From an optimization exercise on the open Yosys and OpenROAD flow, aimed at small area; shortcuts taken in it are not production practice.
Function was checked by simulation only, so behaviour that the tests miss may differ from the original.
The series may have gaps, and a smaller design here may also do less where the tests do not look.

Fig. 1: run 1, signal wires on met1
Supply wires on this layer in grey.
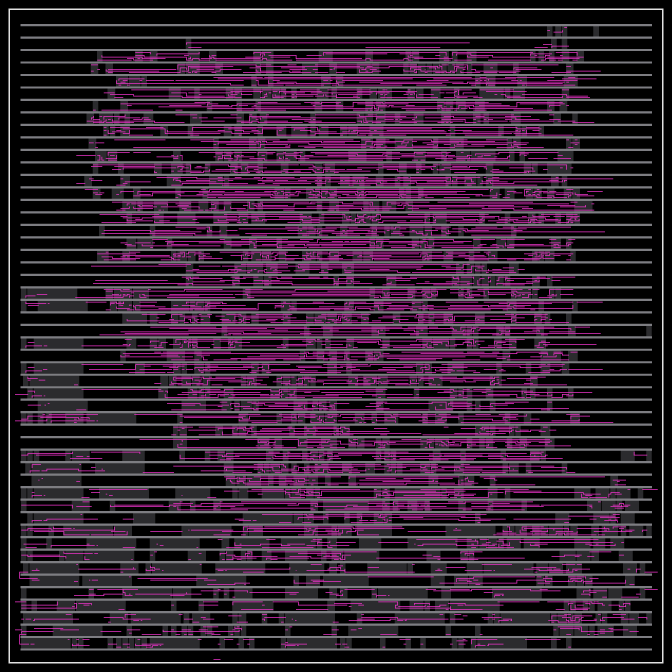
Fig. 2: run 1, the metal 2 layer
The bar under the picture is 50 microns long.
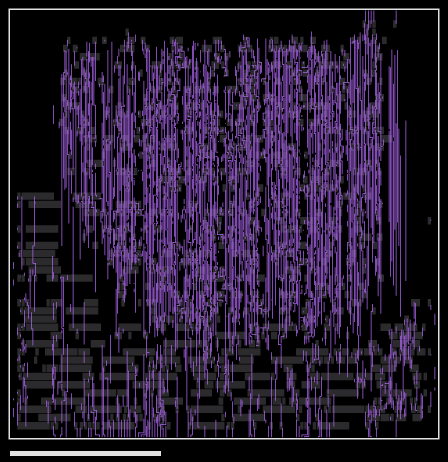
Fig. 3: run 1, metal 3
The bar under the picture is 50 microns long.
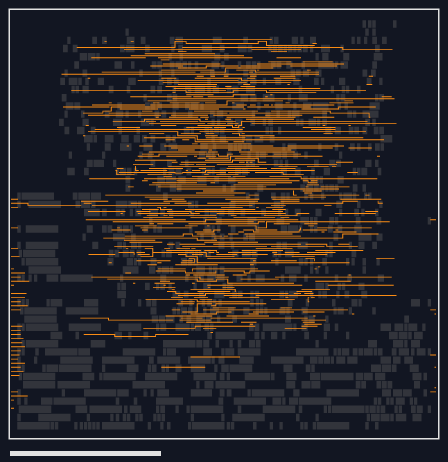
==> flow/design.v <==
`default_nettype none
module gci_std_display_font(
		input wire [6:0] iCODE,
		input wire [3:0] iROW,
		input wire [2:0] iCOL,
		output wire oPIXEL
	);
	wire [6:0] ch = iCODE;
	wire [3:0] row = iROW;
	wire [2:0] col = iCOL;
	wire new_n100, new_n101, new_n102, new_n103, new_n104, new_n105, new_n106, new_n108;
	wire new_n109, new_n110, new_n111, new_n113, new_n114, new_n115, new_n116, new_n118;
	wire new_n119, new_n120, new_n121, new_n122, new_n123, new_n124, new_n125, new_n126;
	wire new_n127, new_n128, new_n129, new_n130, new_n131, new_n133, new_n134, new_n135;
	wire new_n136, new_n137, new_n138, new_n139, new_n140, new_n141, new_n143, new_n144;
	wire new_n146, new_n147, new_n148, new_n149, new_n150, new_n151, new_n152, new_n153;
	wire new_n156, new_n157, new_n158, new_n159, new_n160, new_n161, new_n163, new_n164;
	wire new_n165, new_n166, new_n169, new_n170, new_n172, new_n173, new_n174, new_n175;
	wire new_n176, new_n177, new_n178, new_n179, new_n180, new_n181, new_n182, new_n183;
	wire new_n184, new_n185, new_n186, new_n187, new_n188, new_n189, new_n191, new_n193;
	wire new_n194, new_n195, new_n196, new_n197, new_n198, new_n199, new_n203, new_n204;
	wire new_n205, new_n208, new_n209, new_n21, new_n211, new_n212, new_n213, new_n214;
	wire new_n215, new_n216, new_n217, new_n218, new_n221, new_n222, new_n223, new_n224;
	wire new_n226, new_n227, new_n228, new_n229, new_n23, new_n230, new_n231, new_n232;
	wire new_n233, new_n234, new_n235, new_n236, new_n237, new_n238, new_n239, new_n24;
	wire new_n240, new_n241, new_n242, new_n244, new_n245, new_n246, new_n247, new_n248;
	wire new_n249, new_n250, new_n252, new_n253, new_n254, new_n255, new_n257, new_n258;
	wire new_n259, new_n260, new_n261, new_n263, new_n264, new_n265, new_n266, new_n267;
	wire new_n268, new_n269, new_n27, new_n270, new_n272, new_n274, new_n275, new_n276;
	wire new_n277, new_n279, new_n28, new_n281, new_n282, new_n283, new_n284, new_n285;
	wire new_n286, new_n287, new_n288, new_n289, new_n290, new_n291, new_n292, new_n293;
	wire new_n294, new_n295, new_n296, new_n297, new_n30, new_n300, new_n301, new_n302;
	wire new_n304, new_n306, new_n307, new_n308, new_n309, new_n31, new_n310, new_n311;
	wire new_n312, new_n313, new_n314, new_n315, new_n316, new_n317, new_n318, new_n319;
	wire new_n32, new_n321, new_n322, new_n323, new_n325, new_n326, new_n327, new_n328;
	wire new_n329, new_n330, new_n331, new_n332, new_n333, new_n334, new_n335, new_n336;
	wire new_n337, new_n338, new_n339, new_n34, new_n340, new_n341, new_n342, new_n343;
	wire new_n344, new_n345, new_n349, new_n350, new_n352, new_n353, new_n354, new_n356;
	wire new_n357, new_n358, new_n359, new_n36, new_n361, new_n362, new_n363, new_n365;
	wire new_n366, new_n367, new_n368, new_n369, new_n37, new_n370, new_n371, new_n372;
	wire new_n373, new_n375, new_n376, new_n377, new_n378, new_n379, new_n38, new_n381;
	wire new_n382, new_n383, new_n384, new_n385, new_n386, new_n39, new_n390, new_n391;
	wire new_n392, new_n393, new_n394, new_n395, new_n396, new_n397, new_n398, new_n399;
	wire new_n400, new_n401, new_n402, new_n404, new_n406, new_n407, new_n408, new_n409;
	wire new_n41, new_n410, new_n411, new_n412, new_n413, new_n414, new_n415, new_n418;
	wire new_n42, new_n422, new_n423, new_n424, new_n425, new_n426, new_n427, new_n428;
	wire new_n429, new_n43, new_n430, new_n431, new_n432, new_n433, new_n434, new_n435;
	wire new_n436, new_n437, new_n438, new_n439, new_n44, new_n440, new_n441, new_n444;
	wire new_n445, new_n446, new_n447, new_n448, new_n449, new_n45, new_n450, new_n451;
	wire new_n452, new_n453, new_n454, new_n457, new_n458, new_n46, new_n460, new_n463;
	wire new_n465, new_n466, new_n467, new_n468, new_n469, new_n47, new_n470, new_n471;
	wire new_n472, new_n473, new_n474, new_n475, new_n476, new_n477, new_n478, new_n479;
	wire new_n48, new_n480, new_n484, new_n485, new_n486, new_n487, new_n488, new_n49;
	wire new_n490, new_n491, new_n492, new_n493, new_n494, new_n495, new_n496, new_n497;
	wire new_n498, new_n499, new_n500, new_n501, new_n503, new_n504, new_n505, new_n506;
	wire new_n507, new_n508, new_n509, new_n51, new_n510, new_n511, new_n512, new_n513;
	wire new_n514, new_n515, new_n516, new_n517, new_n518, new_n519, new_n520, new_n521;
	wire new_n522, new_n523, new_n524, new_n525, new_n526, new_n527, new_n528, new_n529;
	wire new_n53, new_n530, new_n531, new_n532, new_n533, new_n534, new_n535, new_n536;
	wire new_n537, new_n538, new_n539, new_n540, new_n541, new_n542, new_n543, new_n546;
	wire new_n547, new_n548, new_n549, new_n550, new_n551, new_n552, new_n553, new_n554;
	wire new_n555, new_n556, new_n557, new_n558, new_n559, new_n56, new_n560, new_n561;
	wire new_n562, new_n563, new_n564, new_n565, new_n567, new_n568, new_n57, new_n570;
	wire new_n571, new_n572, new_n573, new_n574, new_n575, new_n576, new_n577, new_n578;
	wire new_n579, new_n580, new_n581, new_n582, new_n583, new_n584, new_n585, new_n586;
	wire new_n587, new_n588, new_n589, new_n59, new_n590, new_n591, new_n592, new_n593;
	wire new_n594, new_n595, new_n596, new_n597, new_n60, new_n600, new_n601, new_n602;
	wire new_n603, new_n604, new_n605, new_n606, new_n607, new_n608, new_n609, new_n61;
	wire new_n613, new_n614, new_n615, new_n617, new_n618, new_n62, new_n621, new_n622;
	wire new_n624, new_n625, new_n626, new_n629, new_n630, new_n631, new_n632, new_n633;
	wire new_n634, new_n635, new_n636, new_n637, new_n638, new_n639, new_n64, new_n640;
	wire new_n641, new_n642, new_n645, new_n646, new_n647, new_n648, new_n649, new_n650;
	wire new_n652, new_n653, new_n656, new_n657, new_n658, new_n659, new_n66, new_n660;
	wire new_n661, new_n662, new_n663, new_n664, new_n665, new_n666, new_n667, new_n668;
	wire new_n669, new_n67, new_n670, new_n671, new_n672, new_n673, new_n674, new_n675;
	wire new_n677, new_n678, new_n679, new_n68, new_n680, new_n681, new_n682, new_n684;
	wire new_n685, new_n686, new_n687, new_n688, new_n689, new_n69, new_n690, new_n691;
	wire new_n692, new_n693, new_n694, new_n695, new_n696, new_n697, new_n698, new_n699;
	wire new_n700, new_n701, new_n702, new_n703, new_n704, new_n705, new_n706, new_n707;
	wire new_n708, new_n709, new_n710, new_n711, new_n712, new_n713, new_n714, new_n715;
	wire new_n716, new_n717, new_n718, new_n719, new_n722, new_n724, new_n725, new_n726;
	wire new_n727, new_n728, new_n729, new_n73, new_n730, new_n731, new_n732, new_n733;
	wire new_n734, new_n735, new_n736, new_n737, new_n738, new_n739, new_n74, new_n740;
	wire new_n741, new_n742, new_n743, new_n744, new_n745, new_n746, new_n747, new_n748;
	wire new_n749, new_n750, new_n751, new_n752, new_n753, new_n754, new_n755, new_n756;
	wire new_n757, new_n758, new_n759, new_n760, new_n761, new_n762, new_n763, new_n764;
	wire new_n765, new_n766, new_n767, new_n768, new_n769, new_n77, new_n770, new_n771;
	wire new_n772, new_n773, new_n774, new_n775, new_n776, new_n777, new_n778, new_n779;
	wire new_n78, new_n781, new_n782, new_n783, new_n784, new_n785, new_n786, new_n787;
	wire new_n788, new_n80, new_n81, new_n82, new_n83, new_n84, new_n85, new_n86;
	wire new_n87, new_n88, new_n89, new_n90, new_n92, new_n93, new_n95, new_n97;
	wire new_n99;
	wire px;
	assign new_n21 = (~ch[3]) | (~ch[4]);
	assign new_n23 = (col[2]) | (~col[1]);
	assign new_n24 = (row[2]&~row[3]);
	assign new_n27 = (row[1]) | (~row[2]);
	assign new_n28 = (~row[1]&~new_n690);
	assign new_n30 = (row[2]) | (~row[3]);
	assign new_n31 = (~row[0]&~row[1]);
	assign new_n32 = (row[0]) | (row[1]);
	assign new_n34 = (~row[0]) | (~row[1]);
	assign new_n36 = (~new_n32) | (~new_n34);
	assign new_n37 = (~new_n30&~new_n36) | (~row[1]&~new_n690);
	assign new_n38 = (~new_n689) | (~new_n37);
	assign new_n39 = (row[3]) | (~row[1]);
	assign new_n41 = (~row[1]) | (~new_n24);
	assign new_n42 = (~row[1]&~row[2]);
	assign new_n43 = (~row[1]&~new_n30);
	assign new_n44 = (row[3]) | (~col[2]);
	assign new_n45 = (~new_n42&~new_n44) | (~row[1]&~new_n30);
	assign new_n46 = (~new_n694&~new_n45);
	assign new_n47 = (~row[1]&~col[0]);
	assign new_n48 = (~new_n687&~col[2]);
	assign new_n49 = (col[2]) | (~row[1]);
	assign new_n51 = (row[2]) | (~row[1]);
	assign new_n53 = (row[3]) | (new_n51);
	assign new_n56 = (~row[3]) | (~new_n691);
	assign new_n57 = (~new_n696&~new_n697);
	assign new_n59 = (~col[0]) | (~col[2]);
	assign new_n60 = (col[2]&new_n57) | (col[2]&new_n59) | (new_n46&new_n57) | (new_n47&new_n57) | (new_n46&new_n59) | (new_n47&new_n59);
	assign new_n61 = (~col[1]&~new_n60) | (~new_n38);
	assign new_n62 = (~new_n686) | (~col[0]);
	assign new_n64 = (~row[0]) | (~new_n687);
	assign new_n66 = (~new_n62) | (~new_n64);
	assign new_n67 = (~col[1]) | (~col[2]);
	assign new_n68 = (~new_n31) | (~new_n67);
	assign new_n69 = (row[2]) | (row[3]);
	assign new_n73 = (row[3]) | (~ch[0]);
	assign new_n74 = (~ch[0]) | (~new_n24);
	assign new_n77 = (~new_n684&~new_n701);
	assign new_n78 = (~row[0]) | (~col[2]);
	assign new_n80 = (~new_n687) | (~new_n688);
	assign new_n81 = (~ch[0]&~new_n80);
	assign new_n82 = (~new_n695) | (~new_n81);
	assign new_n83 = (~new_n78&~new_n82);
	assign new_n84 = (new_n31&new_n67&new_n77) | (new_n83);
	assign new_n85 = (~new_n684&~new_n84) | (~new_n61&~new_n84) | (~new_n66&~new_n84);
	assign new_n86 = (~new_n21&~new_n85) | (~ch[2]);
	assign new_n87 = (~ch[0]) | (~new_n689);
	assign new_n88 = (col[2]) | (~row[0]);
	assign new_n89 = (~row[1]) | (~col[1]);
	assign new_n90 = (~new_n34&~new_n701&~new_n87);
	assign new_n92 = (~ch[0]) | (~new_n694);
	assign new_n93 = (~col[1]) | (~new_n78);
	assign new_n95 = (~new_n688) | (~col[2]);
	assign new_n97 = (col[0]) | (col[2]);
	assign new_n99 = (~new_n687) | (~col[1]);
	assign new_n100 = (~new_n687) | (~new_n95);
	assign new_n101 = (~row[0]&new_n93) | (~new_n100&new_n93);
	assign new_n102 = (~new_n48&~new_n705);
	assign new_n103 = (~new_n88&~new_n89) | (~new_n97&~new_n89);
	assign new_n104 = (~new_n34&~new_n103) | (~new_n101&~new_n103) | (~new_n102&~new_n103);
	assign new_n105 = (~ch[0]&~new_n30);
	assign new_n106 = (~ch[0]&~new_n30&~new_n104);
	assign new_n108 = (~col[0]) | (~new_n688);
	assign new_n109 = (~new_n24&~new_n43) | (~new_n32&~new_n43);
	assign new_n110 = (~ch[0]&~new_n109);
	assign new_n111 = (~new_n692&~new_n59) | (~new_n110);
	assign new_n113 = (~new_n59) | (~new_n97);
	assign new_n114 = (~col[1]&~new_n113);
	assign new_n115 = (~ch[0]) | (~new_n114);
	assign new_n116 = (~new_n87) | (~new_n115);
	assign new_n118 = (~row[0]) | (~new_n688);
	assign new_n119 = (~new_n711) | (~new_n712);
	assign new_n120 = (~row[0]&~new_n23) | (~new_n119);
	assign new_n121 = (~row[3]) | (~new_n695);
	assign new_n122 = (~new_n87&~new_n120&~new_n121) | (~new_n115&~new_n120&~new_n121);
	assign new_n123 = (~new_n106&~new_n122);
	assign new_n124 = (~new_n108&~new_n111) | (~new_n123);
	assign new_n125 = (~new_n686) | (~row[1]);
	assign new_n126 = (new_n69) | (new_n125);
	assign new_n127 = (~ch[0]&~col[2]);
	assign new_n128 = (~row[0]&~new_n69);
	assign new_n129 = (~col[2]&~new_n126);
	assign new_n130 = (~ch[0]&~col[2]&~new_n126);
	assign new_n131 = (~new_n706&~new_n130) | (~new_n708);
	assign new_n133 = (~new_n51) | (~new_n701);
	assign new_n134 = (~ch[0]&~new_n713);
	assign new_n135 = (~new_n48) | (~new_n134);
	assign new_n136 = (~col[1]&~new_n135) | (~new_n131);
	assign new_n137 = (~ch[0]) | (~col[0]);
	assign new_n138 = (row[1]) | (~ch[0]);
	assign new_n139 = (~new_n24&~new_n703) | (~new_n24&~col[0]) | (~new_n699&~new_n703) | (~new_n138&~new_n703) | (~new_n699&~col[0]) | (~new_n138&~col[0]);
	assign new_n140 = (~new_n95&~new_n139);
	assign new_n141 = (~new_n136&~new_n140);
	assign new_n143 = (~new_n688) | (~new_n113);
	assign new_n144 = (~new_n684&~col[0]);
	assign new_n146 = (~new_n47&~new_n706) | (~new_n703&~new_n706);
	assign new_n147 = (~new_n143&~new_n146);
	assign new_n148 = (~new_n73&~new_n125);
	assign new_n149 = (~col[1]&~new_n53&~new_n148);
	assign new_n150 = (~new_n90&~new_n147&~new_n149);
	assign new_n151 = (~new_n150&~new_n66) | (~col[1]&~new_n141);
	assign new_n152 = (~col[2]&~new_n711) | (~new_n125&~new_n711);
	assign new_n153 = (~new_n151&~new_n124) | (~new_n152&~new_n124);
	assign new_n156 = (~new_n116) | (~new_n715);
	assign new_n157 = (new_n156&new_n137) | (col[0]&new_n153);
	assign new_n158 = (~row[0]) | (~new_n67);
	assign new_n159 = (~new_n92&~new_n158);
	assign new_n160 = (~new_n147&~new_n159);
	assign new_n161 = (~new_n157) | (~new_n160);
	assign new_n163 = (~row[2]&~new_n34);
	assign new_n164 = (row[3]&~col[2]);
	assign new_n165 = (~new_n163) | (~new_n164);
	assign new_n166 = (~ch[0]&~new_n165);
	assign new_n169 = (~new_n130&~new_n166);
	assign new_n170 = (~new_n99) | (~new_n108);
	assign new_n172 = (~new_n684) | (~new_n24);
	assign new_n173 = (~ch[0]) | (~new_n691);
	assign new_n174 = (~new_n684&~new_n56) | (~new_n704);
	assign new_n175 = (~new_n31&~new_n174) | (~new_n717&~new_n174);
	assign new_n176 = (~new_n170&~new_n175);
	assign new_n177 = (~new_n704&~new_n104);
	assign new_n178 = (~new_n177&~new_n147);
	assign new_n179 = (~col[1]&~new_n690);
	assign new_n180 = (~new_n134&~new_n179);
	assign new_n181 = (~row[2]) | (~new_n708);
	assign new_n182 = (~row[2]&~new_n95) | (~new_n181);
	assign new_n183 = (~new_n693&~new_n714) | (~new_n182&~new_n714);
	assign new_n184 = (~new_n180&~new_n183) | (~new_n178);
	assign new_n185 = (~new_n176) | (~new_n184);
	assign new_n186 = (~new_n169&~new_n687) | (~new_n185&~new_n687);
	assign new_n187 = (~ch[0]&~new_n143);
	assign new_n188 = (~row[0]&~col[1]);
	assign new_n189 = (~new_n73&~new_n108) | (~new_n138&~new_n108);
	assign new_n191 = (~new_n687) | (~new_n689);
	assign new_n193 = (~new_n709) | (~new_n127);
	assign new_n194 = (~new_n189&~new_n719);
	assign new_n195 = (~new_n187&~new_n188) | (~new_n696);
	assign new_n196 = (~new_n713&~new_n194) | (~new_n195);
	assign new_n197 = (~new_n186&~new_n196);
	assign new_n198 = (~new_n700) | (~new_n138);
	assign new_n199 = (~new_n161&~new_n197&~new_n198);
	assign new_n203 = (~row[0]&~col[2]) | (row[0]&col[2]);
	assign new_n204 = (~new_n99&~new_n203&~row[1]) | (~new_n717&~new_n203&~row[1]);
	assign new_n205 = (~new_n717&~new_n184) | (~new_n204);
	assign new_n208 = (~new_n47&~new_n698) | (~new_n712);
	assign new_n209 = (~new_n208&~new_n146) | (~new_n119&~new_n724);
	assign new_n211 = (~ch[3]) | (~new_n726);
	assign new_n212 = (~new_n106&~new_n209&~new_n211);
	assign new_n213 = (~new_n24) | (~new_n127);
	assign new_n214 = (~new_n125&~new_n213);
	assign new_n215 = (~new_n695) | (~new_n120);
	assign new_n216 = (~new_n73&~new_n215) | (new_n122);
	assign new_n217 = (~col[1]&~new_n216) | (~new_n214&~new_n216);
	assign new_n218 = (~new_n722) | (~new_n205) | (~new_n212) | (~new_n217);
	assign new_n221 = (~new_n30) | (~new_n41);
	assign new_n222 = (~new_n81) | (~new_n221);
	assign new_n223 = (~new_n62&~new_n67) | (~new_n158);
	assign new_n224 = (~col[2]) | (~new_n223);
	assign new_n226 = (~new_n224&~new_n727) | (~new_n222);
	assign new_n227 = (~col[1]&~col[2]);
	assign new_n228 = (~col[1]&~col[2]&~new_n62);
	assign new_n229 = (~col[0]) | (~col[1]);
	assign new_n230 = (~new_n104&~new_n172);
	assign new_n231 = (~new_n36) | (~new_n67);
	assign new_n232 = (~new_n88) | (~new_n105);
	assign new_n233 = (~new_n231&~new_n232);
	assign new_n234 = (~col[0]&~new_n712&~new_n233) | (~new_n230&~new_n229);
	assign new_n235 = (~new_n169) | (~new_n234);
	assign new_n236 = (~new_n684) | (~col[0]);
	assign new_n237 = (~new_n686&~row[1]);
	assign new_n238 = (~row[0]) | (~new_n28);
	assign new_n239 = (~new_n236&~new_n238) | (~new_n727);
	assign new_n240 = (~new_n686&~row[1]&~new_n700);
	assign new_n241 = (~new_n80&~new_n173&~new_n240);
	assign new_n242 = (~col[1]&~new_n239&~new_n241) | (~new_n235);
	assign new_n244 = (row[3]) | (new_n78) | (new_n229);
	assign new_n245 = (new_n42&~new_n244);
	assign new_n246 = (~new_n116&~new_n245&~new_n226) | (~new_n116&~new_n684&~new_n226) | (~new_n715&~new_n245&~new_n226) | (~new_n715&~new_n684&~new_n226);
	assign new_n247 = (~ch[0]) | (~new_n695);
	assign new_n248 = (~ch[0]) | (~new_n133) | (~new_n718);
	assign new_n249 = (~new_n688) | (~new_n66);
	assign new_n250 = (~ch[0]&~new_n69);
	assign new_n252 = (~row[1]) | (~new_n250);
	assign new_n253 = (~new_n688) | (~new_n66) | (~new_n729);
	assign new_n254 = (~new_n59&~new_n214) | (~new_n99&~new_n214) | (~new_n715&~new_n214);
	assign new_n255 = (~new_n246) | (~new_n248) | (~new_n253) | (~new_n254);
	assign new_n257 = (~row[1]&~new_n224&~new_n236);
	assign new_n258 = (new_n700&new_n718) | (new_n163&new_n718) | (new_n700&new_n257) | (new_n163&new_n257);
	assign new_n259 = (~new_n32&~new_n99);
	assign new_n260 = (~new_n258&~new_n259) | (~new_n105);
	assign new_n261 = (~new_n728) | (~new_n730) | (~new_n260);
	assign new_n263 = (~col[1]&~new_n32&~new_n113&~new_n172);
	assign new_n264 = (~new_n118&~new_n247);
	assign new_n265 = (~col[2]&~new_n118&~new_n247);
	assign new_n266 = (~ch[3]&~new_n263&~new_n265);
	assign new_n267 = (~new_n24) | (~new_n32) | (~new_n187);
	assign new_n268 = (~new_n248) | (~new_n731) | (~new_n266) | (~new_n267);
	assign new_n269 = (~new_n119&~new_n252);
	assign new_n270 = (~ch[2]&~new_n269);
	assign new_n272 = (~new_n688) | (~new_n708);
	assign new_n274 = (~new_n688&~new_n169) | (~new_n270) | (~new_n733) | (~ch[4]);
	assign new_n275 = (~new_n218&~new_n274) | (~new_n268&~new_n274);
	assign new_n276 = (ch[4]) | (~ch[3]);
	assign new_n277 = (~row[0]&~new_n57);
	assign new_n279 = (~col[0]&~new_n277) | (~new_n695&~new_n277);
	assign new_n281 = (~new_n686) | (~new_n687);
	assign new_n282 = (~col[0]&~new_n279&~new_n87) | (~new_n277&~new_n279&~new_n87);
	assign new_n283 = (~new_n109) | (~new_n134) | (~new_n718);
	assign new_n284 = (ch[0]&~row[3]) | (~ch[0]&row[3]);
	assign new_n285 = (~col[2]&~new_n229);
	assign new_n286 = (row[2]&~row[0]);
	assign new_n287 = (~row[0]&~new_n27);
	assign new_n288 = (~new_n284&~new_n282&~new_n130) | (~new_n285&~new_n282&~new_n130) | (~new_n287&~new_n282&~new_n130);
	assign new_n289 = (~new_n283&~new_n136) | (~new_n288&~new_n136);
	assign new_n290 = (new_n144) | (~new_n236);
	assign new_n291 = (~new_n109) | (~new_n290);
	assign new_n292 = (new_n240) | (new_n290);
	assign new_n293 = (~new_n114&~new_n289) | (~new_n291&~new_n289) | (~new_n292&~new_n289);
	assign new_n294 = (new_n293&~new_n276);
	assign new_n295 = (~ch[3]&~ch[4]);
	assign new_n296 = (~new_n34&~row[2]) | (~row[0]&~new_n27);
	assign new_n297 = (~row[3]) | (~new_n687) | (~new_n31);
	assign new_n300 = (~ch[3]&~ch[4]&~new_n736);
	assign new_n301 = (~ch[1]&~new_n275&~new_n294&~new_n300);
	assign new_n302 = (~col[2]&~new_n237);
	assign new_n304 = (~new_n67) | (~new_n77) | (~new_n237);
	assign new_n306 = (~row[1]&~row[2]) | (~new_n702);
	assign new_n307 = (~new_n693) | (~new_n59) | (~new_n99) | (~new_n250);
	assign new_n308 = (~new_n114&~ch[4]) | (~new_n737&~ch[4]);
	assign new_n309 = (~new_n304) | (~new_n307) | (~new_n308);
	assign new_n310 = (~new_n176&~new_n309) | (~new_n302&~new_n309);
	assign new_n311 = (~new_n702&~new_n151) | (new_n215);
	assign new_n312 = (~new_n31) | (~new_n67) | (~new_n272);
	assign new_n313 = (~row[1]&~new_n203) | (~col[1]&~new_n203);
	assign new_n314 = (~new_n203&~new_n313&~new_n137) | (~new_n231&~new_n313&~new_n137);
	assign new_n315 = (~new_n705&~new_n314) | (~new_n312&~new_n314);
	assign new_n316 = (~col[2]) | (~new_n134);
	assign new_n317 = (~new_n704&~new_n315) | (~new_n716&~new_n315) | (~new_n316&~new_n315);
	assign new_n318 = (new_n286&new_n317);
	assign new_n319 = (new_n177) | (~ch[4]);
	assign new_n321 = (~new_n23&~new_n74);
	assign new_n322 = (~new_n686) | (~row[1]) | (~new_n321);
	assign new_n323 = (~col[1]&~new_n690&~new_n32);
	assign new_n325 = (~new_n74&~new_n143);
	assign new_n326 = (~new_n699&~new_n710) | (~new_n105);
	assign new_n327 = (~col[2]&~new_n47&~new_n326);
	assign new_n328 = (~new_n32) | (~new_n327);
	assign new_n329 = (~new_n31&~new_n738) | (~new_n325&~new_n738);
	assign new_n330 = (new_n739) | (~new_n328) | (~new_n329) | (~new_n322);
	assign new_n331 = (~new_n318&~new_n319&~new_n330);
	assign new_n332 = (~new_n185&~new_n310) | (~new_n242&~new_n310) | (~new_n311&~new_n310) | (~new_n331&~new_n310);
	assign new_n333 = (~ch[3]&~new_n269&~new_n332);
	assign new_n334 = (~row[3]) | (~new_n125);
	assign new_n335 = (~new_n39&~new_n81) | (~new_n39&~new_n34) | (~new_n187&~new_n81) | (~new_n334&~new_n81) | (~new_n187&~new_n34) | (~new_n334&~new_n34);
	assign new_n336 = (~new_n24) | (~new_n48);
	assign new_n337 = (~new_n34&~new_n336);
	assign new_n338 = (~new_n159&~new_n258&~new_n276);
	assign new_n339 = (~new_n109&~new_n335) | (~new_n338);
	assign new_n340 = (~new_n56&~new_n66) | (~new_n121);
	assign new_n341 = (~new_n282&~new_n21) | (~new_n340&~new_n21);
	assign new_n342 = (~new_n337&~new_n339) | (~ch[1]);
	assign new_n343 = (~new_n38&~new_n342&~new_n333&~ch[2]) | (~new_n341&~new_n342&~new_n333&~ch[2]);
	assign new_n344 = (~new_n301&~new_n343) | (~new_n86);
	assign new_n345 = (~new_n694&~new_n306) | (~new_n724);
	assign new_n349 = (~new_n228&~new_n742) | (~new_n345);
	assign new_n350 = (~new_n238&~ch[0]) | (~new_n687&~new_n704) | (~new_n126);
	assign new_n352 = (~new_n23) | (~new_n95);
	assign new_n353 = (~new_n73) | (~new_n281);
	assign new_n354 = (~col[1]&~new_n353) | (~new_n352) | (~new_n350);
	assign new_n356 = (~new_n710&~new_n732) | (~new_n710&~new_n110) | (~new_n109&~new_n732) | (~new_n717&~new_n732) | (~new_n109&~new_n110) | (~new_n717&~new_n110);
	assign new_n357 = (~new_n44&~new_n173&~new_n249) | (~ch[4]);
	assign new_n358 = (~row[0]&~new_n357&~ch[3]) | (~new_n696&~new_n357&~ch[3]) | (~new_n709&~new_n357&~ch[3]);
	assign new_n359 = (~new_n349) | (~new_n354) | (~new_n356) | (~new_n358);
	assign new_n361 = (~new_n277) | (~new_n744);
	assign new_n362 = (~ch[3]) | (~ch[4]) | (~new_n741) | (~new_n361);
	assign new_n363 = (~row[3]) | (~new_n125) | (~new_n248);
	assign new_n365 = (~new_n39) | (~new_n363);
	assign new_n366 = (~new_n745&~new_n365) | (~new_n311);
	assign new_n367 = (~new_n362&~new_n366) | (~new_n106&~new_n359);
	assign new_n368 = (~new_n170&~new_n722) | (~new_n367);
	assign new_n369 = (~new_n691&~new_n133);
	assign new_n370 = (~new_n189) | (~new_n369);
	assign new_n371 = (~row[3]&~new_n77&~new_n99&~new_n250);
	assign new_n372 = (~col[0]&~new_n371) | (~col[1]&~new_n371) | (~new_n105&~new_n371);
	assign new_n373 = (~new_n370&~new_n88) | (~new_n372&~new_n88);
	assign new_n375 = (~col[1]) | (~new_n127);
	assign new_n376 = (~new_n297&~new_n375);
	assign new_n377 = (~new_n36) | (~new_n165);
	assign new_n378 = (~new_n109&~new_n203) | (~new_n377);
	assign new_n379 = (~new_n187&~new_n376) | (~new_n221&~new_n376) | (~new_n378&~new_n376);
	assign new_n381 = (~new_n709) | (~new_n129);
	assign new_n382 = (~new_n295) | (~new_n747);
	assign new_n383 = (~new_n48&~new_n373&~new_n382) | (~new_n134&~new_n373&~new_n382) | (~new_n296&~new_n373&~new_n382);
	assign new_n384 = (~new_n349) | (~new_n379) | (~new_n381) | (~new_n383);
	assign new_n385 = (~new_n127) | (~new_n170);
	assign new_n386 = (~new_n127&~new_n159) | (~new_n170&~new_n159) | (~new_n340&~new_n159);
	assign new_n390 = (~new_n321&~new_n749) | (~new_n748);
	assign new_n391 = (~new_n67&~new_n137) | (~new_n385);
	assign new_n392 = (~row[3]&~new_n276) | (~new_n296&~new_n276) | (~new_n391&~new_n276);
	assign new_n393 = (~ch[4]&~new_n386);
	assign new_n394 = (~ch[1]&~new_n393);
	assign new_n395 = (~ch[1]&~new_n394) | (~new_n390&~new_n394) | (~new_n392&~new_n394);
	assign new_n396 = (~ch[2]) | (~new_n368) | (~new_n384) | (~new_n395);
	assign new_n397 = (~new_n716) | (~new_n336);
	assign new_n398 = (~ch[0]&~new_n130) | (~ch[0]&~col[1]) | (~new_n89&~new_n130) | (~new_n397&~new_n130) | (~new_n89&~col[1]) | (~new_n397&~col[1]);
	assign new_n399 = (row[1]&new_n398) | (new_n741&new_n398);
	assign new_n400 = (~new_n213&~new_n281) | (~new_n399&~new_n281);
	assign new_n401 = (new_n44&~new_n164);
	assign new_n402 = (new_n711) | (new_n247) | (new_n401);
	assign new_n404 = (~new_n23&~new_n74&~new_n748);
	assign new_n406 = (~new_n241&~new_n404&~new_n752);
	assign new_n407 = (~new_n714&~new_n188);
	assign new_n408 = (~new_n247&~new_n734&~new_n407);
	assign new_n409 = (~new_n37&~new_n408) | (~new_n187&~new_n408);
	assign new_n410 = (~new_n80) | (~new_n137);
	assign new_n411 = (~new_n39&~new_n88&~new_n410);
	assign new_n412 = (~new_n31&~new_n87&~new_n139);
	assign new_n413 = (~ch[4]&~new_n83&~new_n411&~new_n412);
	assign new_n414 = (~new_n406) | (~new_n409) | (~new_n413);
	assign new_n415 = (~row[3]&~new_n414&~new_n199&~new_n400) | (~new_n750&~new_n414&~new_n199&~new_n400);
	assign new_n418 = (~col[0]&~new_n147) | (~new_n695&~new_n147) | (~new_n746&~new_n147);
	assign new_n422 = (~new_n28&~new_n233) | (~new_n719&~new_n233);
	assign new_n423 = (~new_n686&~new_n418) | (~new_n756) | (~new_n422) | (~new_n754);
	assign new_n424 = (~new_n319&~new_n423) | (~ch[2]);
	assign new_n425 = (~ch[1]&~ch[3]&~new_n415&~new_n424);
	assign new_n426 = (~ch[6]&~new_n425);
	assign new_n427 = (~new_n344) | (~new_n396) | (~new_n426);
	assign new_n428 = (~ch[2]&~new_n276);
	assign new_n429 = (~new_n165) | (~new_n322);
	assign new_n430 = (~new_n157) | (~new_n165) | (~new_n322);
	assign new_n431 = (~new_n170) | (~new_n430);
	assign new_n432 = (~new_n43&~new_n696);
	assign new_n433 = (~new_n115&~new_n432) | (~new_n398);
	assign new_n434 = (~new_n696&~new_n337) | (~new_n188&~new_n337);
	assign new_n435 = (~new_n45) | (~new_n81);
	assign new_n436 = (new_n49&new_n435) | (new_n170&new_n435) | (new_n232&new_n435);
	assign new_n437 = (~new_n127&~new_n434) | (~new_n436) | (~new_n431);
	assign new_n438 = (~new_n433&~new_n437) | (~ch[1]);
	assign new_n439 = (~col[0]) | (~new_n129);
	assign new_n440 = (~new_n255&~new_n439) | (~new_n438);
	assign new_n441 = (~new_n428) | (~new_n440);
	assign new_n444 = (~new_n116) | (~new_n240);
	assign new_n445 = (~new_n705&~new_n169);
	assign new_n446 = (~ch[0]&~new_n42);
	assign new_n447 = (~col[2]&~new_n108&~new_n369&~new_n446);
	assign new_n448 = (~new_n694&~ch[2]) | (~new_n66&~ch[2]) | (~new_n746&~ch[2]);
	assign new_n449 = (~new_n444) | (~new_n448);
	assign new_n450 = (~new_n758&~new_n445&~new_n447&~new_n449);
	assign new_n451 = (~new_n32&~new_n74&~new_n99);
	assign new_n452 = (~new_n318&~new_n451);
	assign new_n453 = (~new_n82) | (~new_n452);
	assign new_n454 = (~new_n28&~new_n263) | (~new_n742&~new_n263);
	assign new_n457 = (~new_n253) | (~new_n454) | (~new_n759);
	assign new_n458 = (~new_n44&~new_n760&~new_n457) | (~new_n453&~new_n760&~new_n457);
	assign new_n460 = (~col[2]&~new_n238);
	assign new_n463 = (~new_n51&~new_n335);
	assign new_n465 = (~new_n458) | (~new_n463);
	assign new_n466 = (~new_n450) | (~new_n465);
	assign new_n467 = (~ch[0]&~new_n717) | (~ch[0]&~new_n710) | (~new_n114&~new_n717) | (~new_n114&~new_n710);
	assign new_n468 = (~new_n193&~new_n30) | (~new_n467&~new_n30);
	assign new_n469 = (~new_n32&~new_n337&~new_n739) | (~new_n325&~new_n337&~new_n739);
	assign new_n470 = (~ch[2]) | (~new_n322);
	assign new_n471 = (~new_n101&~new_n470) | (~new_n729&~new_n470);
	assign new_n472 = (~new_n245&~new_n739) | (~ch[0]);
	assign new_n473 = (~row[3]&~new_n711&~new_n227&~new_n247);
	assign new_n474 = (~new_n43) | (~new_n285);
	assign new_n475 = (~new_n686&~new_n404) | (~new_n43&~new_n404) | (~new_n285&~new_n404);
	assign new_n476 = (~new_n469) | (~new_n471) | (~new_n472) | (~new_n475);
	assign new_n477 = (~new_n468&~new_n473&~new_n476);
	assign new_n478 = (new_n36) | (new_n141) | (new_n172);
	assign new_n479 = (~new_n318&new_n758&new_n477&new_n478);
	assign new_n480 = (~new_n703&~new_n136) | (~new_n113&~new_n136);
	assign new_n484 = (~ch[3]&~new_n130&~new_n327);
	assign new_n485 = (~new_n270) | (~new_n484);
	assign new_n486 = (~new_n216&~new_n230&~new_n765&~new_n485);
	assign new_n487 = (~new_n134&~new_n445) | (~new_n285&~new_n445);
	assign new_n488 = (~new_n693&~new_n109&~new_n487);
	assign new_n490 = (~col[1]&~new_n402);
	assign new_n491 = (~new_n330&~new_n490);
	assign new_n492 = (~new_n486&~new_n479) | (~new_n767&~new_n479) | (~new_n491&~new_n479);
	assign new_n493 = (~new_n763&~new_n466) | (~new_n492) | (~ch[1]);
	assign new_n494 = (new_n728) | (~col[2]);
	assign new_n495 = (~new_n689) | (~new_n221);
	assign new_n496 = (~new_n684&~col[0]&~new_n495) | (~new_n494) | (~ch[3]);
	assign new_n497 = (~ch[0]&~new_n327) | (~new_n695&~new_n327) | (~new_n101&~new_n327);
	assign new_n498 = (~new_n429&~new_n762) | (~new_n497);
	assign new_n499 = (new_n340&new_n498&new_n458&new_n472) | (new_n497&new_n498&new_n458&new_n472);
	assign new_n500 = (~ch[2]&~new_n499);
	assign new_n501 = (~new_n247&~new_n281&~new_n743) | (~new_n197) | (~ch[2]);
	assign new_n503 = (~new_n249&~new_n30) | (~new_n768&~new_n30);
	assign new_n504 = (~col[2]&~new_n503) | (~new_n277&~new_n503);
	assign new_n505 = (~new_n138&~new_n504&new_n67);
	assign new_n506 = (~new_n325&~new_n505);
	assign new_n507 = (~new_n486&~ch[1]) | (~new_n506&~ch[1]);
	assign new_n508 = (~new_n488&~new_n496&~new_n500) | (~new_n501) | (~new_n507);
	assign new_n509 = (~new_n493) | (~new_n508);
	assign new_n510 = (~new_n77&~new_n250) | (~new_n77&~new_n689) | (~new_n705&~new_n250) | (~new_n705&~new_n689);
	assign new_n511 = (~new_n36&~new_n510);
	assign new_n512 = (~row[0]) | (~new_n709) | (~new_n511);
	assign new_n513 = (~new_n684&~new_n56) | (~new_n253);
	assign new_n514 = (~new_n223) | (~new_n513);
	assign new_n515 = (~col[0]&~new_n739) | (~new_n129&~new_n739);
	assign new_n516 = (new_n78&ch[3]&ch[2]) | (new_n229&ch[3]&ch[2]) | (new_n252&ch[3]&ch[2]);
	assign new_n517 = (~ch[0]&~new_n515) | (~new_n516) | (~new_n512) | (~new_n514);
	assign new_n518 = (~ch[4]) | (~new_n509) | (~new_n517);
	assign new_n519 = (ch[1]) | (new_n166) | (new_n470);
	assign new_n520 = (~new_n690&~new_n31) | (~col[2]);
	assign new_n521 = (~new_n700) | (~new_n520);
	assign new_n522 = (~new_n129&~new_n269&~new_n519);
	assign new_n523 = (~new_n467&~new_n521) | (~new_n522);
	assign new_n524 = (~ch[0]&~new_n523) | (~new_n695&~new_n523) | (~new_n151&~new_n523);
	assign new_n525 = (~row[0]&~new_n113&~new_n499) | (~new_n524) | (~new_n731);
	assign new_n526 = (~new_n710) | (~new_n261);
	assign new_n527 = (~new_n102&~new_n227);
	assign new_n528 = (~new_n330) | (~new_n527);
	assign new_n529 = (~new_n684&~new_n371) | (~row[3]&~new_n371) | (~new_n527&~new_n371);
	assign new_n530 = (~row[1]&~new_n287) | (~new_n708&~new_n287);
	assign new_n531 = (~ch[1]&~new_n752);
	assign new_n532 = (~new_n110) | (~new_n179) | (~new_n748);
	assign new_n533 = (~new_n529&~new_n530) | (~new_n531) | (~new_n532) | (~new_n270);
	assign new_n534 = (~new_n704&~new_n315) | (~new_n379);
	assign new_n535 = (~new_n533&~new_n534);
	assign new_n536 = (~new_n399) | (~new_n526) | (~new_n528) | (~new_n535);
	assign new_n537 = (~new_n153) | (~new_n270) | (~new_n454);
	assign new_n538 = (~new_n685&~new_n151) | (~new_n537);
	assign new_n539 = (~new_n217) | (~new_n452);
	assign new_n540 = (~new_n750&~new_n539);
	assign new_n541 = (~ch[1]) | (~new_n169) | (~new_n538) | (~new_n540);
	assign new_n542 = (~new_n295) | (~new_n525) | (~new_n536) | (~new_n541);
	assign new_n543 = (~new_n685&~ch[4]);
	assign new_n546 = (~new_n126&~new_n80) | (~new_n172&~new_n80);
	assign new_n547 = (~new_n68&~new_n480);
	assign new_n548 = (~new_n727&~new_n249);
	assign new_n549 = (~ch[4]&~new_n264&~new_n548);
	assign new_n550 = (~new_n714&~new_n323&~new_n760) | (~new_n133) | (~ch[0]);
	assign new_n551 = (~new_n549) | (~new_n550);
	assign new_n552 = (~new_n136&~new_n519&~new_n547&~new_n551);
	assign new_n553 = (~col[1]) | (~new_n34);
	assign new_n554 = (~row[2]&~new_n687) | (~new_n49) | (~new_n553) | (~ch[2]);
	assign new_n555 = (~new_n93&~new_n401) | (~new_n554);
	assign new_n556 = (~new_n100) | (~new_n290) | (~new_n555);
	assign new_n557 = (~ch[0]&~new_n42&~new_n401);
	assign new_n558 = (new_n556&new_n82) | (new_n688&new_n369) | (new_n557);
	assign new_n559 = (~ch[4]) | (~new_n444) | (~new_n759) | (~new_n558);
	assign new_n560 = (~ch[2]&~new_n255&~new_n546) | (~new_n559) | (~ch[3]);
	assign new_n561 = (ch[1]&new_n770) | (new_n552) | (new_n560);
	assign new_n562 = (~new_n441) | (~new_n518) | (~new_n542) | (~new_n561);
	assign new_n563 = (~ch[5]&~new_n562) | (~ch[5]&~ch[6]) | (~new_n427&~new_n562) | (~new_n427&~ch[6]);
	assign new_n564 = (~ch[0]) | (~new_n337);
	assign new_n565 = (~new_n169&~new_n564) | (~new_n169&~new_n727) | (~new_n234&~new_n564) | (~new_n234&~new_n727);
	assign new_n567 = (~new_n172&~new_n312) | (~ch[1]);
	assign new_n568 = (~ch[0]&~new_n567) | (~new_n707&~new_n567) | (~new_n240&~new_n567);
	assign new_n570 = (~new_n687&~new_n361) | (~new_n772) | (~new_n568) | (~new_n773);
	assign new_n571 = (~new_n272&~new_n51) | (~new_n41&~new_n191);
	assign new_n572 = (~new_n499) | (~new_n571);
	assign new_n573 = (~row[3]&~new_n108) | (~new_n88&~new_n108);
	assign new_n574 = (~new_n164&~new_n573) | (~new_n734&~new_n573);
	assign new_n575 = (~ch[0]&~new_n574) | (~new_n691&~new_n574);
	assign new_n576 = (~new_n572&~new_n575) | (~new_n572&~new_n722) | (~new_n574&~new_n575) | (~new_n574&~new_n722);
	assign new_n577 = (~new_n448) | (~new_n531);
	assign new_n578 = (~new_n738&~new_n323&~new_n412&~new_n577);
	assign new_n579 = (~new_n478) | (~new_n767) | (~new_n578);
	assign new_n580 = (~new_n576&~new_n579) | (~new_n565&~new_n570);
	assign new_n581 = (~new_n46&~new_n375&~new_n748) | (~new_n580) | (~new_n728);
	assign new_n582 = (~row[1]&~new_n128&~ch[1]) | (~row[2]&~new_n128&~ch[1]) | (~row[3]&~new_n128&~ch[1]);
	assign new_n583 = (~new_n719&~new_n282) | (~new_n582);
	assign new_n584 = (~new_n701&~new_n138) | (~new_n118&~new_n138);
	assign new_n585 = (~new_n700&~col[2]) | (~new_n229&~col[2]);
	assign new_n586 = (~ch[2]) | (~new_n381);
	assign new_n587 = (~new_n584&~new_n586) | (~new_n585&~new_n586);
	assign new_n588 = (~new_n528&~new_n21) | (~new_n583&~new_n21) | (~new_n587&~new_n21);
	assign new_n589 = (~new_n581) | (~new_n588);
	assign new_n590 = (~new_n28) | (~new_n120);
	assign new_n591 = (~new_n85&~new_n590);
	assign new_n592 = (~ch[4]&~new_n591);
	assign new_n593 = (~ch[0]&~new_n108&~new_n203);
	assign new_n594 = (~new_n221) | (~new_n593);
	assign new_n595 = (~new_n478) | (~new_n594);
	assign new_n596 = (~new_n194&~new_n238);
	assign new_n597 = (~ch[0]) | (~new_n24) | (~new_n34) | (~new_n698);
	assign new_n600 = (~new_n595&~new_n596&~new_n774);
	assign new_n601 = (~new_n153) | (~new_n592) | (~new_n600);
	assign new_n602 = (~new_n77&new_n38) | (~new_n527&new_n38);
	assign new_n603 = (~row[1]) | (~col[2]);
	assign new_n604 = (new_n66) | (~new_n179) | (~new_n603);
	assign new_n605 = (~new_n604&~new_n345) | (~new_n32&~new_n602);
	assign new_n606 = (~new_n31&~new_n511) | (~new_n433&~new_n511);
	assign new_n607 = (~new_n27&~new_n606);
	assign new_n608 = (~new_n327&~new_n592&~new_n605&~new_n607);
	assign new_n609 = (~new_n724&~new_n600) | (~new_n608) | (~new_n572) | (~new_n157);
	assign new_n613 = (~new_n601&~new_n776&~ch[2]) | (~new_n609&~new_n776&~ch[2]);
	assign new_n614 = (new_n136) | (new_n140) | (new_n335);
	assign new_n615 = (~new_n248&~new_n690) | (~new_n614&~new_n690);
	assign new_n617 = (~new_n244&~new_n247);
	assign new_n618 = (new_n685) | (new_n617);
	assign new_n621 = (~new_n547&~new_n615&~new_n778);
	assign new_n622 = (~ch[3]&~new_n543&~new_n613&~new_n621);
	assign new_n624 = (~col[2]&~new_n340);
	assign new_n625 = (~col[2]&~new_n340) | (~new_n183);
	assign new_n626 = (~new_n293&~new_n779&~new_n42&~new_n284) | (~new_n624&~new_n779&~new_n42&~new_n284);
	assign new_n629 = (~new_n706&~new_n750) | (~new_n114);
	assign new_n630 = (~ch[0]&~new_n102&~new_n238);
	assign new_n631 = (~row[0]&~new_n23&~new_n704);
	assign new_n632 = (~ch[3]&~new_n739&~new_n630&~new_n631);
	assign new_n633 = (~new_n782) | (~new_n629) | (~new_n632);
	assign new_n634 = (~new_n625&~new_n633&~new_n199) | (~new_n626&~new_n633&~new_n199);
	assign new_n635 = (~new_n705&~new_n90) | (~new_n603&~new_n90);
	assign new_n636 = (~new_n89&~new_n336) | (~new_n635);
	assign new_n637 = (~new_n306&new_n636) | (~new_n399&new_n636);
	assign new_n638 = (~new_n687&~new_n53) | (~new_n238);
	assign new_n639 = (~new_n746) | (~new_n638);
	assign new_n640 = (~new_n697) | (~new_n127) | (~new_n249) | (~new_n768);
	assign new_n641 = (~new_n472) | (~new_n639) | (~new_n640);
	assign new_n642 = (new_n317&ch[3]) | (new_n637&ch[3]) | (new_n641&ch[3]);
	assign new_n645 = (~new_n178&~ch[4]) | (~new_n784&~ch[4]);
	assign new_n646 = (~ch[2]&~new_n642) | (~new_n645);
	assign new_n647 = (~new_n634&~new_n646) | (~ch[1]);
	assign new_n648 = (~new_n28) | (~new_n120) | (~new_n236);
	assign new_n649 = (~new_n239) | (~new_n397);
	assign new_n650 = (~new_n743&~new_n649) | (~new_n648);
	assign new_n652 = (~ch[0]&~new_n46&~new_n80) | (~new_n785);
	assign new_n653 = (new_n762) | (new_n776) | (new_n650) | (new_n652);
	assign new_n656 = (~new_n698&~new_n287) | (~new_n787);
	assign new_n657 = (~new_n144&~new_n617) | (~new_n460&~new_n617);
	assign new_n658 = (~new_n487) | (~new_n656) | (~new_n657);
	assign new_n659 = (~new_n496&~new_n658);
	assign new_n660 = (~new_n161&~new_n653) | (~new_n543);
	assign new_n661 = (~new_n37&~new_n293) | (~new_n715&new_n293);
	assign new_n662 = (~new_n77&~new_n134) | (~new_n77&~new_n718) | (~new_n705&~new_n134) | (~new_n705&~new_n718);
	assign new_n663 = (~col[2]&~new_n618&~new_n630) | (~new_n548&~new_n618&~new_n630);
	assign new_n664 = (~new_n662&~new_n715) | (~new_n23&~new_n661) | (~new_n663);
	assign new_n665 = (~new_n718&~new_n738&~new_n90) | (~new_n729&~new_n738&~new_n90);
	assign new_n666 = (~new_n592) | (~new_n606) | (~new_n665);
	assign new_n667 = (~col[0]&~new_n664) | (~col[0]&~new_n666) | (~new_n703&~new_n664) | (~new_n264&~new_n664) | (~new_n703&~new_n666) | (~new_n264&~new_n666);
	assign new_n668 = (~new_n99) | (~new_n174) | (~new_n292) | (~new_n352);
	assign new_n669 = (~new_n697&~ch[2]) | (~new_n127&~ch[2]) | (~new_n229&~ch[2]) | (~new_n281&~ch[2]);
	assign new_n670 = (~new_n80&~new_n92) | (~new_n669);
	assign new_n671 = (~new_n357&~new_n670&new_n590);
	assign new_n672 = (new_n124) | (~new_n185) | (~new_n668) | (~new_n671);
	assign new_n673 = (~ch[3]&~new_n543&~new_n667);
	assign new_n674 = (~new_n595&~new_n672) | (~new_n673);
	assign new_n675 = (~new_n460) | (~new_n662);
	assign new_n677 = (~new_n137&~new_n495);
	assign new_n678 = (~new_n696&~new_n677) | (~new_n744&~new_n677);
	assign new_n679 = (~new_n246) | (~new_n675) | (~new_n788) | (~new_n678);
	assign new_n680 = (~new_n428&~ch[1]) | (~new_n679&~ch[1]);
	assign new_n681 = (~new_n659&~new_n660) | (~new_n674) | (~new_n680);
	assign new_n682 = (~new_n622&~new_n647) | (~new_n681);
	assign px = (~ch[5]&~new_n563) | (~ch[6]&~new_n563) | (~new_n589&~new_n563) | (~new_n682&~new_n563);
	assign new_n684 = (~ch[0]);
	assign new_n685 = (~ch[2]);
	assign new_n686 = (~row[0]);
	assign new_n687 = (~col[0]);
	assign new_n688 = (~col[1]);
	assign new_n689 = (~new_n23);
	assign new_n690 = (~new_n24);
	assign new_n691 = (~new_n27);
	assign new_n692 = (~new_n34);
	assign new_n693 = (~new_n36);
	assign new_n694 = (~new_n41);
	assign new_n695 = (~new_n51);
	assign new_n696 = (~new_n53);
	assign new_n697 = (~new_n56);
	assign new_n698 = (~new_n59);
	assign new_n699 = (~new_n64);
	assign new_n700 = (~new_n701);
	assign new_n701 = (new_n30&~new_n24);
	assign new_n702 = (~new_n73);
	assign new_n703 = (~new_n704);
	assign new_n704 = (~row[3]) | (~new_n77);
	assign new_n705 = (~new_n80);
	assign new_n706 = (~new_n92);
	assign new_n707 = (~new_n95);
	assign new_n708 = (~new_n97);
	assign new_n709 = (~new_n99);
	assign new_n710 = (~new_n108);
	assign new_n711 = (~new_n113);
	assign new_n712 = (~new_n118);
	assign new_n713 = (~new_n133);
	assign new_n714 = (~new_n143);
	assign new_n715 = (~new_n716);
	assign new_n716 = (~row[3]) | (~new_n163);
	assign new_n717 = (~new_n172);
	assign new_n718 = (~new_n191);
	assign new_n719 = (~new_n193);
	assign new_n722 = (~new_n97&~new_n90) | (~new_n148&~new_n90) | (~new_n179&~new_n90);
	assign new_n724 = (ch[0]) | (new_n41);
	assign new_n725 = (~row[1]&~new_n604);
	assign new_n726 = (~new_n725) | (~new_n714);
	assign new_n727 = (~row[1]) | (~new_n105);
	assign new_n728 = (~new_n226&~new_n228) | (~new_n565);
	assign new_n729 = (~new_n252);
	assign new_n730 = (new_n121) | (~new_n255);
	assign new_n731 = (~new_n261) | (~new_n574) | (~new_n649) | (~new_n372);
	assign new_n732 = (~new_n272);
	assign new_n733 = (~new_n732) | (~new_n233);
	assign new_n734 = (~new_n281);
	assign new_n735 = (~new_n296&~new_n571&~new_n345);
	assign new_n736 = (~new_n735&~new_n87) | (~new_n297&~new_n87);
	assign new_n737 = (~new_n306);
	assign new_n738 = (~new_n78&~new_n629);
	assign new_n739 = (~new_n690&~new_n32&~new_n104);
	assign new_n740 = (~new_n38&~new_n111) | (~new_n95&~new_n111);
	assign new_n741 = (~new_n740&~new_n318) | (~new_n64);
	assign new_n742 = (~new_n741);
	assign new_n743 = (~new_n352);
	assign new_n744 = (~ch[0]&~new_n272) | (~new_n87);
	assign new_n745 = (new_n334&new_n283&new_n506);
	assign new_n746 = (~new_n375);
	assign new_n747 = (new_n222) | (~new_n37);
	assign new_n748 = (~row[1]&~new_n47) | (~col[0]&~new_n47);
	assign new_n749 = (~row[2]&~col[1]&~new_n401&ch[0]);
	assign new_n750 = (~new_n402&new_n189) | (~new_n304&new_n189);
	assign new_n751 = (~new_n352) | (~new_n84);
	assign new_n752 = (~new_n751&~new_n297);
	assign new_n753 = (~new_n724) | (~new_n316);
	assign new_n754 = (~new_n753&~new_n148) | (~new_n114);
	assign new_n755 = (~col[1]) | (~new_n460);
	assign new_n756 = (new_n755&new_n361&new_n272) | (new_n306);
	assign new_n757 = (~new_n297&~new_n662) | (~new_n788&~new_n662);
	assign new_n758 = (~new_n757&~ch[3]);
	assign new_n759 = (new_n724) | (~new_n571);
	assign new_n760 = (~new_n238&~new_n336);
	assign new_n761 = (~new_n114) | (~new_n41) | (~new_n679);
	assign new_n762 = (~new_n761&~new_n36) | (~new_n728&~new_n36);
	assign new_n763 = (~new_n458&~new_n762&~new_n136&~new_n345);
	assign new_n764 = (~new_n189&~new_n209);
	assign new_n765 = (~new_n764&~new_n480) | (~new_n185&~new_n480) | (~new_n27&~new_n480);
	assign new_n766 = (~new_n727&~new_n526);
	assign new_n767 = (~new_n766&~new_n488&~new_n762);
	assign new_n768 = (new_n66) | (~col[1]);
	assign new_n769 = (~new_n311) | (~new_n356);
	assign new_n770 = (~new_n769&~new_n488&~new_n184) | (~new_n543);
	assign new_n771 = (~new_n248&~new_n277);
	assign new_n772 = (~new_n771) | (~new_n139);
	assign new_n773 = (~new_n237) | (~new_n546);
	assign new_n774 = (~new_n597&new_n573) | (~new_n135&new_n573);
	assign new_n775 = (new_n625&~new_n765);
	assign new_n776 = (~new_n775&~new_n304);
	assign new_n777 = (~new_n32&~new_n209&~new_n618) | (~new_n468&~new_n209&~new_n618);
	assign new_n778 = (~new_n777) | (~new_n597) | (~new_n474);
	assign new_n779 = (~new_n108&~new_n296);
	assign new_n781 = (~new_n590) | (~new_n514);
	assign new_n782 = (~new_n781) | (~new_n116);
	assign new_n783 = (~new_n516) | (~new_n590) | (~new_n773) | (~new_n788);
	assign new_n784 = (~new_n783&~new_n226);
	assign new_n785 = (~col[1]&~ch[3]) | (~new_n186&~ch[3]);
	assign new_n786 = (~new_n99) | (~new_n77) | (~new_n329);
	assign new_n787 = (~new_n163&~new_n786) | (~col[1]&~new_n786);
	assign new_n788 = (~row[2]) | (~new_n495) | (~new_n400);
	assign oPIXEL = px;
endmodule
`default_nettype wire
`default_nettype none
module gci_std_display_character #(
		parameter P_AREA_H = 640,
		parameter P_AREA_V = 480,
		parameter P_AREAA_HV_N = 19,
		parameter P_MEM_ADDR_N = 23
	)(
		input wire iCLOCK,
		input wire inRESET,
		input wire iRESET_SYNC,
		input wire iIF_VALID,
		output wire oIF_BUSY,
		input wire [13:0] iIF_ADDR,	 
		input wire [31:0] iIF_DATA,
		output wire oIF_FINISH,
		output wire oIF_VALID,
		input wire iIF_BUSY,
		output wire [P_MEM_ADDR_N-1:0] oIF_ADDR,
		output wire [23:0] oIF_DATA
	);
	reg b_busy;
	reg [6:0] b_pixel;
	reg b_pixel_on;
	reg [11:0] b_fore;
	reg [11:0] b_back;
	reg [13:0] b_base;
	reg [6:0] b_code;
	wire last = b_pixel[6] & b_pixel[5] & b_pixel[4];
	wire fetch = last & b_pixel[3];
	wire finish = b_busy & last & !b_pixel[3];
	wire write = b_busy & !last & !iIF_BUSY;
	wire [6:0] next_pixel = b_pixel + 7'h1;
	wire font_pixel;
	gci_std_display_font FONT14X8(
		.iCODE(b_code),
		.iROW(b_pixel[6:3]),
		.iCOL(b_pixel[2:0]),
		.oPIXEL(font_pixel)
	);
	always@(posedge iCLOCK or negedge inRESET)begin
		if(!inRESET)begin
			b_busy <= 1'b0;
		end
		else if(iRESET_SYNC)begin
			b_busy <= 1'b0;
		end
		else if(!b_busy)begin
			b_busy <= iIF_VALID;
		end
		else if(finish)begin
			b_busy <= 1'b0;
		end
	end
	always@(posedge iCLOCK)begin
		if(!b_busy)begin
			b_pixel <= 7'h7f;
			b_fore <= iIF_DATA[19:8];
			b_back <= iIF_DATA[31:20];
			b_base <= iIF_ADDR;
			b_code <= iIF_DATA[6:0];
		end
		else if(fetch | write)begin
			b_pixel <= next_pixel;
			b_pixel_on <= font_pixel;
		end
	end
	wire [5:0] r = b_base[13:8];
	wire [3:0] row = b_pixel[6:3];
	wire [3:0] chi = b_base[7:4];
	wire [12:0] hi;
	wire s0 = row[0] ^ chi[0];
	wire c0 = row[0] & chi[0];
	wire s1 = r[0] ^ row[1] ^ chi[1];
	wire c1 = (r[0] & row[1]) | (r[0] & chi[1]) | (row[1] & chi[1]);
	wire s2 = c0 ^ s1;
	wire c2 = c0 & s1;
	wire s3 = r[1] ^ r[0] ^ row[2];
	wire c3 = (r[1] & r[0]) | (r[1] & row[2]) | (r[0] & row[2]);
	wire s4 = row[0] ^ chi[2] ^ c1;
	wire c4 = (row[0] & chi[2]) | (row[0] & c1) | (chi[2] & c1);
	wire s5 = c2 ^ s3 ^ s4;
	wire c5 = (c2 & s3) | (c2 & s4) | (s3 & s4);
	wire s6 = r[2] ^ r[1] ^ row[3];
	wire c6 = (r[2] & r[1]) | (r[2] & row[3]) | (r[1] & row[3]);
	wire s7 = row[1] ^ chi[3] ^ c3;
	wire c7 = (row[1] & chi[3]) | (row[1] & c3) | (chi[3] & c3);
	wire s8 = c4 ^ c5 ^ s6;
	wire c8 = (c4 & c5) | (c4 & s6) | (c5 & s6);
	wire s9 = s7 ^ s8;
	wire c9 = s7 & s8;
	wire s10 = r[3] ^ r[2] ^ row[2];
	wire c10 = (r[3] & r[2]) | (r[3] & row[2]) | (r[2] & row[2]);
	wire s11 = c6 ^ c7 ^ c8;
	wire c11 = (c6 & c7) | (c6 & c8) | (c7 & c8);
	wire s12 = c9 ^ s10 ^ s11;
	wire c12 = (c9 & s10) | (c9 & s11) | (s10 & s11);
	wire s13 = r[4] ^ r[3] ^ row[3];
	wire c13 = (r[4] & r[3]) | (r[4] & row[3]) | (r[3] & row[3]);
	wire s14 = c10 ^ c11 ^ c12;
	wire c14 = (c10 & c11) | (c10 & c12) | (c11 & c12);
	wire s15 = s13 ^ s14;
	wire c15 = s13 & s14;
	wire s16 = r[5] ^ r[4] ^ r[0];
	wire c16 = (r[5] & r[4]) | (r[5] & r[0]) | (r[4] & r[0]);
	wire s17 = c13 ^ c14 ^ c15;
	wire c17 = (c13 & c14) | (c13 & c15) | (c14 & c15);
	wire s18 = s16 ^ s17;
	wire c18 = s16 & s17;
	wire s19 = r[5] ^ r[1] ^ c16;
	wire c19 = (r[5] & r[1]) | (r[5] & c16) | (r[1] & c16);
	wire s20 = c17 ^ c18 ^ s19;
	wire c20 = (c17 & c18) | (c17 & s19) | (c18 & s19);
	wire s21 = r[2] ^ c19 ^ c20;
	wire c21 = (r[2] & c19) | (r[2] & c20) | (c19 & c20);
	wire s22 = r[3] ^ c21;
	wire c22 = r[3] & c21;
	wire s23 = r[4] ^ c22;
	wire c23 = r[4] & c22;
	wire s24 = r[5] ^ c23;
	wire c24 = r[5] & c23;
	assign hi = {c24, s24, s23, s22, s21, s20, s18, s15, s12, s9, s5, s2, s0};
	assign oIF_BUSY = b_busy;
	assign oIF_FINISH = finish;
	assign oIF_VALID = write;
	assign oIF_ADDR = {3'b000, hi, b_base[3:0], b_pixel[2:0]};
	wire [11:0] color = b_pixel_on ? b_fore : b_back;
	assign oIF_DATA = {color[11:8], color[11:8], color[7:4], color[7:4], color[3:0], color[3:0]};
endmodule
`default_nettype wire
==> flow/flow/run.sh <==
#!/bin/bash
# Own flow: the standard flow with two changes.
# 1. Synthesis: ORFS's synthesis script as the standard synthesis runs it, but with
#    an area-oriented ABC script (a few are tried, optionally without Yosys's
#    full-adder extraction) in place of ORFS's delay-oriented one; the smallest
#    netlist whose registers are exactly the standard synthesis's is kept.
#    No buffers are added for outputs that share a net (OpenROAD reads the
#    assign statements; the port buffers follow in placement).
# 2. Layout: the smallest buffer on the ports, and a clock tree of clkbuf_8.
set -euo pipefail
W=$(pwd)
R=$W/orfs/results/$FLOW_PLATFORM/gci_std_display_character/base
REP=$W/orfs/reports/$FLOW_PLATFORM/gci_std_display_character/base
bash standard.sh synth > $W/std_synth.log 2>&1
cp $R/1_2_yosys.v $W/std_1_2_yosys.v
cp $R/1_2_yosys.sdc $W/std_1_2_yosys.sdc
cp $REP/synth_stat.txt $W/std_synth_stat.txt
std_area=$(sed -n "s/.*Chip area for module .*: \([0-9.]*\).*/\1/p" $W/std_synth_stat.txt | tail -1)
echo "standard $std_area" > $W/synth_areas.txt
best=""; best_area=$std_area
for s in nfm nf amap; do
  for fa in 0 1 2; do
    t=synth_${s}_fa${fa}
    # fa: 0 = Yosys's adder extraction as is, 1 = none, 2 = full adders only
    xfa="extract_fa {*}[dont_use_extract_fa_args]"
    [[ $fa == 1 ]] && xfa=""
    [[ $fa == 2 ]] && xfa="extract_fa -fa {*}[dont_use_extract_fa_args]"
    sed -e "s#^\(\s*\)extract_fa {\*}\[dont_use_extract_fa_args\]#\1$xfa#" \
        -e "s#^\(\s*\)insbuf -buf #\1\# insbuf -buf #" \
        -e "s#^\(\s*\)log_cmd abc {\*}\$abc_args#\1log_cmd abc -script $W/flow/$s.abc {*}[lrange \$abc_args 2 end]#" \
        $FLOW_HOME/scripts/synth.tcl > $W/$t.tcl
    sed -e "s#^source \$::env(SCRIPTS_DIR)/synth.tcl#source $W/$t.tcl#" $W/synth_recipe.tcl > $W/my_$t.tcl
    rm -f $R/1_2_yosys.v $R/1_2_yosys.sdc $R/1_synth.odb $R/1_synth.sdc
    if bash standard.sh "SYNTH_SCRIPT=$W/my_$t.tcl" $R/1_2_yosys.v > $W/$t.log 2>&1 \
       && cp $R/1_2_yosys.v $W/$t.v && cp $REP/synth_stat.txt $W/$t.stat \
       && python3 $W/flow/same_regs.py $W/std_1_2_yosys.v $W/$t.v > $W/$t.regs 2>&1; then
      a=$(sed -n "s/.*Chip area for module .*: \([0-9.]*\).*/\1/p" $W/$t.stat | tail -1)
      echo "$t $a" >> $W/synth_areas.txt
      # (far smaller than the standard netlist would mean lost logic)
      if python3 -c "import sys; sys.exit(0 if $a < $best_area and $a > 0.5 * $std_area else 1)"; then
        best=$t; best_area=$a
      fi
    fi
  done
done
echo "chosen ${best:-standard} $best_area" >> $W/synth_areas.txt
rm -f $R/1_2_yosys.v $R/1_2_yosys.sdc $R/1_synth.odb $R/1_synth.sdc
if [[ -n "$best" ]]; then cp $W/$best.v $R/1_2_yosys.v; else cp $W/std_1_2_yosys.v $R/1_2_yosys.v; fi
cp $W/std_1_2_yosys.sdc $R/1_2_yosys.sdc
bash standard.sh finish "BUFFER_PORTS_ARGS=-buffer_cell sky130_fd_sc_hd__buf_1" \
  "CTS_ARGS=-sink_clustering_enable -repair_clock_nets -dont_use_dummy_load -buf_list sky130_fd_sc_hd__clkbuf_8 -sink_clustering_size 30" \
  > $W/std_finish.log 2>&1
==> flow/flow/amap.abc <==
strash
dch
amap
topo
==> flow/flow/nf.abc <==
strash
&get -n
&dch -f
&nf -a -R 1000
&put
topo
==> flow/flow/nfm.abc <==
strash
&get -n
&dch -f
&nf -p -R 1000
&put
mfs3 -ae
topo
==> flow/flow/same_regs.py <==
import re, sys
def regs(path):
    s=open(path).read()
    out=set()
    for m in re.finditer(r'\b(sky130_fd_sc_hd__(?:df|edf|sdf|sedf|dl)\w*)\s+(\\\S+|\w+)\s*\(', s):
        out.add((m.group(1), m.group(2)))
    return out
a=regs(sys.argv[1]); b=regs(sys.argv[2])
print(len(a), "registers in the standard netlist,", len(b), "in the re-mapped one")
if a!=b:
    print("differ:", sorted(a^b)); sys.exit(1)
print("same")
==> flow/standard.sh <==
#!/bin/bash
# synth_recipe.tcl (not shown) runs the flow's synth.tcl, then flattens the netlist and writes it again
# the make line also repeats each setting of config.mk as NAME=value (left out here)
make -C /OpenROAD-flow-scripts/flow DESIGN_CONFIG=/design/flow/config.mk WORK_HOME=/design/flow/orfs CLKGATE_MAP_FILE= SYNTH_SCRIPT=/design/flow/synth_recipe.tcl "${@:-finish}"
==> flow/config.mk <==
export PLATFORM = sky130hd
export DESIGN_NAME = gci_std_display_character
export DESIGN_NICKNAME = gci_std_display_character
export VERILOG_FILES = /design/flow/design.v
export SDC_FILE = /design/flow/constraint.sdc
export NUM_CORES = 4
export LEC_CHECK = 0
export ABC_AREA = 1
export CAP_MARGIN = 40
export CORE_MARGIN = 2
export CORE_UTILIZATION = 30
export GPL_TIMING_DRIVEN = 0
export PLACE_DENSITY = 0.45
export SETUP_SLACK_MARGIN = 0.4
export SLEW_MARGIN = 40
export SYNTH_MEMORY_MAX_BITS = 32768
==> flow/constraint.sdc <==
create_clock -name core_clock -period 10.0 [get_ports {iCLOCK}]
set_input_delay 2.0000 -clock core_clock [delete_from_list [all_inputs] [get_ports {iCLOCK}]]
set_output_delay 2.0000 -clock core_clock [all_outputs]
set_load 0.01 [all_outputs]
==> impl_table.tex, run 1 <==
\begin{tabular}{lr}
\hline
Metric & Value \\
\hline
\multicolumn{2}{l}{\textbf{Clocking}} \\
\quad Inserted Clock Buffers & 5 \\
\quad Clock insertion delay at the later pin of the skew report & 0.31 ns \\
\quad Hold-fix buffers, CTS & 0 \\
\quad CTS sink cnt & 54 \\
\multicolumn{2}{l}{\textbf{Setup path}} \\
\quad Stages on the worst setup path & 19 \\
\quad Worst-path fanout max & 22 \\
\quad Critical path, cell by cell & buf\_16, or2\_0, clkinv\_1, nand2\_1, clkinv\_1, nor2\_1, o21ai\_0, a31oi\_1, nor2\_1, nor2\_1, a21boi\_0, a22oi\_1, or3\_1, nor4\_1, nor4\_1, o41ai\_1, nor2\_1, o2111a\_1, nor3\_1 \\
\quad Startpoint of the worst setup timing path & b\_pixel[1] \\
\quad CP Capture Type & flip-flop \\
\quad R2R Path Start & b\_pixel[1] \\
\multicolumn{2}{l}{\textbf{Finish}} \\
\quad Commonest non-fill, non-tap cell in the layout & nand2\_1 \\
\quad Sequential portion of the cell area & 23.2\% \\
\quad Post-route cell area & 6700 sq um \\
\quad FF+latch area & 1560 sq um \\
\quad Net count of the finished layout & 989 \\
\quad Final sequential cell count & 54 \\
\quad Synth-to-layout area growth & 17.3\% \\
\quad Non-filler instance count after layout & 1170 \\
\quad Core occupancy in the finished layout & 35.8\% \\
\quad Regs by FF count & b\_base x14, b\_back x12, b\_fore x12 \\
\quad Multi-Input Combinational & 729 \\
\quad Multi-input gate area & 4080 sq um \\
\quad Layout filler cell count & 2105 \\
\multicolumn{2}{l}{\textbf{Global routing}} \\
\quad Global-route layer with the greatest usage & met2 \\
\quad Remaining global-route overflow & 0 \\
\quad First-pass GRT wire length & 52.9 mm \\
\quad GRT Util Overall & 37.0\% \\
\quad Antenna violations before repair & 0 \\
\quad Global routing usage on met2 & 52.3\% \\
\multicolumn{2}{l}{\textbf{STA}} \\
\quad Timing-limited maximum frequency & 140 MHz \\
\quad Setup slack of the critical path after layout & 2.85 ns \\
\quad Hold Violations, Final & 0 \\
\quad Final Skew & 0.0345 ns \\
\quad Post-route minimum period & 7.15 ns \\
\multicolumn{2}{l}{\textbf{Min path}} \\
\quad Min-delay worst type & reg2reg \\
\multicolumn{2}{l}{\textbf{Placement}} \\
\quad Post-placement setup slack & 3.30 ns \\
\quad Area after detailed placement & 6620 sq um \\
\quad I/O Buffers & 96 \\
\quad Post-DP HPWL & 29.0 mm \\
\quad Gp weighted congestion & 1.12 \\
\multicolumn{2}{l}{\textbf{Floorplan}} \\
\quad Area inside the core boundary & 18700 sq um \\
\quad Effective utilization at floorplan & 30.5\% \\
\quad Die extent in x & 142 microns \\
\quad Top-Level Pins & 101 \\
\multicolumn{2}{l}{\textbf{Job}} \\
\quad Maximum Capacitance Violations & 0 \\
\multicolumn{2}{l}{\textbf{Status}} \\
\quad Outcome & complete, no violations \\
\multicolumn{2}{l}{\textbf{Synth}} \\
\quad Cell count after synthesis & 821 \\
\quad Post-synthesis area per instance & 6.96 sq um \\
\quad Yosys warnings & 1 \\
\multicolumn{2}{l}{\textbf{Detailed routing}} \\
\quad Average vias per placed instance & 6.92 \\
\quad Routed Wire Length & 37.8 mm \\
\hline
\end{tabular}
-- Fig. 1 (at the start) --
nets with wire on the layer: 918
main direction: horizontal
share of all routed wire: 36%

-- Fig. 2 (at the start) --
main direction: vertical
wire length on this layer: 14900 microns
longest straight run: 70.2 microns
share of all routed wire: 39%

-- Fig. 3 (at the start) --
main direction: horizontal
share of all routed wire: 16%
longest straight run: 85.1 microns
nets with wire on the layer: 257
wire length on this layer: 5860 microns

## Run 2: large edit since run 1, in outline
flow/design.v: 875 -> 858 lines; modules unchanged: 1
  gci_std_display_font: edited, 744 -> 727 lines
--- a/flow/config.mk
+++ b/flow/config.mk
@@ -7,5 +7,5 @@
 export LEC_CHECK = 0
 export ABC_AREA = 1
-export CAP_MARGIN = 40
+export CAP_MARGIN = 30
 export CORE_MARGIN = 2
 export CORE_UTILIZATION = 30
@@ -13,4 +13,4 @@
 export PLACE_DENSITY = 0.45
 export SETUP_SLACK_MARGIN = 0.4
-export SLEW_MARGIN = 40
+export SLEW_MARGIN = 30
 export SYNTH_MEMORY_MAX_BITS = 32768
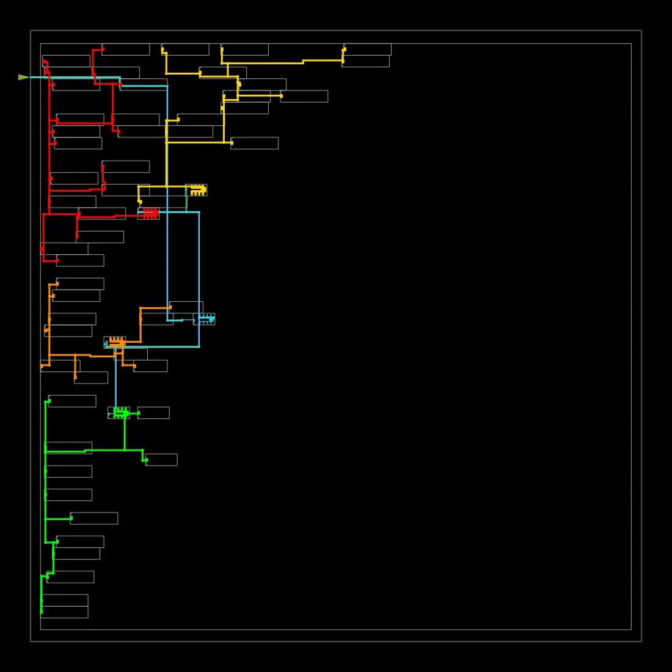
Fig. 4. Clock tree branches (run 2).
CTS H-Tree Depth: 2
CTS sink cnt: 54
final sequential cell count: 54
root buffer cell: clkbuf_8

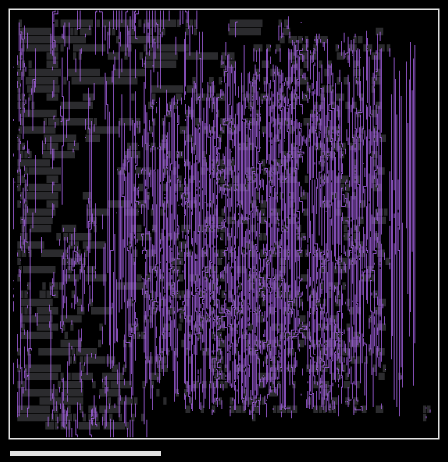
Fig. 5. The metal 2 layer (run 2).
The bar under the picture is 50 microns long.
share of all routed wire: 40%
wire length on this layer: 16000 microns
nets with wire on the layer: 854

==> run 2 against run 1 <==
  * Highest routed layer is now met4
  * Die area shrank 0.36%
  * Final cell count fell by 2.6%
  * Still clean on timing, DRC and antenna
  * Wire length increased by 5.0%
==> impl_table.tex, run 2 <==
\begin{tabular}{lr}
\hline
Metric & Value \\
\hline
\multicolumn{2}{l}{\textbf{Finish}} \\
\quad Commonest non-fill, non-tap cell in the layout & nand2\_1 \\
\quad Core occupancy in the finished layout & 35.1\% \\
\quad Synth-to-layout area growth & 15.0\% \\
\quad Post-route cell area & 6540 sq um \\
\quad Multi-Input Combinational & 675 \\
\quad Layout filler cell count & 2115 \\
\quad Net count of the finished layout & 974 \\
\quad Regs by FF count & b\_base x14, b\_back x12, b\_fore x12 \\
\quad Non-filler instance count after layout & 1140 \\
\quad Antenna Cells & 2 \\
\multicolumn{2}{l}{\textbf{STA}} \\
\quad Setup slack of the critical path after layout & 1.22 ns \\
\quad Timing-limited maximum frequency & 114 MHz \\
\quad Final Skew & 0.0348 ns \\
\quad Tightest slew margin relative to the limit & 29.3\% \\
\quad Setup violations, final & 0 \\
\quad Hold Violations, Final & 0 \\
\quad Post-route minimum period & 8.78 ns \\
\multicolumn{2}{l}{\textbf{Floorplan}} \\
\quad Die extent in x & 142 microns \\
\quad Area inside the core boundary & 18600 sq um \\
\quad Effective utilization at floorplan & 30.5\% \\
\quad Top-Level Pins & 101 \\
\multicolumn{2}{l}{\textbf{Global routing}} \\
\quad First-pass GRT wire length & 55.1 mm \\
\quad GRT Util Overall & 39.0\% \\
\quad Antenna violations before repair & 0 \\
\quad Remaining global-route overflow & 0 \\
\quad Global routing usage on met2 & 56.2\% \\
\quad Global-route layer with the greatest usage & met2 \\
\multicolumn{2}{l}{\textbf{Job}} \\
\quad Maximum Capacitance Violations & 0 \\
\multicolumn{2}{l}{\textbf{Synth}} \\
\quad Post-synthesis area per instance & 7.14 sq um \\
\quad Cell count after synthesis & 797 \\
\quad Yosys warnings & 1 \\
\multicolumn{2}{l}{\textbf{Placement}} \\
\quad Post-placement setup slack & 1.62 ns \\
\quad Post-DP HPWL & 29.5 mm \\
\quad I/O Buffers & 96 \\
\quad Gp weighted congestion & 1.14 \\
\quad Area after detailed placement & 6460 sq um \\
\multicolumn{2}{l}{\textbf{Detailed routing}} \\
\quad Routed Wire Length & 39.7 mm \\
\quad Average vias per placed instance & 6.92 \\
\quad Wire per inst & 34.8 microns \\
\multicolumn{2}{l}{\textbf{Clocking}} \\
\quad Inserted Clock Buffers & 5 \\
\quad CTS max path bufs & 2 \\
\quad Clock insertion delay at the later pin of the skew report & 0.32 ns \\
\quad Gates resized, CTS repair & 0 \\
\quad Hold-fix buffers, CTS & 0 \\
\multicolumn{2}{l}{\textbf{Min path}} \\
\quad Min-delay worst type & reg2reg \\
\multicolumn{2}{l}{\textbf{Setup path}} \\
\quad Critical path's largest stage delay & 0.98 ns \\
\quad Stages on the worst setup path & 18 \\
\quad CP Capture Type & output pin \\
\quad Critical path, cell by cell & clkinv\_1, fa\_1, clkinv\_1, fa\_1, fa\_1, clkinv\_1, fa\_1, clkinv\_1, fa\_1, nand2b\_1, fa\_1, nand2b\_1, fa\_1, fa\_1, nor2\_1, a21oi\_1, nor2\_1, buf\_1 \\
\quad Worst-path fanout max & 17 \\
\quad R2R Path Start & b\_pixel[5] \\
\multicolumn{2}{l}{\textbf{Status}} \\
\quad Outcome & complete, no violations \\
\hline
\end{tabular}
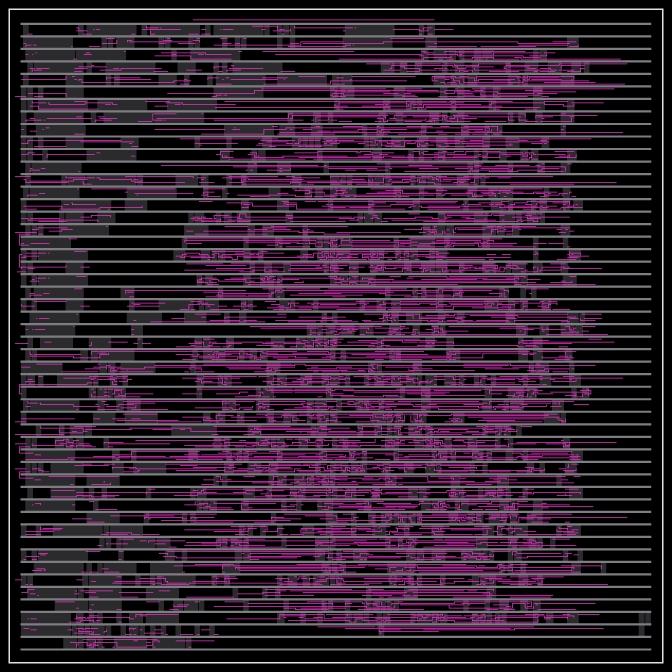
Fig. 6. Signal wires on met1 (run 2).
Supply wires on this layer in grey.
share of all routed wire: 35%
wire length on this layer: 13800 microns

## Run 3: what changed since run 2
--- a/flow/config.mk
+++ b/flow/config.mk
@@ -7,10 +7,9 @@
 export LEC_CHECK = 0
 export ABC_AREA = 1
-export CAP_MARGIN = 30
+export CAP_MARGIN = 40
 export CORE_MARGIN = 2
 export CORE_UTILIZATION = 30
-export GPL_TIMING_DRIVEN = 0
 export PLACE_DENSITY = 0.45
 export SETUP_SLACK_MARGIN = 0.4
-export SLEW_MARGIN = 30
+export SLEW_MARGIN = 40
 export SYNTH_MEMORY_MAX_BITS = 32768
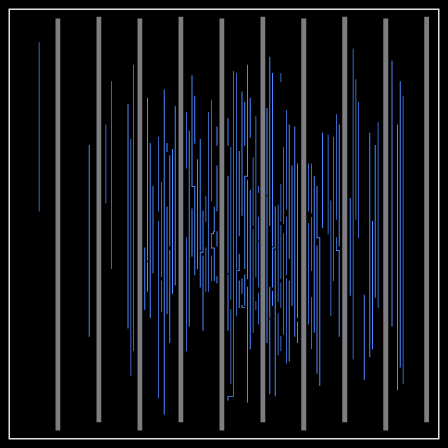
Fig. 7. M4 wires (run 3).
Supply wires on this layer in grey.
longest straight run: 108 microns
nets with wire on the layer: 104
main direction: vertical

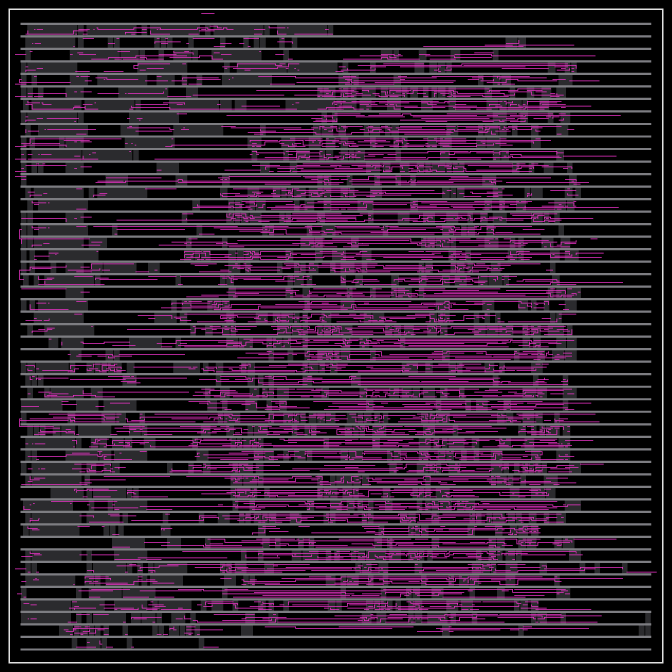
Fig. 8. Signal wires on met1 (run 3).
Supply wires on this layer in grey.
longest straight run: 49.7 microns
wire length on this layer: 13600 microns
main direction: horizontal

==> run 3 against run 2 <==
  * Via count grew 1.7%
  * Clock skew is 0.00071 ns higher
  * Largest cell class unchanged
==> impl_table.tex, run 3 <==
\begin{tabular}{lr}
\hline
Metric & Value \\
\hline
\multicolumn{2}{l}{\textbf{Global routing}} \\
\quad Remaining global-route overflow & 0 \\
\quad Global-route layer with the greatest usage & met2 \\
\multicolumn{2}{l}{\textbf{Placement}} \\
\quad Gp weighted congestion & 1.18 \\
\quad I/O Buffers & 96 \\
\quad Area after detailed placement & 6630 sq um \\
\quad Post-placement setup slack & 2.34 ns \\
\quad Post-DP HPWL & 29.8 mm \\
\multicolumn{2}{l}{\textbf{STA}} \\
\quad Post-route minimum period & 7.95 ns \\
\quad Timing-limited maximum frequency & 126 MHz \\
\quad Hold Violations, Final & 0 \\
\quad Tightest slew margin relative to the limit & 34.8\% \\
\quad Final Skew & 0.0356 ns \\
\quad Setup violations, final & 0 \\
\multicolumn{2}{l}{\textbf{Synth}} \\
\quad Yosys warnings & 1 \\
\quad Post-synthesis area per instance & 7.14 sq um \\
\multicolumn{2}{l}{\textbf{Setup path}} \\
\quad Stages on the worst setup path & 19 \\
\quad Critical path, cell by cell & fa\_1, fa\_1, clkinv\_1, fa\_1, clkinv\_1, fa\_1, fa\_1, clkinv\_1, fa\_1, clkinv\_1, fa\_1, nand2b\_1, fa\_1, nand2b\_1, fa\_1, fa\_1, nor4\_1, nor2\_1, buf\_1 \\
\quad Critical path's largest stage delay & 0.50 ns \\
\quad Worst-path fanout max & 3 \\
\quad Startpoint of the worst setup timing path & b\_base[8] \\
\quad R2R Path Start & b\_pixel[5] \\
\quad CP Capture Type & output pin \\
\multicolumn{2}{l}{\textbf{Floorplan}} \\
\quad Area inside the core boundary & 18600 sq um \\
\quad Effective utilization at floorplan & 30.5\% \\
\quad Top-Level Pins & 101 \\
\multicolumn{2}{l}{\textbf{Clocking}} \\
\quad Inserted Clock Buffers & 5 \\
\quad CTS H-Tree Depth & 2 \\
\quad Clock insertion delay at the later pin of the skew report & 0.31 ns \\
\quad Root buffer cell & clkbuf\_8 \\
\quad CTS sink cnt & 54 \\
\quad Hold-fix buffers, CTS & 0 \\
\quad Gates resized, CTS repair & 0 \\
\multicolumn{2}{l}{\textbf{Finish}} \\
\quad Net count of the finished layout & 1004 \\
\quad Antenna Cells & 3 \\
\quad Multi-Input Combinational & 675 \\
\quad Sequential portion of the cell area & 23.0\% \\
\quad Non-filler instance count after layout & 1171 \\
\quad Commonest non-fill, non-tap cell in the layout & nand2\_1 \\
\quad Layout filler cell count & 2112 \\
\quad Core occupancy in the finished layout & 36.1\% \\
\quad Final sequential cell count & 54 \\
\quad Regs by FF count & b\_base x14, b\_back x12, b\_fore x12 \\
\quad Post-route cell area & 6720 sq um \\
\quad FF+latch area & 1550 sq um \\
\multicolumn{2}{l}{\textbf{Detailed routing}} \\
\quad Wire per inst & 34.1 microns \\
\multicolumn{2}{l}{\textbf{Job}} \\
\quad Maximum Capacitance Violations & 0 \\
\multicolumn{2}{l}{\textbf{Status}} \\
\quad Outcome & complete, no violations \\
\multicolumn{2}{l}{\textbf{Min path}} \\
\quad Min-delay worst type & reg2reg \\
\hline
\end{tabular}
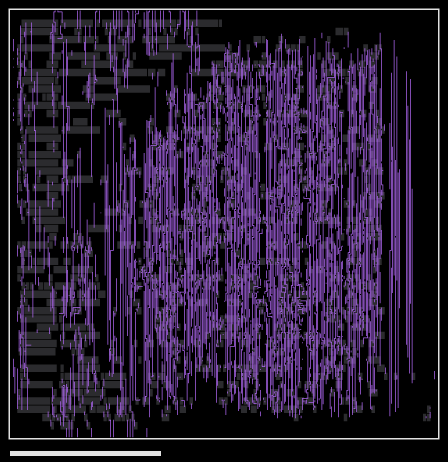
Fig. 9. The metal 2 layer (run 3).
The bar under the picture is 50 microns long.
total number of vias: 8025
global routing usage on met2: 55.1%
Routed Wire Length: 40.0 mm

## Run 4: what changed since run 3
--- a/flow/config.mk
+++ b/flow/config.mk
@@ -7,9 +7,10 @@
 export LEC_CHECK = 0
 export ABC_AREA = 1
-export CAP_MARGIN = 40
+export CAP_MARGIN = 25
 export CORE_MARGIN = 2
 export CORE_UTILIZATION = 30
+export GPL_TIMING_DRIVEN = 0
 export PLACE_DENSITY = 0.45
 export SETUP_SLACK_MARGIN = 0.4
-export SLEW_MARGIN = 40
+export SLEW_MARGIN = 25
 export SYNTH_MEMORY_MAX_BITS = 32768
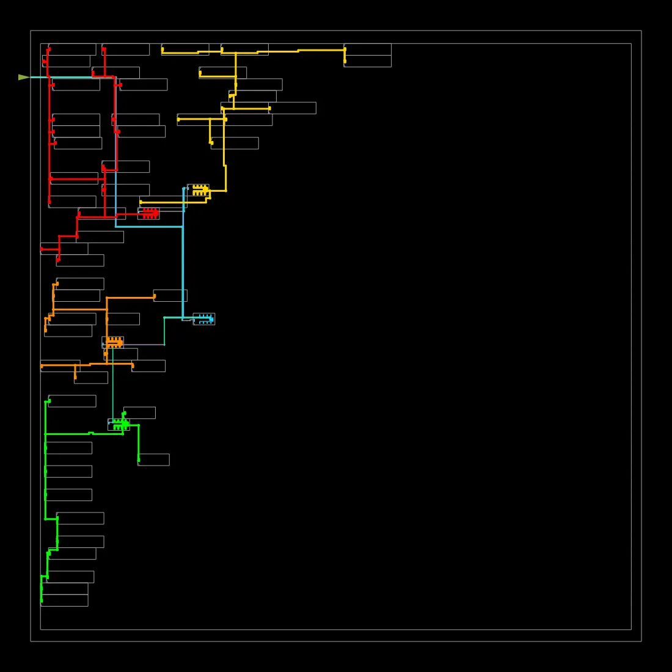
Fig. 10. Clock tree branches (run 4).
Inserted Clock Buffers: 5

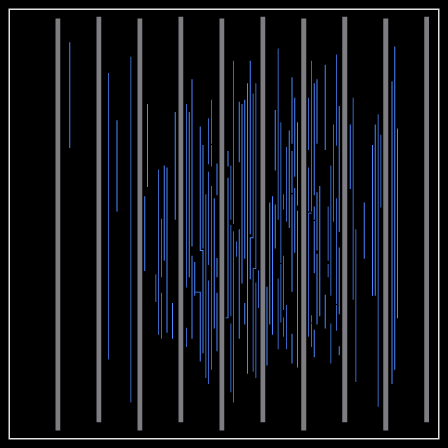
Fig. 11. M4 wires (run 4).
Supply wires on this layer in grey.
longest straight run: 114 microns
nets with wire on the layer: 98
wire length on this layer: 3810 microns

==> run 4 against run 3 <==
  * Clock skew decreased by 0.0027 ns
  * Area after synthesis is the same
  * First-iteration DRC count shrank 6.9%
  * Final cell count is 2.6% lower
  * Critical path type unchanged
==> impl_table.tex, run 4 <==
\begin{tabular}{lr}
\hline
Metric & Value \\
\hline
\multicolumn{2}{l}{\textbf{Setup path}} \\
\quad Stages on the worst setup path & 17 \\
\quad Worst-path fanout max & 17 \\
\quad CP Capture Type & output pin \\
\quad Critical path, cell by cell & clkinv\_1, fa\_1, clkinv\_1, fa\_1, fa\_1, clkinv\_1, fa\_1, clkinv\_1, fa\_1, nand2b\_1, fa\_1, nand2b\_1, fa\_1, fa\_1, nor4\_1, nor2\_1, buf\_1 \\
\quad Critical path's largest stage delay & 0.96 ns \\
\quad R2R Path Start & b\_pixel[5] \\
\multicolumn{2}{l}{\textbf{Finish}} \\
\quad Multi-Input Combinational & 675 \\
\quad Commonest non-fill, non-tap cell in the layout & nand2\_1 \\
\quad Net count of the finished layout & 975 \\
\quad Antenna Cells & 1 \\
\quad Post-route cell area & 6550 sq um \\
\quad Multi-input gate area & 3910 sq um \\
\quad Sequential portion of the cell area & 23.7\% \\
\quad Core occupancy in the finished layout & 35.1\% \\
\quad FF+latch area & 1550 sq um \\
\quad Non-filler instance count after layout & 1140 \\
\multicolumn{2}{l}{\textbf{Synth}} \\
\quad Post-synthesis area per instance & 7.14 sq um \\
\quad Cell count after synthesis & 797 \\
\multicolumn{2}{l}{\textbf{Global routing}} \\
\quad First-pass GRT wire length & 55.0 mm \\
\quad Antenna violations before repair & 1 \\
\quad Remaining global-route overflow & 0 \\
\quad Global routing usage on met2 & 56.9\% \\
\quad GRT Util Overall & 39.1\% \\
\quad Global-route layer with the greatest usage & met2 \\
\multicolumn{2}{l}{\textbf{STA}} \\
\quad Final Skew & 0.0329 ns \\
\quad Tightest slew margin relative to the limit & 22.2\% \\
\quad Setup slack of the critical path after layout & 1.22 ns \\
\quad Post-route minimum period & 8.78 ns \\
\quad Timing-limited maximum frequency & 114 MHz \\
\multicolumn{2}{l}{\textbf{Detailed routing}} \\
\quad Average vias per placed instance & 6.93 \\
\quad Wire per inst & 34.9 microns \\
\quad Total number of vias & 7898 \\
\multicolumn{2}{l}{\textbf{Clocking}} \\
\quad CTS H-Tree Depth & 2 \\
\quad Hold-fix buffers, CTS & 0 \\
\quad Gates resized, CTS repair & 0 \\
\quad Clock insertion delay at the later pin of the skew report & 0.31 ns \\
\multicolumn{2}{l}{\textbf{Job}} \\
\quad Maximum Capacitance Violations & 0 \\
\multicolumn{2}{l}{\textbf{Floorplan}} \\
\quad Top-Level Pins & 101 \\
\quad Die extent in x & 142 microns \\
\quad Effective utilization at floorplan & 30.5\% \\
\multicolumn{2}{l}{\textbf{Placement}} \\
\quad Area after detailed placement & 6470 sq um \\
\quad Gp weighted congestion & 1.14 \\
\quad Post-placement setup slack & 1.65 ns \\
\quad Post-DP HPWL & 29.6 mm \\
\multicolumn{2}{l}{\textbf{Status}} \\
\quad Outcome & complete, no violations \\
\hline
\end{tabular}
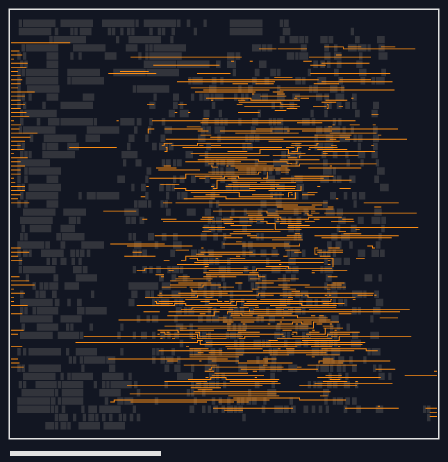
Fig. 12. Metal 3 (run 4).
The bar under the picture is 50 microns long.
wire length on this layer: 5490 microns
share of all routed wire: 14%
nets with wire on the layer: 295
main direction: horizontal
longest straight run: 69.9 microns

--- run 5: outline of the changes from run 4 ---
flow/design.v: 858 -> 1001 lines; modules unchanged: 0
  gci_std_display_font: edited, 727 -> 875 lines
  gci_std_display_character: edited, 127 -> 122 lines
==> module gci_std_display_character as of run 5 <==
module gci_std_display_character #(
		parameter P_AREA_H = 640,
		parameter P_AREA_V = 480,
		parameter P_AREAA_HV_N = 19,
		parameter P_MEM_ADDR_N = 23
	)(
		input wire iCLOCK,
		input wire inRESET,
		input wire iRESET_SYNC,
		input wire iIF_VALID,
		output wire oIF_BUSY,
		input wire [13:0] iIF_ADDR,	 
		input wire [31:0] iIF_DATA,
		output wire oIF_FINISH,
		output wire oIF_VALID,
		input wire iIF_BUSY,
		output wire [P_MEM_ADDR_N-1:0] oIF_ADDR,
		output wire [23:0] oIF_DATA
	);
	reg b_busy;
	reg [6:0] b_pixel;
	reg [11:0] b_fore;
	reg [11:0] b_back;
	reg [13:0] b_base;
	reg [6:0] b_code;
	wire finish = b_busy & b_pixel[6] & b_pixel[5] & b_pixel[4];
	wire write = b_busy & !finish & !iIF_BUSY;
	always@(posedge iCLOCK or negedge inRESET)begin
		if(!inRESET)begin
			b_busy <= 1'b0;
		end
		else if(iRESET_SYNC)begin
			b_busy <= 1'b0;
		end
		else if(!b_busy)begin
			b_busy <= iIF_VALID;
		end
		else if(finish)begin
			b_busy <= 1'b0;
		end
	end
	always@(posedge iCLOCK)begin
		if(!b_busy)begin
			b_pixel <= 7'h0;
			b_fore <= iIF_DATA[19:8];
			b_back <= iIF_DATA[31:20];
			b_base <= iIF_ADDR;
			b_code <= iIF_DATA[6:0];
		end
		else if(write)begin
			b_pixel <= b_pixel + 7'h1;
		end
	end
	wire [7:0] font_row;
	gci_std_display_font FONT14X8(
		.iCODE(b_code),
		.iROW(b_pixel[6:3]),
		.oROW(font_row)
	);
	wire pixel_on = font_row[~b_pixel[2:0]];
	wire [5:0] r = b_base[13:8];
	wire [3:0] row = b_pixel[6:3];
	wire [3:0] chi = b_base[7:4];
	wire [12:0] hi;
	wire s0 = row[0] ^ chi[0];
	wire c0 = row[0] & chi[0];
	wire s1 = r[0] ^ row[1] ^ chi[1];
	wire c1 = (r[0] & row[1]) | (r[0] & chi[1]) | (row[1] & chi[1]);
	wire s2 = c0 ^ s1;
	wire c2 = c0 & s1;
	wire s3 = r[1] ^ r[0] ^ row[2];
	wire c3 = (r[1] & r[0]) | (r[1] & row[2]) | (r[0] & row[2]);
	wire s4 = row[0] ^ chi[2] ^ c1;
	wire c4 = (row[0] & chi[2]) | (row[0] & c1) | (chi[2] & c1);
	wire s5 = c2 ^ s3 ^ s4;
	wire c5 = (c2 & s3) | (c2 & s4) | (s3 & s4);
	wire s6 = r[2] ^ r[1] ^ row[3];
	wire c6 = (r[2] & r[1]) | (r[2] & row[3]) | (r[1] & row[3]);
	wire s7 = row[1] ^ chi[3] ^ c3;
	wire c7 = (row[1] & chi[3]) | (row[1] & c3) | (chi[3] & c3);
	wire s8 = c4 ^ c5 ^ s6;
	wire c8 = (c4 & c5) | (c4 & s6) | (c5 & s6);
	wire s9 = s7 ^ s8;
	wire c9 = s7 & s8;
	wire s10 = r[3] ^ r[2] ^ row[2];
	wire c10 = (r[3] & r[2]) | (r[3] & row[2]) | (r[2] & row[2]);
	wire s11 = c6 ^ c7 ^ c8;
	wire c11 = (c6 & c7) | (c6 & c8) | (c7 & c8);
	wire s12 = c9 ^ s10 ^ s11;
	wire c12 = (c9 & s10) | (c9 & s11) | (s10 & s11);
	wire s13 = r[4] ^ r[3] ^ row[3];
	wire c13 = (r[4] & r[3]) | (r[4] & row[3]) | (r[3] & row[3]);
	wire s14 = c10 ^ c11 ^ c12;
	wire c14 = (c10 & c11) | (c10 & c12) | (c11 & c12);
	wire s15 = s13 ^ s14;
	wire c15 = s13 & s14;
	wire s16 = r[5] ^ r[4] ^ r[0];
	wire c16 = (r[5] & r[4]) | (r[5] & r[0]) | (r[4] & r[0]);
	wire s17 = c13 ^ c14 ^ c15;
	wire c17 = (c13 & c14) | (c13 & c15) | (c14 & c15);
	wire s18 = s16 ^ s17;
	wire c18 = s16 & s17;
	wire s19 = r[5] ^ r[1] ^ c16;
	wire c19 = (r[5] & r[1]) | (r[5] & c16) | (r[1] & c16);
	wire s20 = c17 ^ c18 ^ s19;
	wire c20 = (c17 & c18) | (c17 & s19) | (c18 & s19);
	wire s21 = r[2] ^ c19 ^ c20;
	wire c21 = (r[2] & c19) | (r[2] & c20) | (c19 & c20);
	wire s22 = r[3] ^ c21;
	wire c22 = r[3] & c21;
	wire s23 = r[4] ^ c22;
	wire c23 = r[4] & c22;
	wire s24 = r[5] ^ c23;
	wire c24 = r[5] & c23;
	assign hi = {c24, s24, s23, s22, s21, s20, s18, s15, s12, s9, s5, s2, s0};
	assign oIF_BUSY = b_busy;
	assign oIF_FINISH = finish;
	assign oIF_VALID = write;
	assign oIF_ADDR = {3'b000, hi, b_base[3:0], b_pixel[2:0]};
	wire [11:0] color = pixel_on ? b_fore : b_back;
	assign oIF_DATA = {color[11:8], color[11:8], color[7:4], color[7:4], color[3:0], color[3:0]};
endmodule
changed, not shown: flow/flow/run.sh
new, not shown: flow/flow/area.abc
new, not shown: flow/flow/combmap.v
new, not shown: flow/flow/remap.tcl
removed: flow/flow/amap.abc
removed: flow/flow/nf.abc
removed: flow/flow/nfm.abc
--- a/flow/config.mk
+++ b/flow/config.mk
@@ -6,11 +6,8 @@
 export NUM_CORES = 4
 export LEC_CHECK = 0
-export ABC_AREA = 1
-export CAP_MARGIN = 25
+export CAP_MARGIN = 20
 export CORE_MARGIN = 2
 export CORE_UTILIZATION = 30
-export GPL_TIMING_DRIVEN = 0
 export PLACE_DENSITY = 0.45
-export SETUP_SLACK_MARGIN = 0.4
-export SLEW_MARGIN = 25
+export SLEW_MARGIN = 20
 export SYNTH_MEMORY_MAX_BITS = 32768
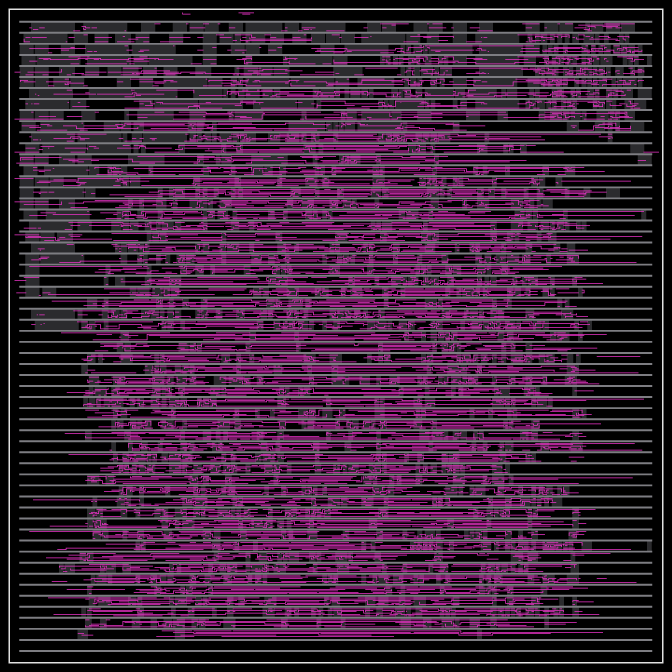
Fig. 13. Signal wires on met1 (run 5).
Supply wires on this layer in grey.
longest straight run: 77.3 microns
main direction: horizontal

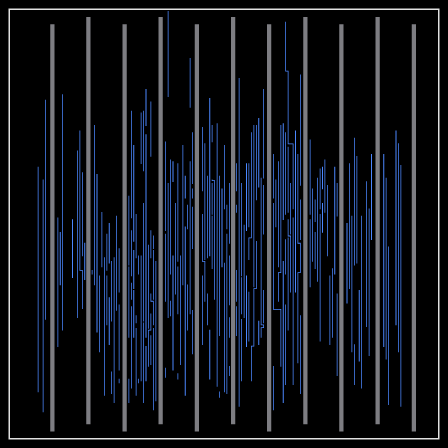
Fig. 14. M4 wires (run 5).
Supply wires on this layer in grey.
nets with wire on the layer: 150
wire length on this layer: 6040 microns
longest straight run: 123 microns

==> run 5 against run 4 <==
  * Clock skew shrank 0.028 ns
  * Synthesized cell count rose by 54%
  * Critical path type unchanged
  * Sequential cell count down 1
  * Area after synthesis increased by 29%
  * Non-clock buffer count grew 49
  * First-iteration DRC count increased by 91%
  * Final cell count increased by 47%
==> impl_table.tex, run 5 <==
\begin{tabular}{lr}
\hline
Metric & Value \\
\hline
\multicolumn{2}{l}{\textbf{Placement}} \\
\quad Area after detailed placement & 8900 sq um \\
\quad Post-DP HPWL & 46.4 mm \\
\quad Post-placement setup slack & 1.87 ns \\
\multicolumn{2}{l}{\textbf{Global routing}} \\
\quad Global-route layer with the greatest usage & met2 \\
\quad Remaining global-route overflow & 0 \\
\quad Global routing usage on met2 & 64.4\% \\
\multicolumn{2}{l}{\textbf{Clocking}} \\
\quad CTS max path bufs & 2 \\
\quad Gates resized, CTS repair & 0 \\
\quad CTS sink cnt & 53 \\
\quad Hold-fix buffers, CTS & 0 \\
\quad Root buffer cell & clkbuf\_16 \\
\quad Inserted Clock Buffers & 5 \\
\multicolumn{2}{l}{\textbf{Setup path}} \\
\quad Worst-path fanout max & 12 \\
\quad R2R Path Start & b\_pixel[5] \\
\multicolumn{2}{l}{\textbf{Finish}} \\
\quad Sequential portion of the cell area & 16.7\% \\
\quad Layout filler cell count & 2754 \\
\quad Antenna Cells & 2 \\
\quad FF+latch area & 1520 sq um \\
\quad Net count of the finished layout & 1405 \\
\quad Non-filler instance count after layout & 1681 \\
\quad Regs by FF count & b\_base x14, b\_back x12, b\_fore x12 \\
\multicolumn{2}{l}{\textbf{Synth}} \\
\quad Yosys warnings & 2 \\
\multicolumn{2}{l}{\textbf{Floorplan}} \\
\quad Die extent in x & 161 microns \\
\multicolumn{2}{l}{\textbf{Detailed routing}} \\
\quad Routed Wire Length & 63.3 mm \\
\quad Total number of vias & 12000 \\
\quad Average vias per placed instance & 7.11 \\
\multicolumn{2}{l}{\textbf{Status}} \\
\quad Outcome & complete, no violations \\
\multicolumn{2}{l}{\textbf{STA}} \\
\quad Tightest slew margin relative to the limit & 16.5\% \\
\hline
\end{tabular}
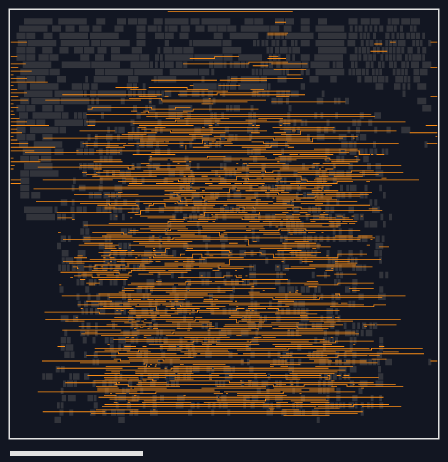
Fig. 15. Metal 3 (run 5).
The bar under the picture is 50 microns long.
nets with wire on the layer: 359
wire length on this layer: 11600 microns
longest straight run: 107 microns
share of all routed wire: 18%
main direction: horizontal

## Run 6: what changed since run 5
--- a/flow/flow/run.sh
+++ b/flow/flow/run.sh
@@ -16,3 +16,4 @@
 cp $W/remap.v $R/1_2_yosys.v
 touch $R/1_2_yosys.v
-bash standard.sh finish > $W/std_finish.log 2>&1
+# Port buffers: the smallest buffer instead of the delay cell the resizer picks.
+bash standard.sh finish "BUFFER_PORTS_ARGS=-buffer_cell sky130_fd_sc_hd__buf_1" > $W/std_finish.log 2>&1
--- a/flow/config.mk
+++ b/flow/config.mk
@@ -6,8 +6,9 @@
 export NUM_CORES = 4
 export LEC_CHECK = 0
+export ABC_AREA = 1
 export CAP_MARGIN = 20
 export CORE_MARGIN = 2
-export CORE_UTILIZATION = 30
-export PLACE_DENSITY = 0.45
+export CORE_UTILIZATION = 40
+export PLACE_DENSITY = 0.5
 export SLEW_MARGIN = 20
 export SYNTH_MEMORY_MAX_BITS = 32768
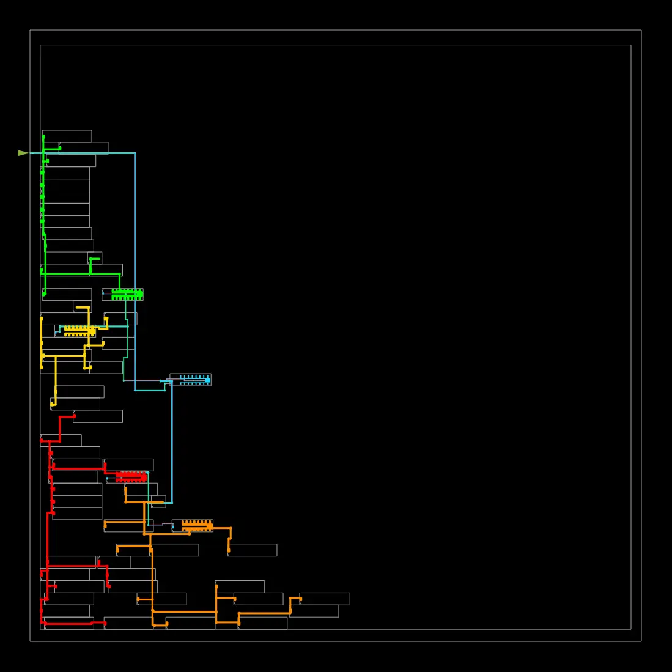
Fig. 16. Clock tree branches (run 6).
root buffer cell: clkbuf_16
CTS sink cnt: 53

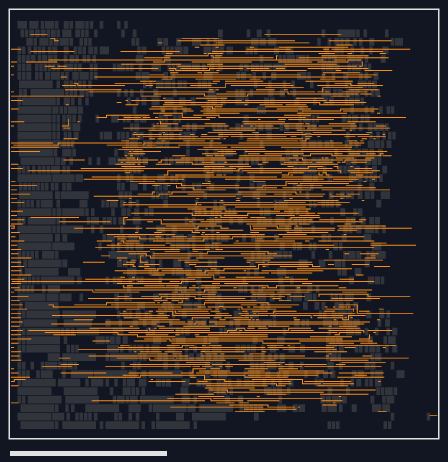
Fig. 17. Metal 3 (run 6).
The bar under the picture is 50 microns long.
longest straight run: 88.8 microns
share of all routed wire: 18%
wire length on this layer: 9100 microns

==> run 6 against run 5 <==
  * Critical path type unchanged
  * Fmax increased by 14%
  * Global-route usage increased by 5.0 points
  * Sequential cell count unchanged
  * Sequential share of layout area increased by 2.4 points
  * Area after synthesis decreased by 4.4%
==> impl_table.tex, run 6 <==
\begin{tabular}{lr}
\hline
Metric & Value \\
\hline
\multicolumn{2}{l}{\textbf{Status}} \\
\quad Outcome & complete, no violations \\
\multicolumn{2}{l}{\textbf{Setup path}} \\
\quad CP Capture Type & output pin \\
\quad Critical path, cell by cell & buf\_4, nor2\_1, clkinv\_1, nor2\_1, clkinv\_1, nand2\_1, clkinv\_1, nor2\_1, nor2\_1, clkinv\_1, nor2\_1, a21oi\_1, o21ai\_0, nand4\_1, a21oi\_1, o221ai\_1, nand4\_1, nand3\_1, a21oi\_1, a31o\_2, a22oi\_1, buf\_4, mux2\_2, buf\_1 \\
\quad Worst-path fanout max & 24 \\
\quad Stages on the worst setup path & 24 \\
\quad R2R Path Start & b\_busy \\
\quad Critical path's largest stage delay & 0.46 ns \\
\multicolumn{2}{l}{\textbf{Finish}} \\
\quad Synth-to-layout area growth & 12.4\% \\
\quad Sequential portion of the cell area & 19.2\% \\
\quad Regs by FF count & b\_base x14, b\_back x12, b\_fore x12 \\
\quad Commonest non-fill, non-tap cell in the layout & nor2\_1 \\
\quad Core occupancy in the finished layout & 45.9\% \\
\quad Multi-Input Combinational & 934 \\
\quad Layout filler cell count & 1829 \\
\multicolumn{2}{l}{\textbf{Detailed routing}} \\
\quad Wire per inst & 32.7 microns \\
\multicolumn{2}{l}{\textbf{STA}} \\
\quad Post-route minimum period & 8.04 ns \\
\quad Hold Violations, Final & 0 \\
\quad Tightest slew margin relative to the limit & 26.3\% \\
\quad Setup violations, final & 0 \\
\quad Final Skew & 0.0110 ns \\
\multicolumn{2}{l}{\textbf{Floorplan}} \\
\quad Effective utilization at floorplan & 40.8\% \\
\quad Area inside the core boundary & 17200 sq um \\
\quad Top-Level Pins & 101 \\
\multicolumn{2}{l}{\textbf{Placement}} \\
\quad Area after detailed placement & 7740 sq um \\
\quad Post-placement setup slack & 2.70 ns \\
\quad Gp weighted congestion & 1.16 \\
\multicolumn{2}{l}{\textbf{Global routing}} \\
\quad GRT Util Overall & 52.6\% \\
\multicolumn{2}{l}{\textbf{Min path}} \\
\quad Min-delay worst type & reg2reg \\
\multicolumn{2}{l}{\textbf{Synth}} \\
\quad Post-synthesis area per instance & 6.02 sq um \\
\quad Cell count after synthesis & 1169 \\
\quad Yosys warnings & 2 \\
\multicolumn{2}{l}{\textbf{Clocking}} \\
\quad Gates resized, CTS repair & 0 \\
\hline
\end{tabular}
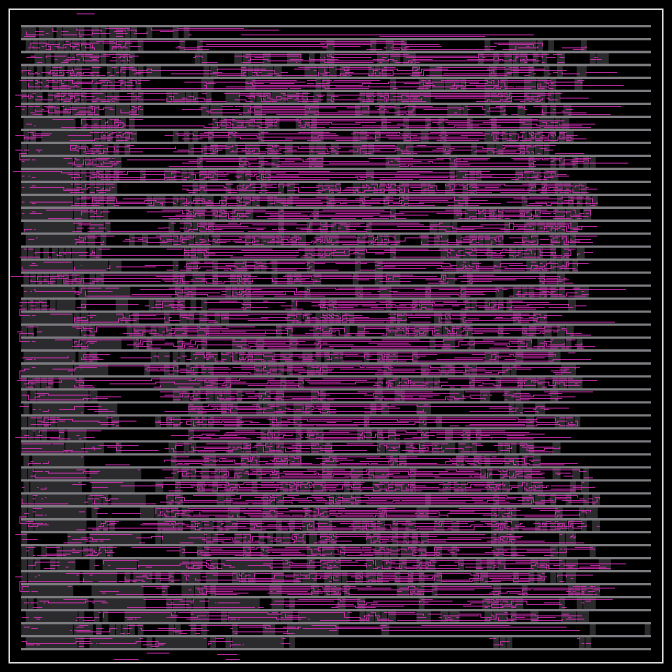
Fig. 18. Signal wires on met1 (run 6).
Supply wires on this layer in grey.
main direction: horizontal
share of all routed wire: 33%
longest straight run: 61.2 microns

## afterwards: timing with drivers on the ports
How much do the figures lean on ideal ports? The routed layouts below were timed once more, with nothing changed but the port constraints.
Step 1 sets driving cells, clkbuf_16 on the clock port and buf_2 on the other inputs (assumed; they add their load-dependent delay and slew).
Step 2 moves the port delays by t, midway between the first and last clock arrival at a register: inputs arrive t later, outputs are due t later. That takes back most of the time a late clock gives input paths.
Three values: no drivers, after step 1, after step 2; two values: the first two.
| run | t (ns) | slack for setup (ns) | clock arrival spread, ns | worst data-port slew with drivers (ns) |
|---|---|---|---|---|
| run 1 | 0.327 | 2.850 / 2.850 / 2.850 | 0.035 / 0.035 | 0.04 |
| run 2 | 0.337 | 1.217 / 1.183 / 1.520 | 0.036 / 0.036 | 0.04 |
| run 3 | 0.326 | 2.054 / 2.024 / 2.350 | 0.036 / 0.036 | 0.04 |
| run 4 | 0.329 | 1.223 / 1.191 / 1.520 | 0.033 / 0.034 | 0.04 |
| run 5 | 0.327 | 0.848 / 0.812 / 1.139 | 0.006 / 0.006 | 0.05 |
| run 6 | 0.335 | 1.965 / 1.926 / 2.261 | 0.012 / 0.012 | 0.04 |
After both steps every run listed still meets setup and hold.
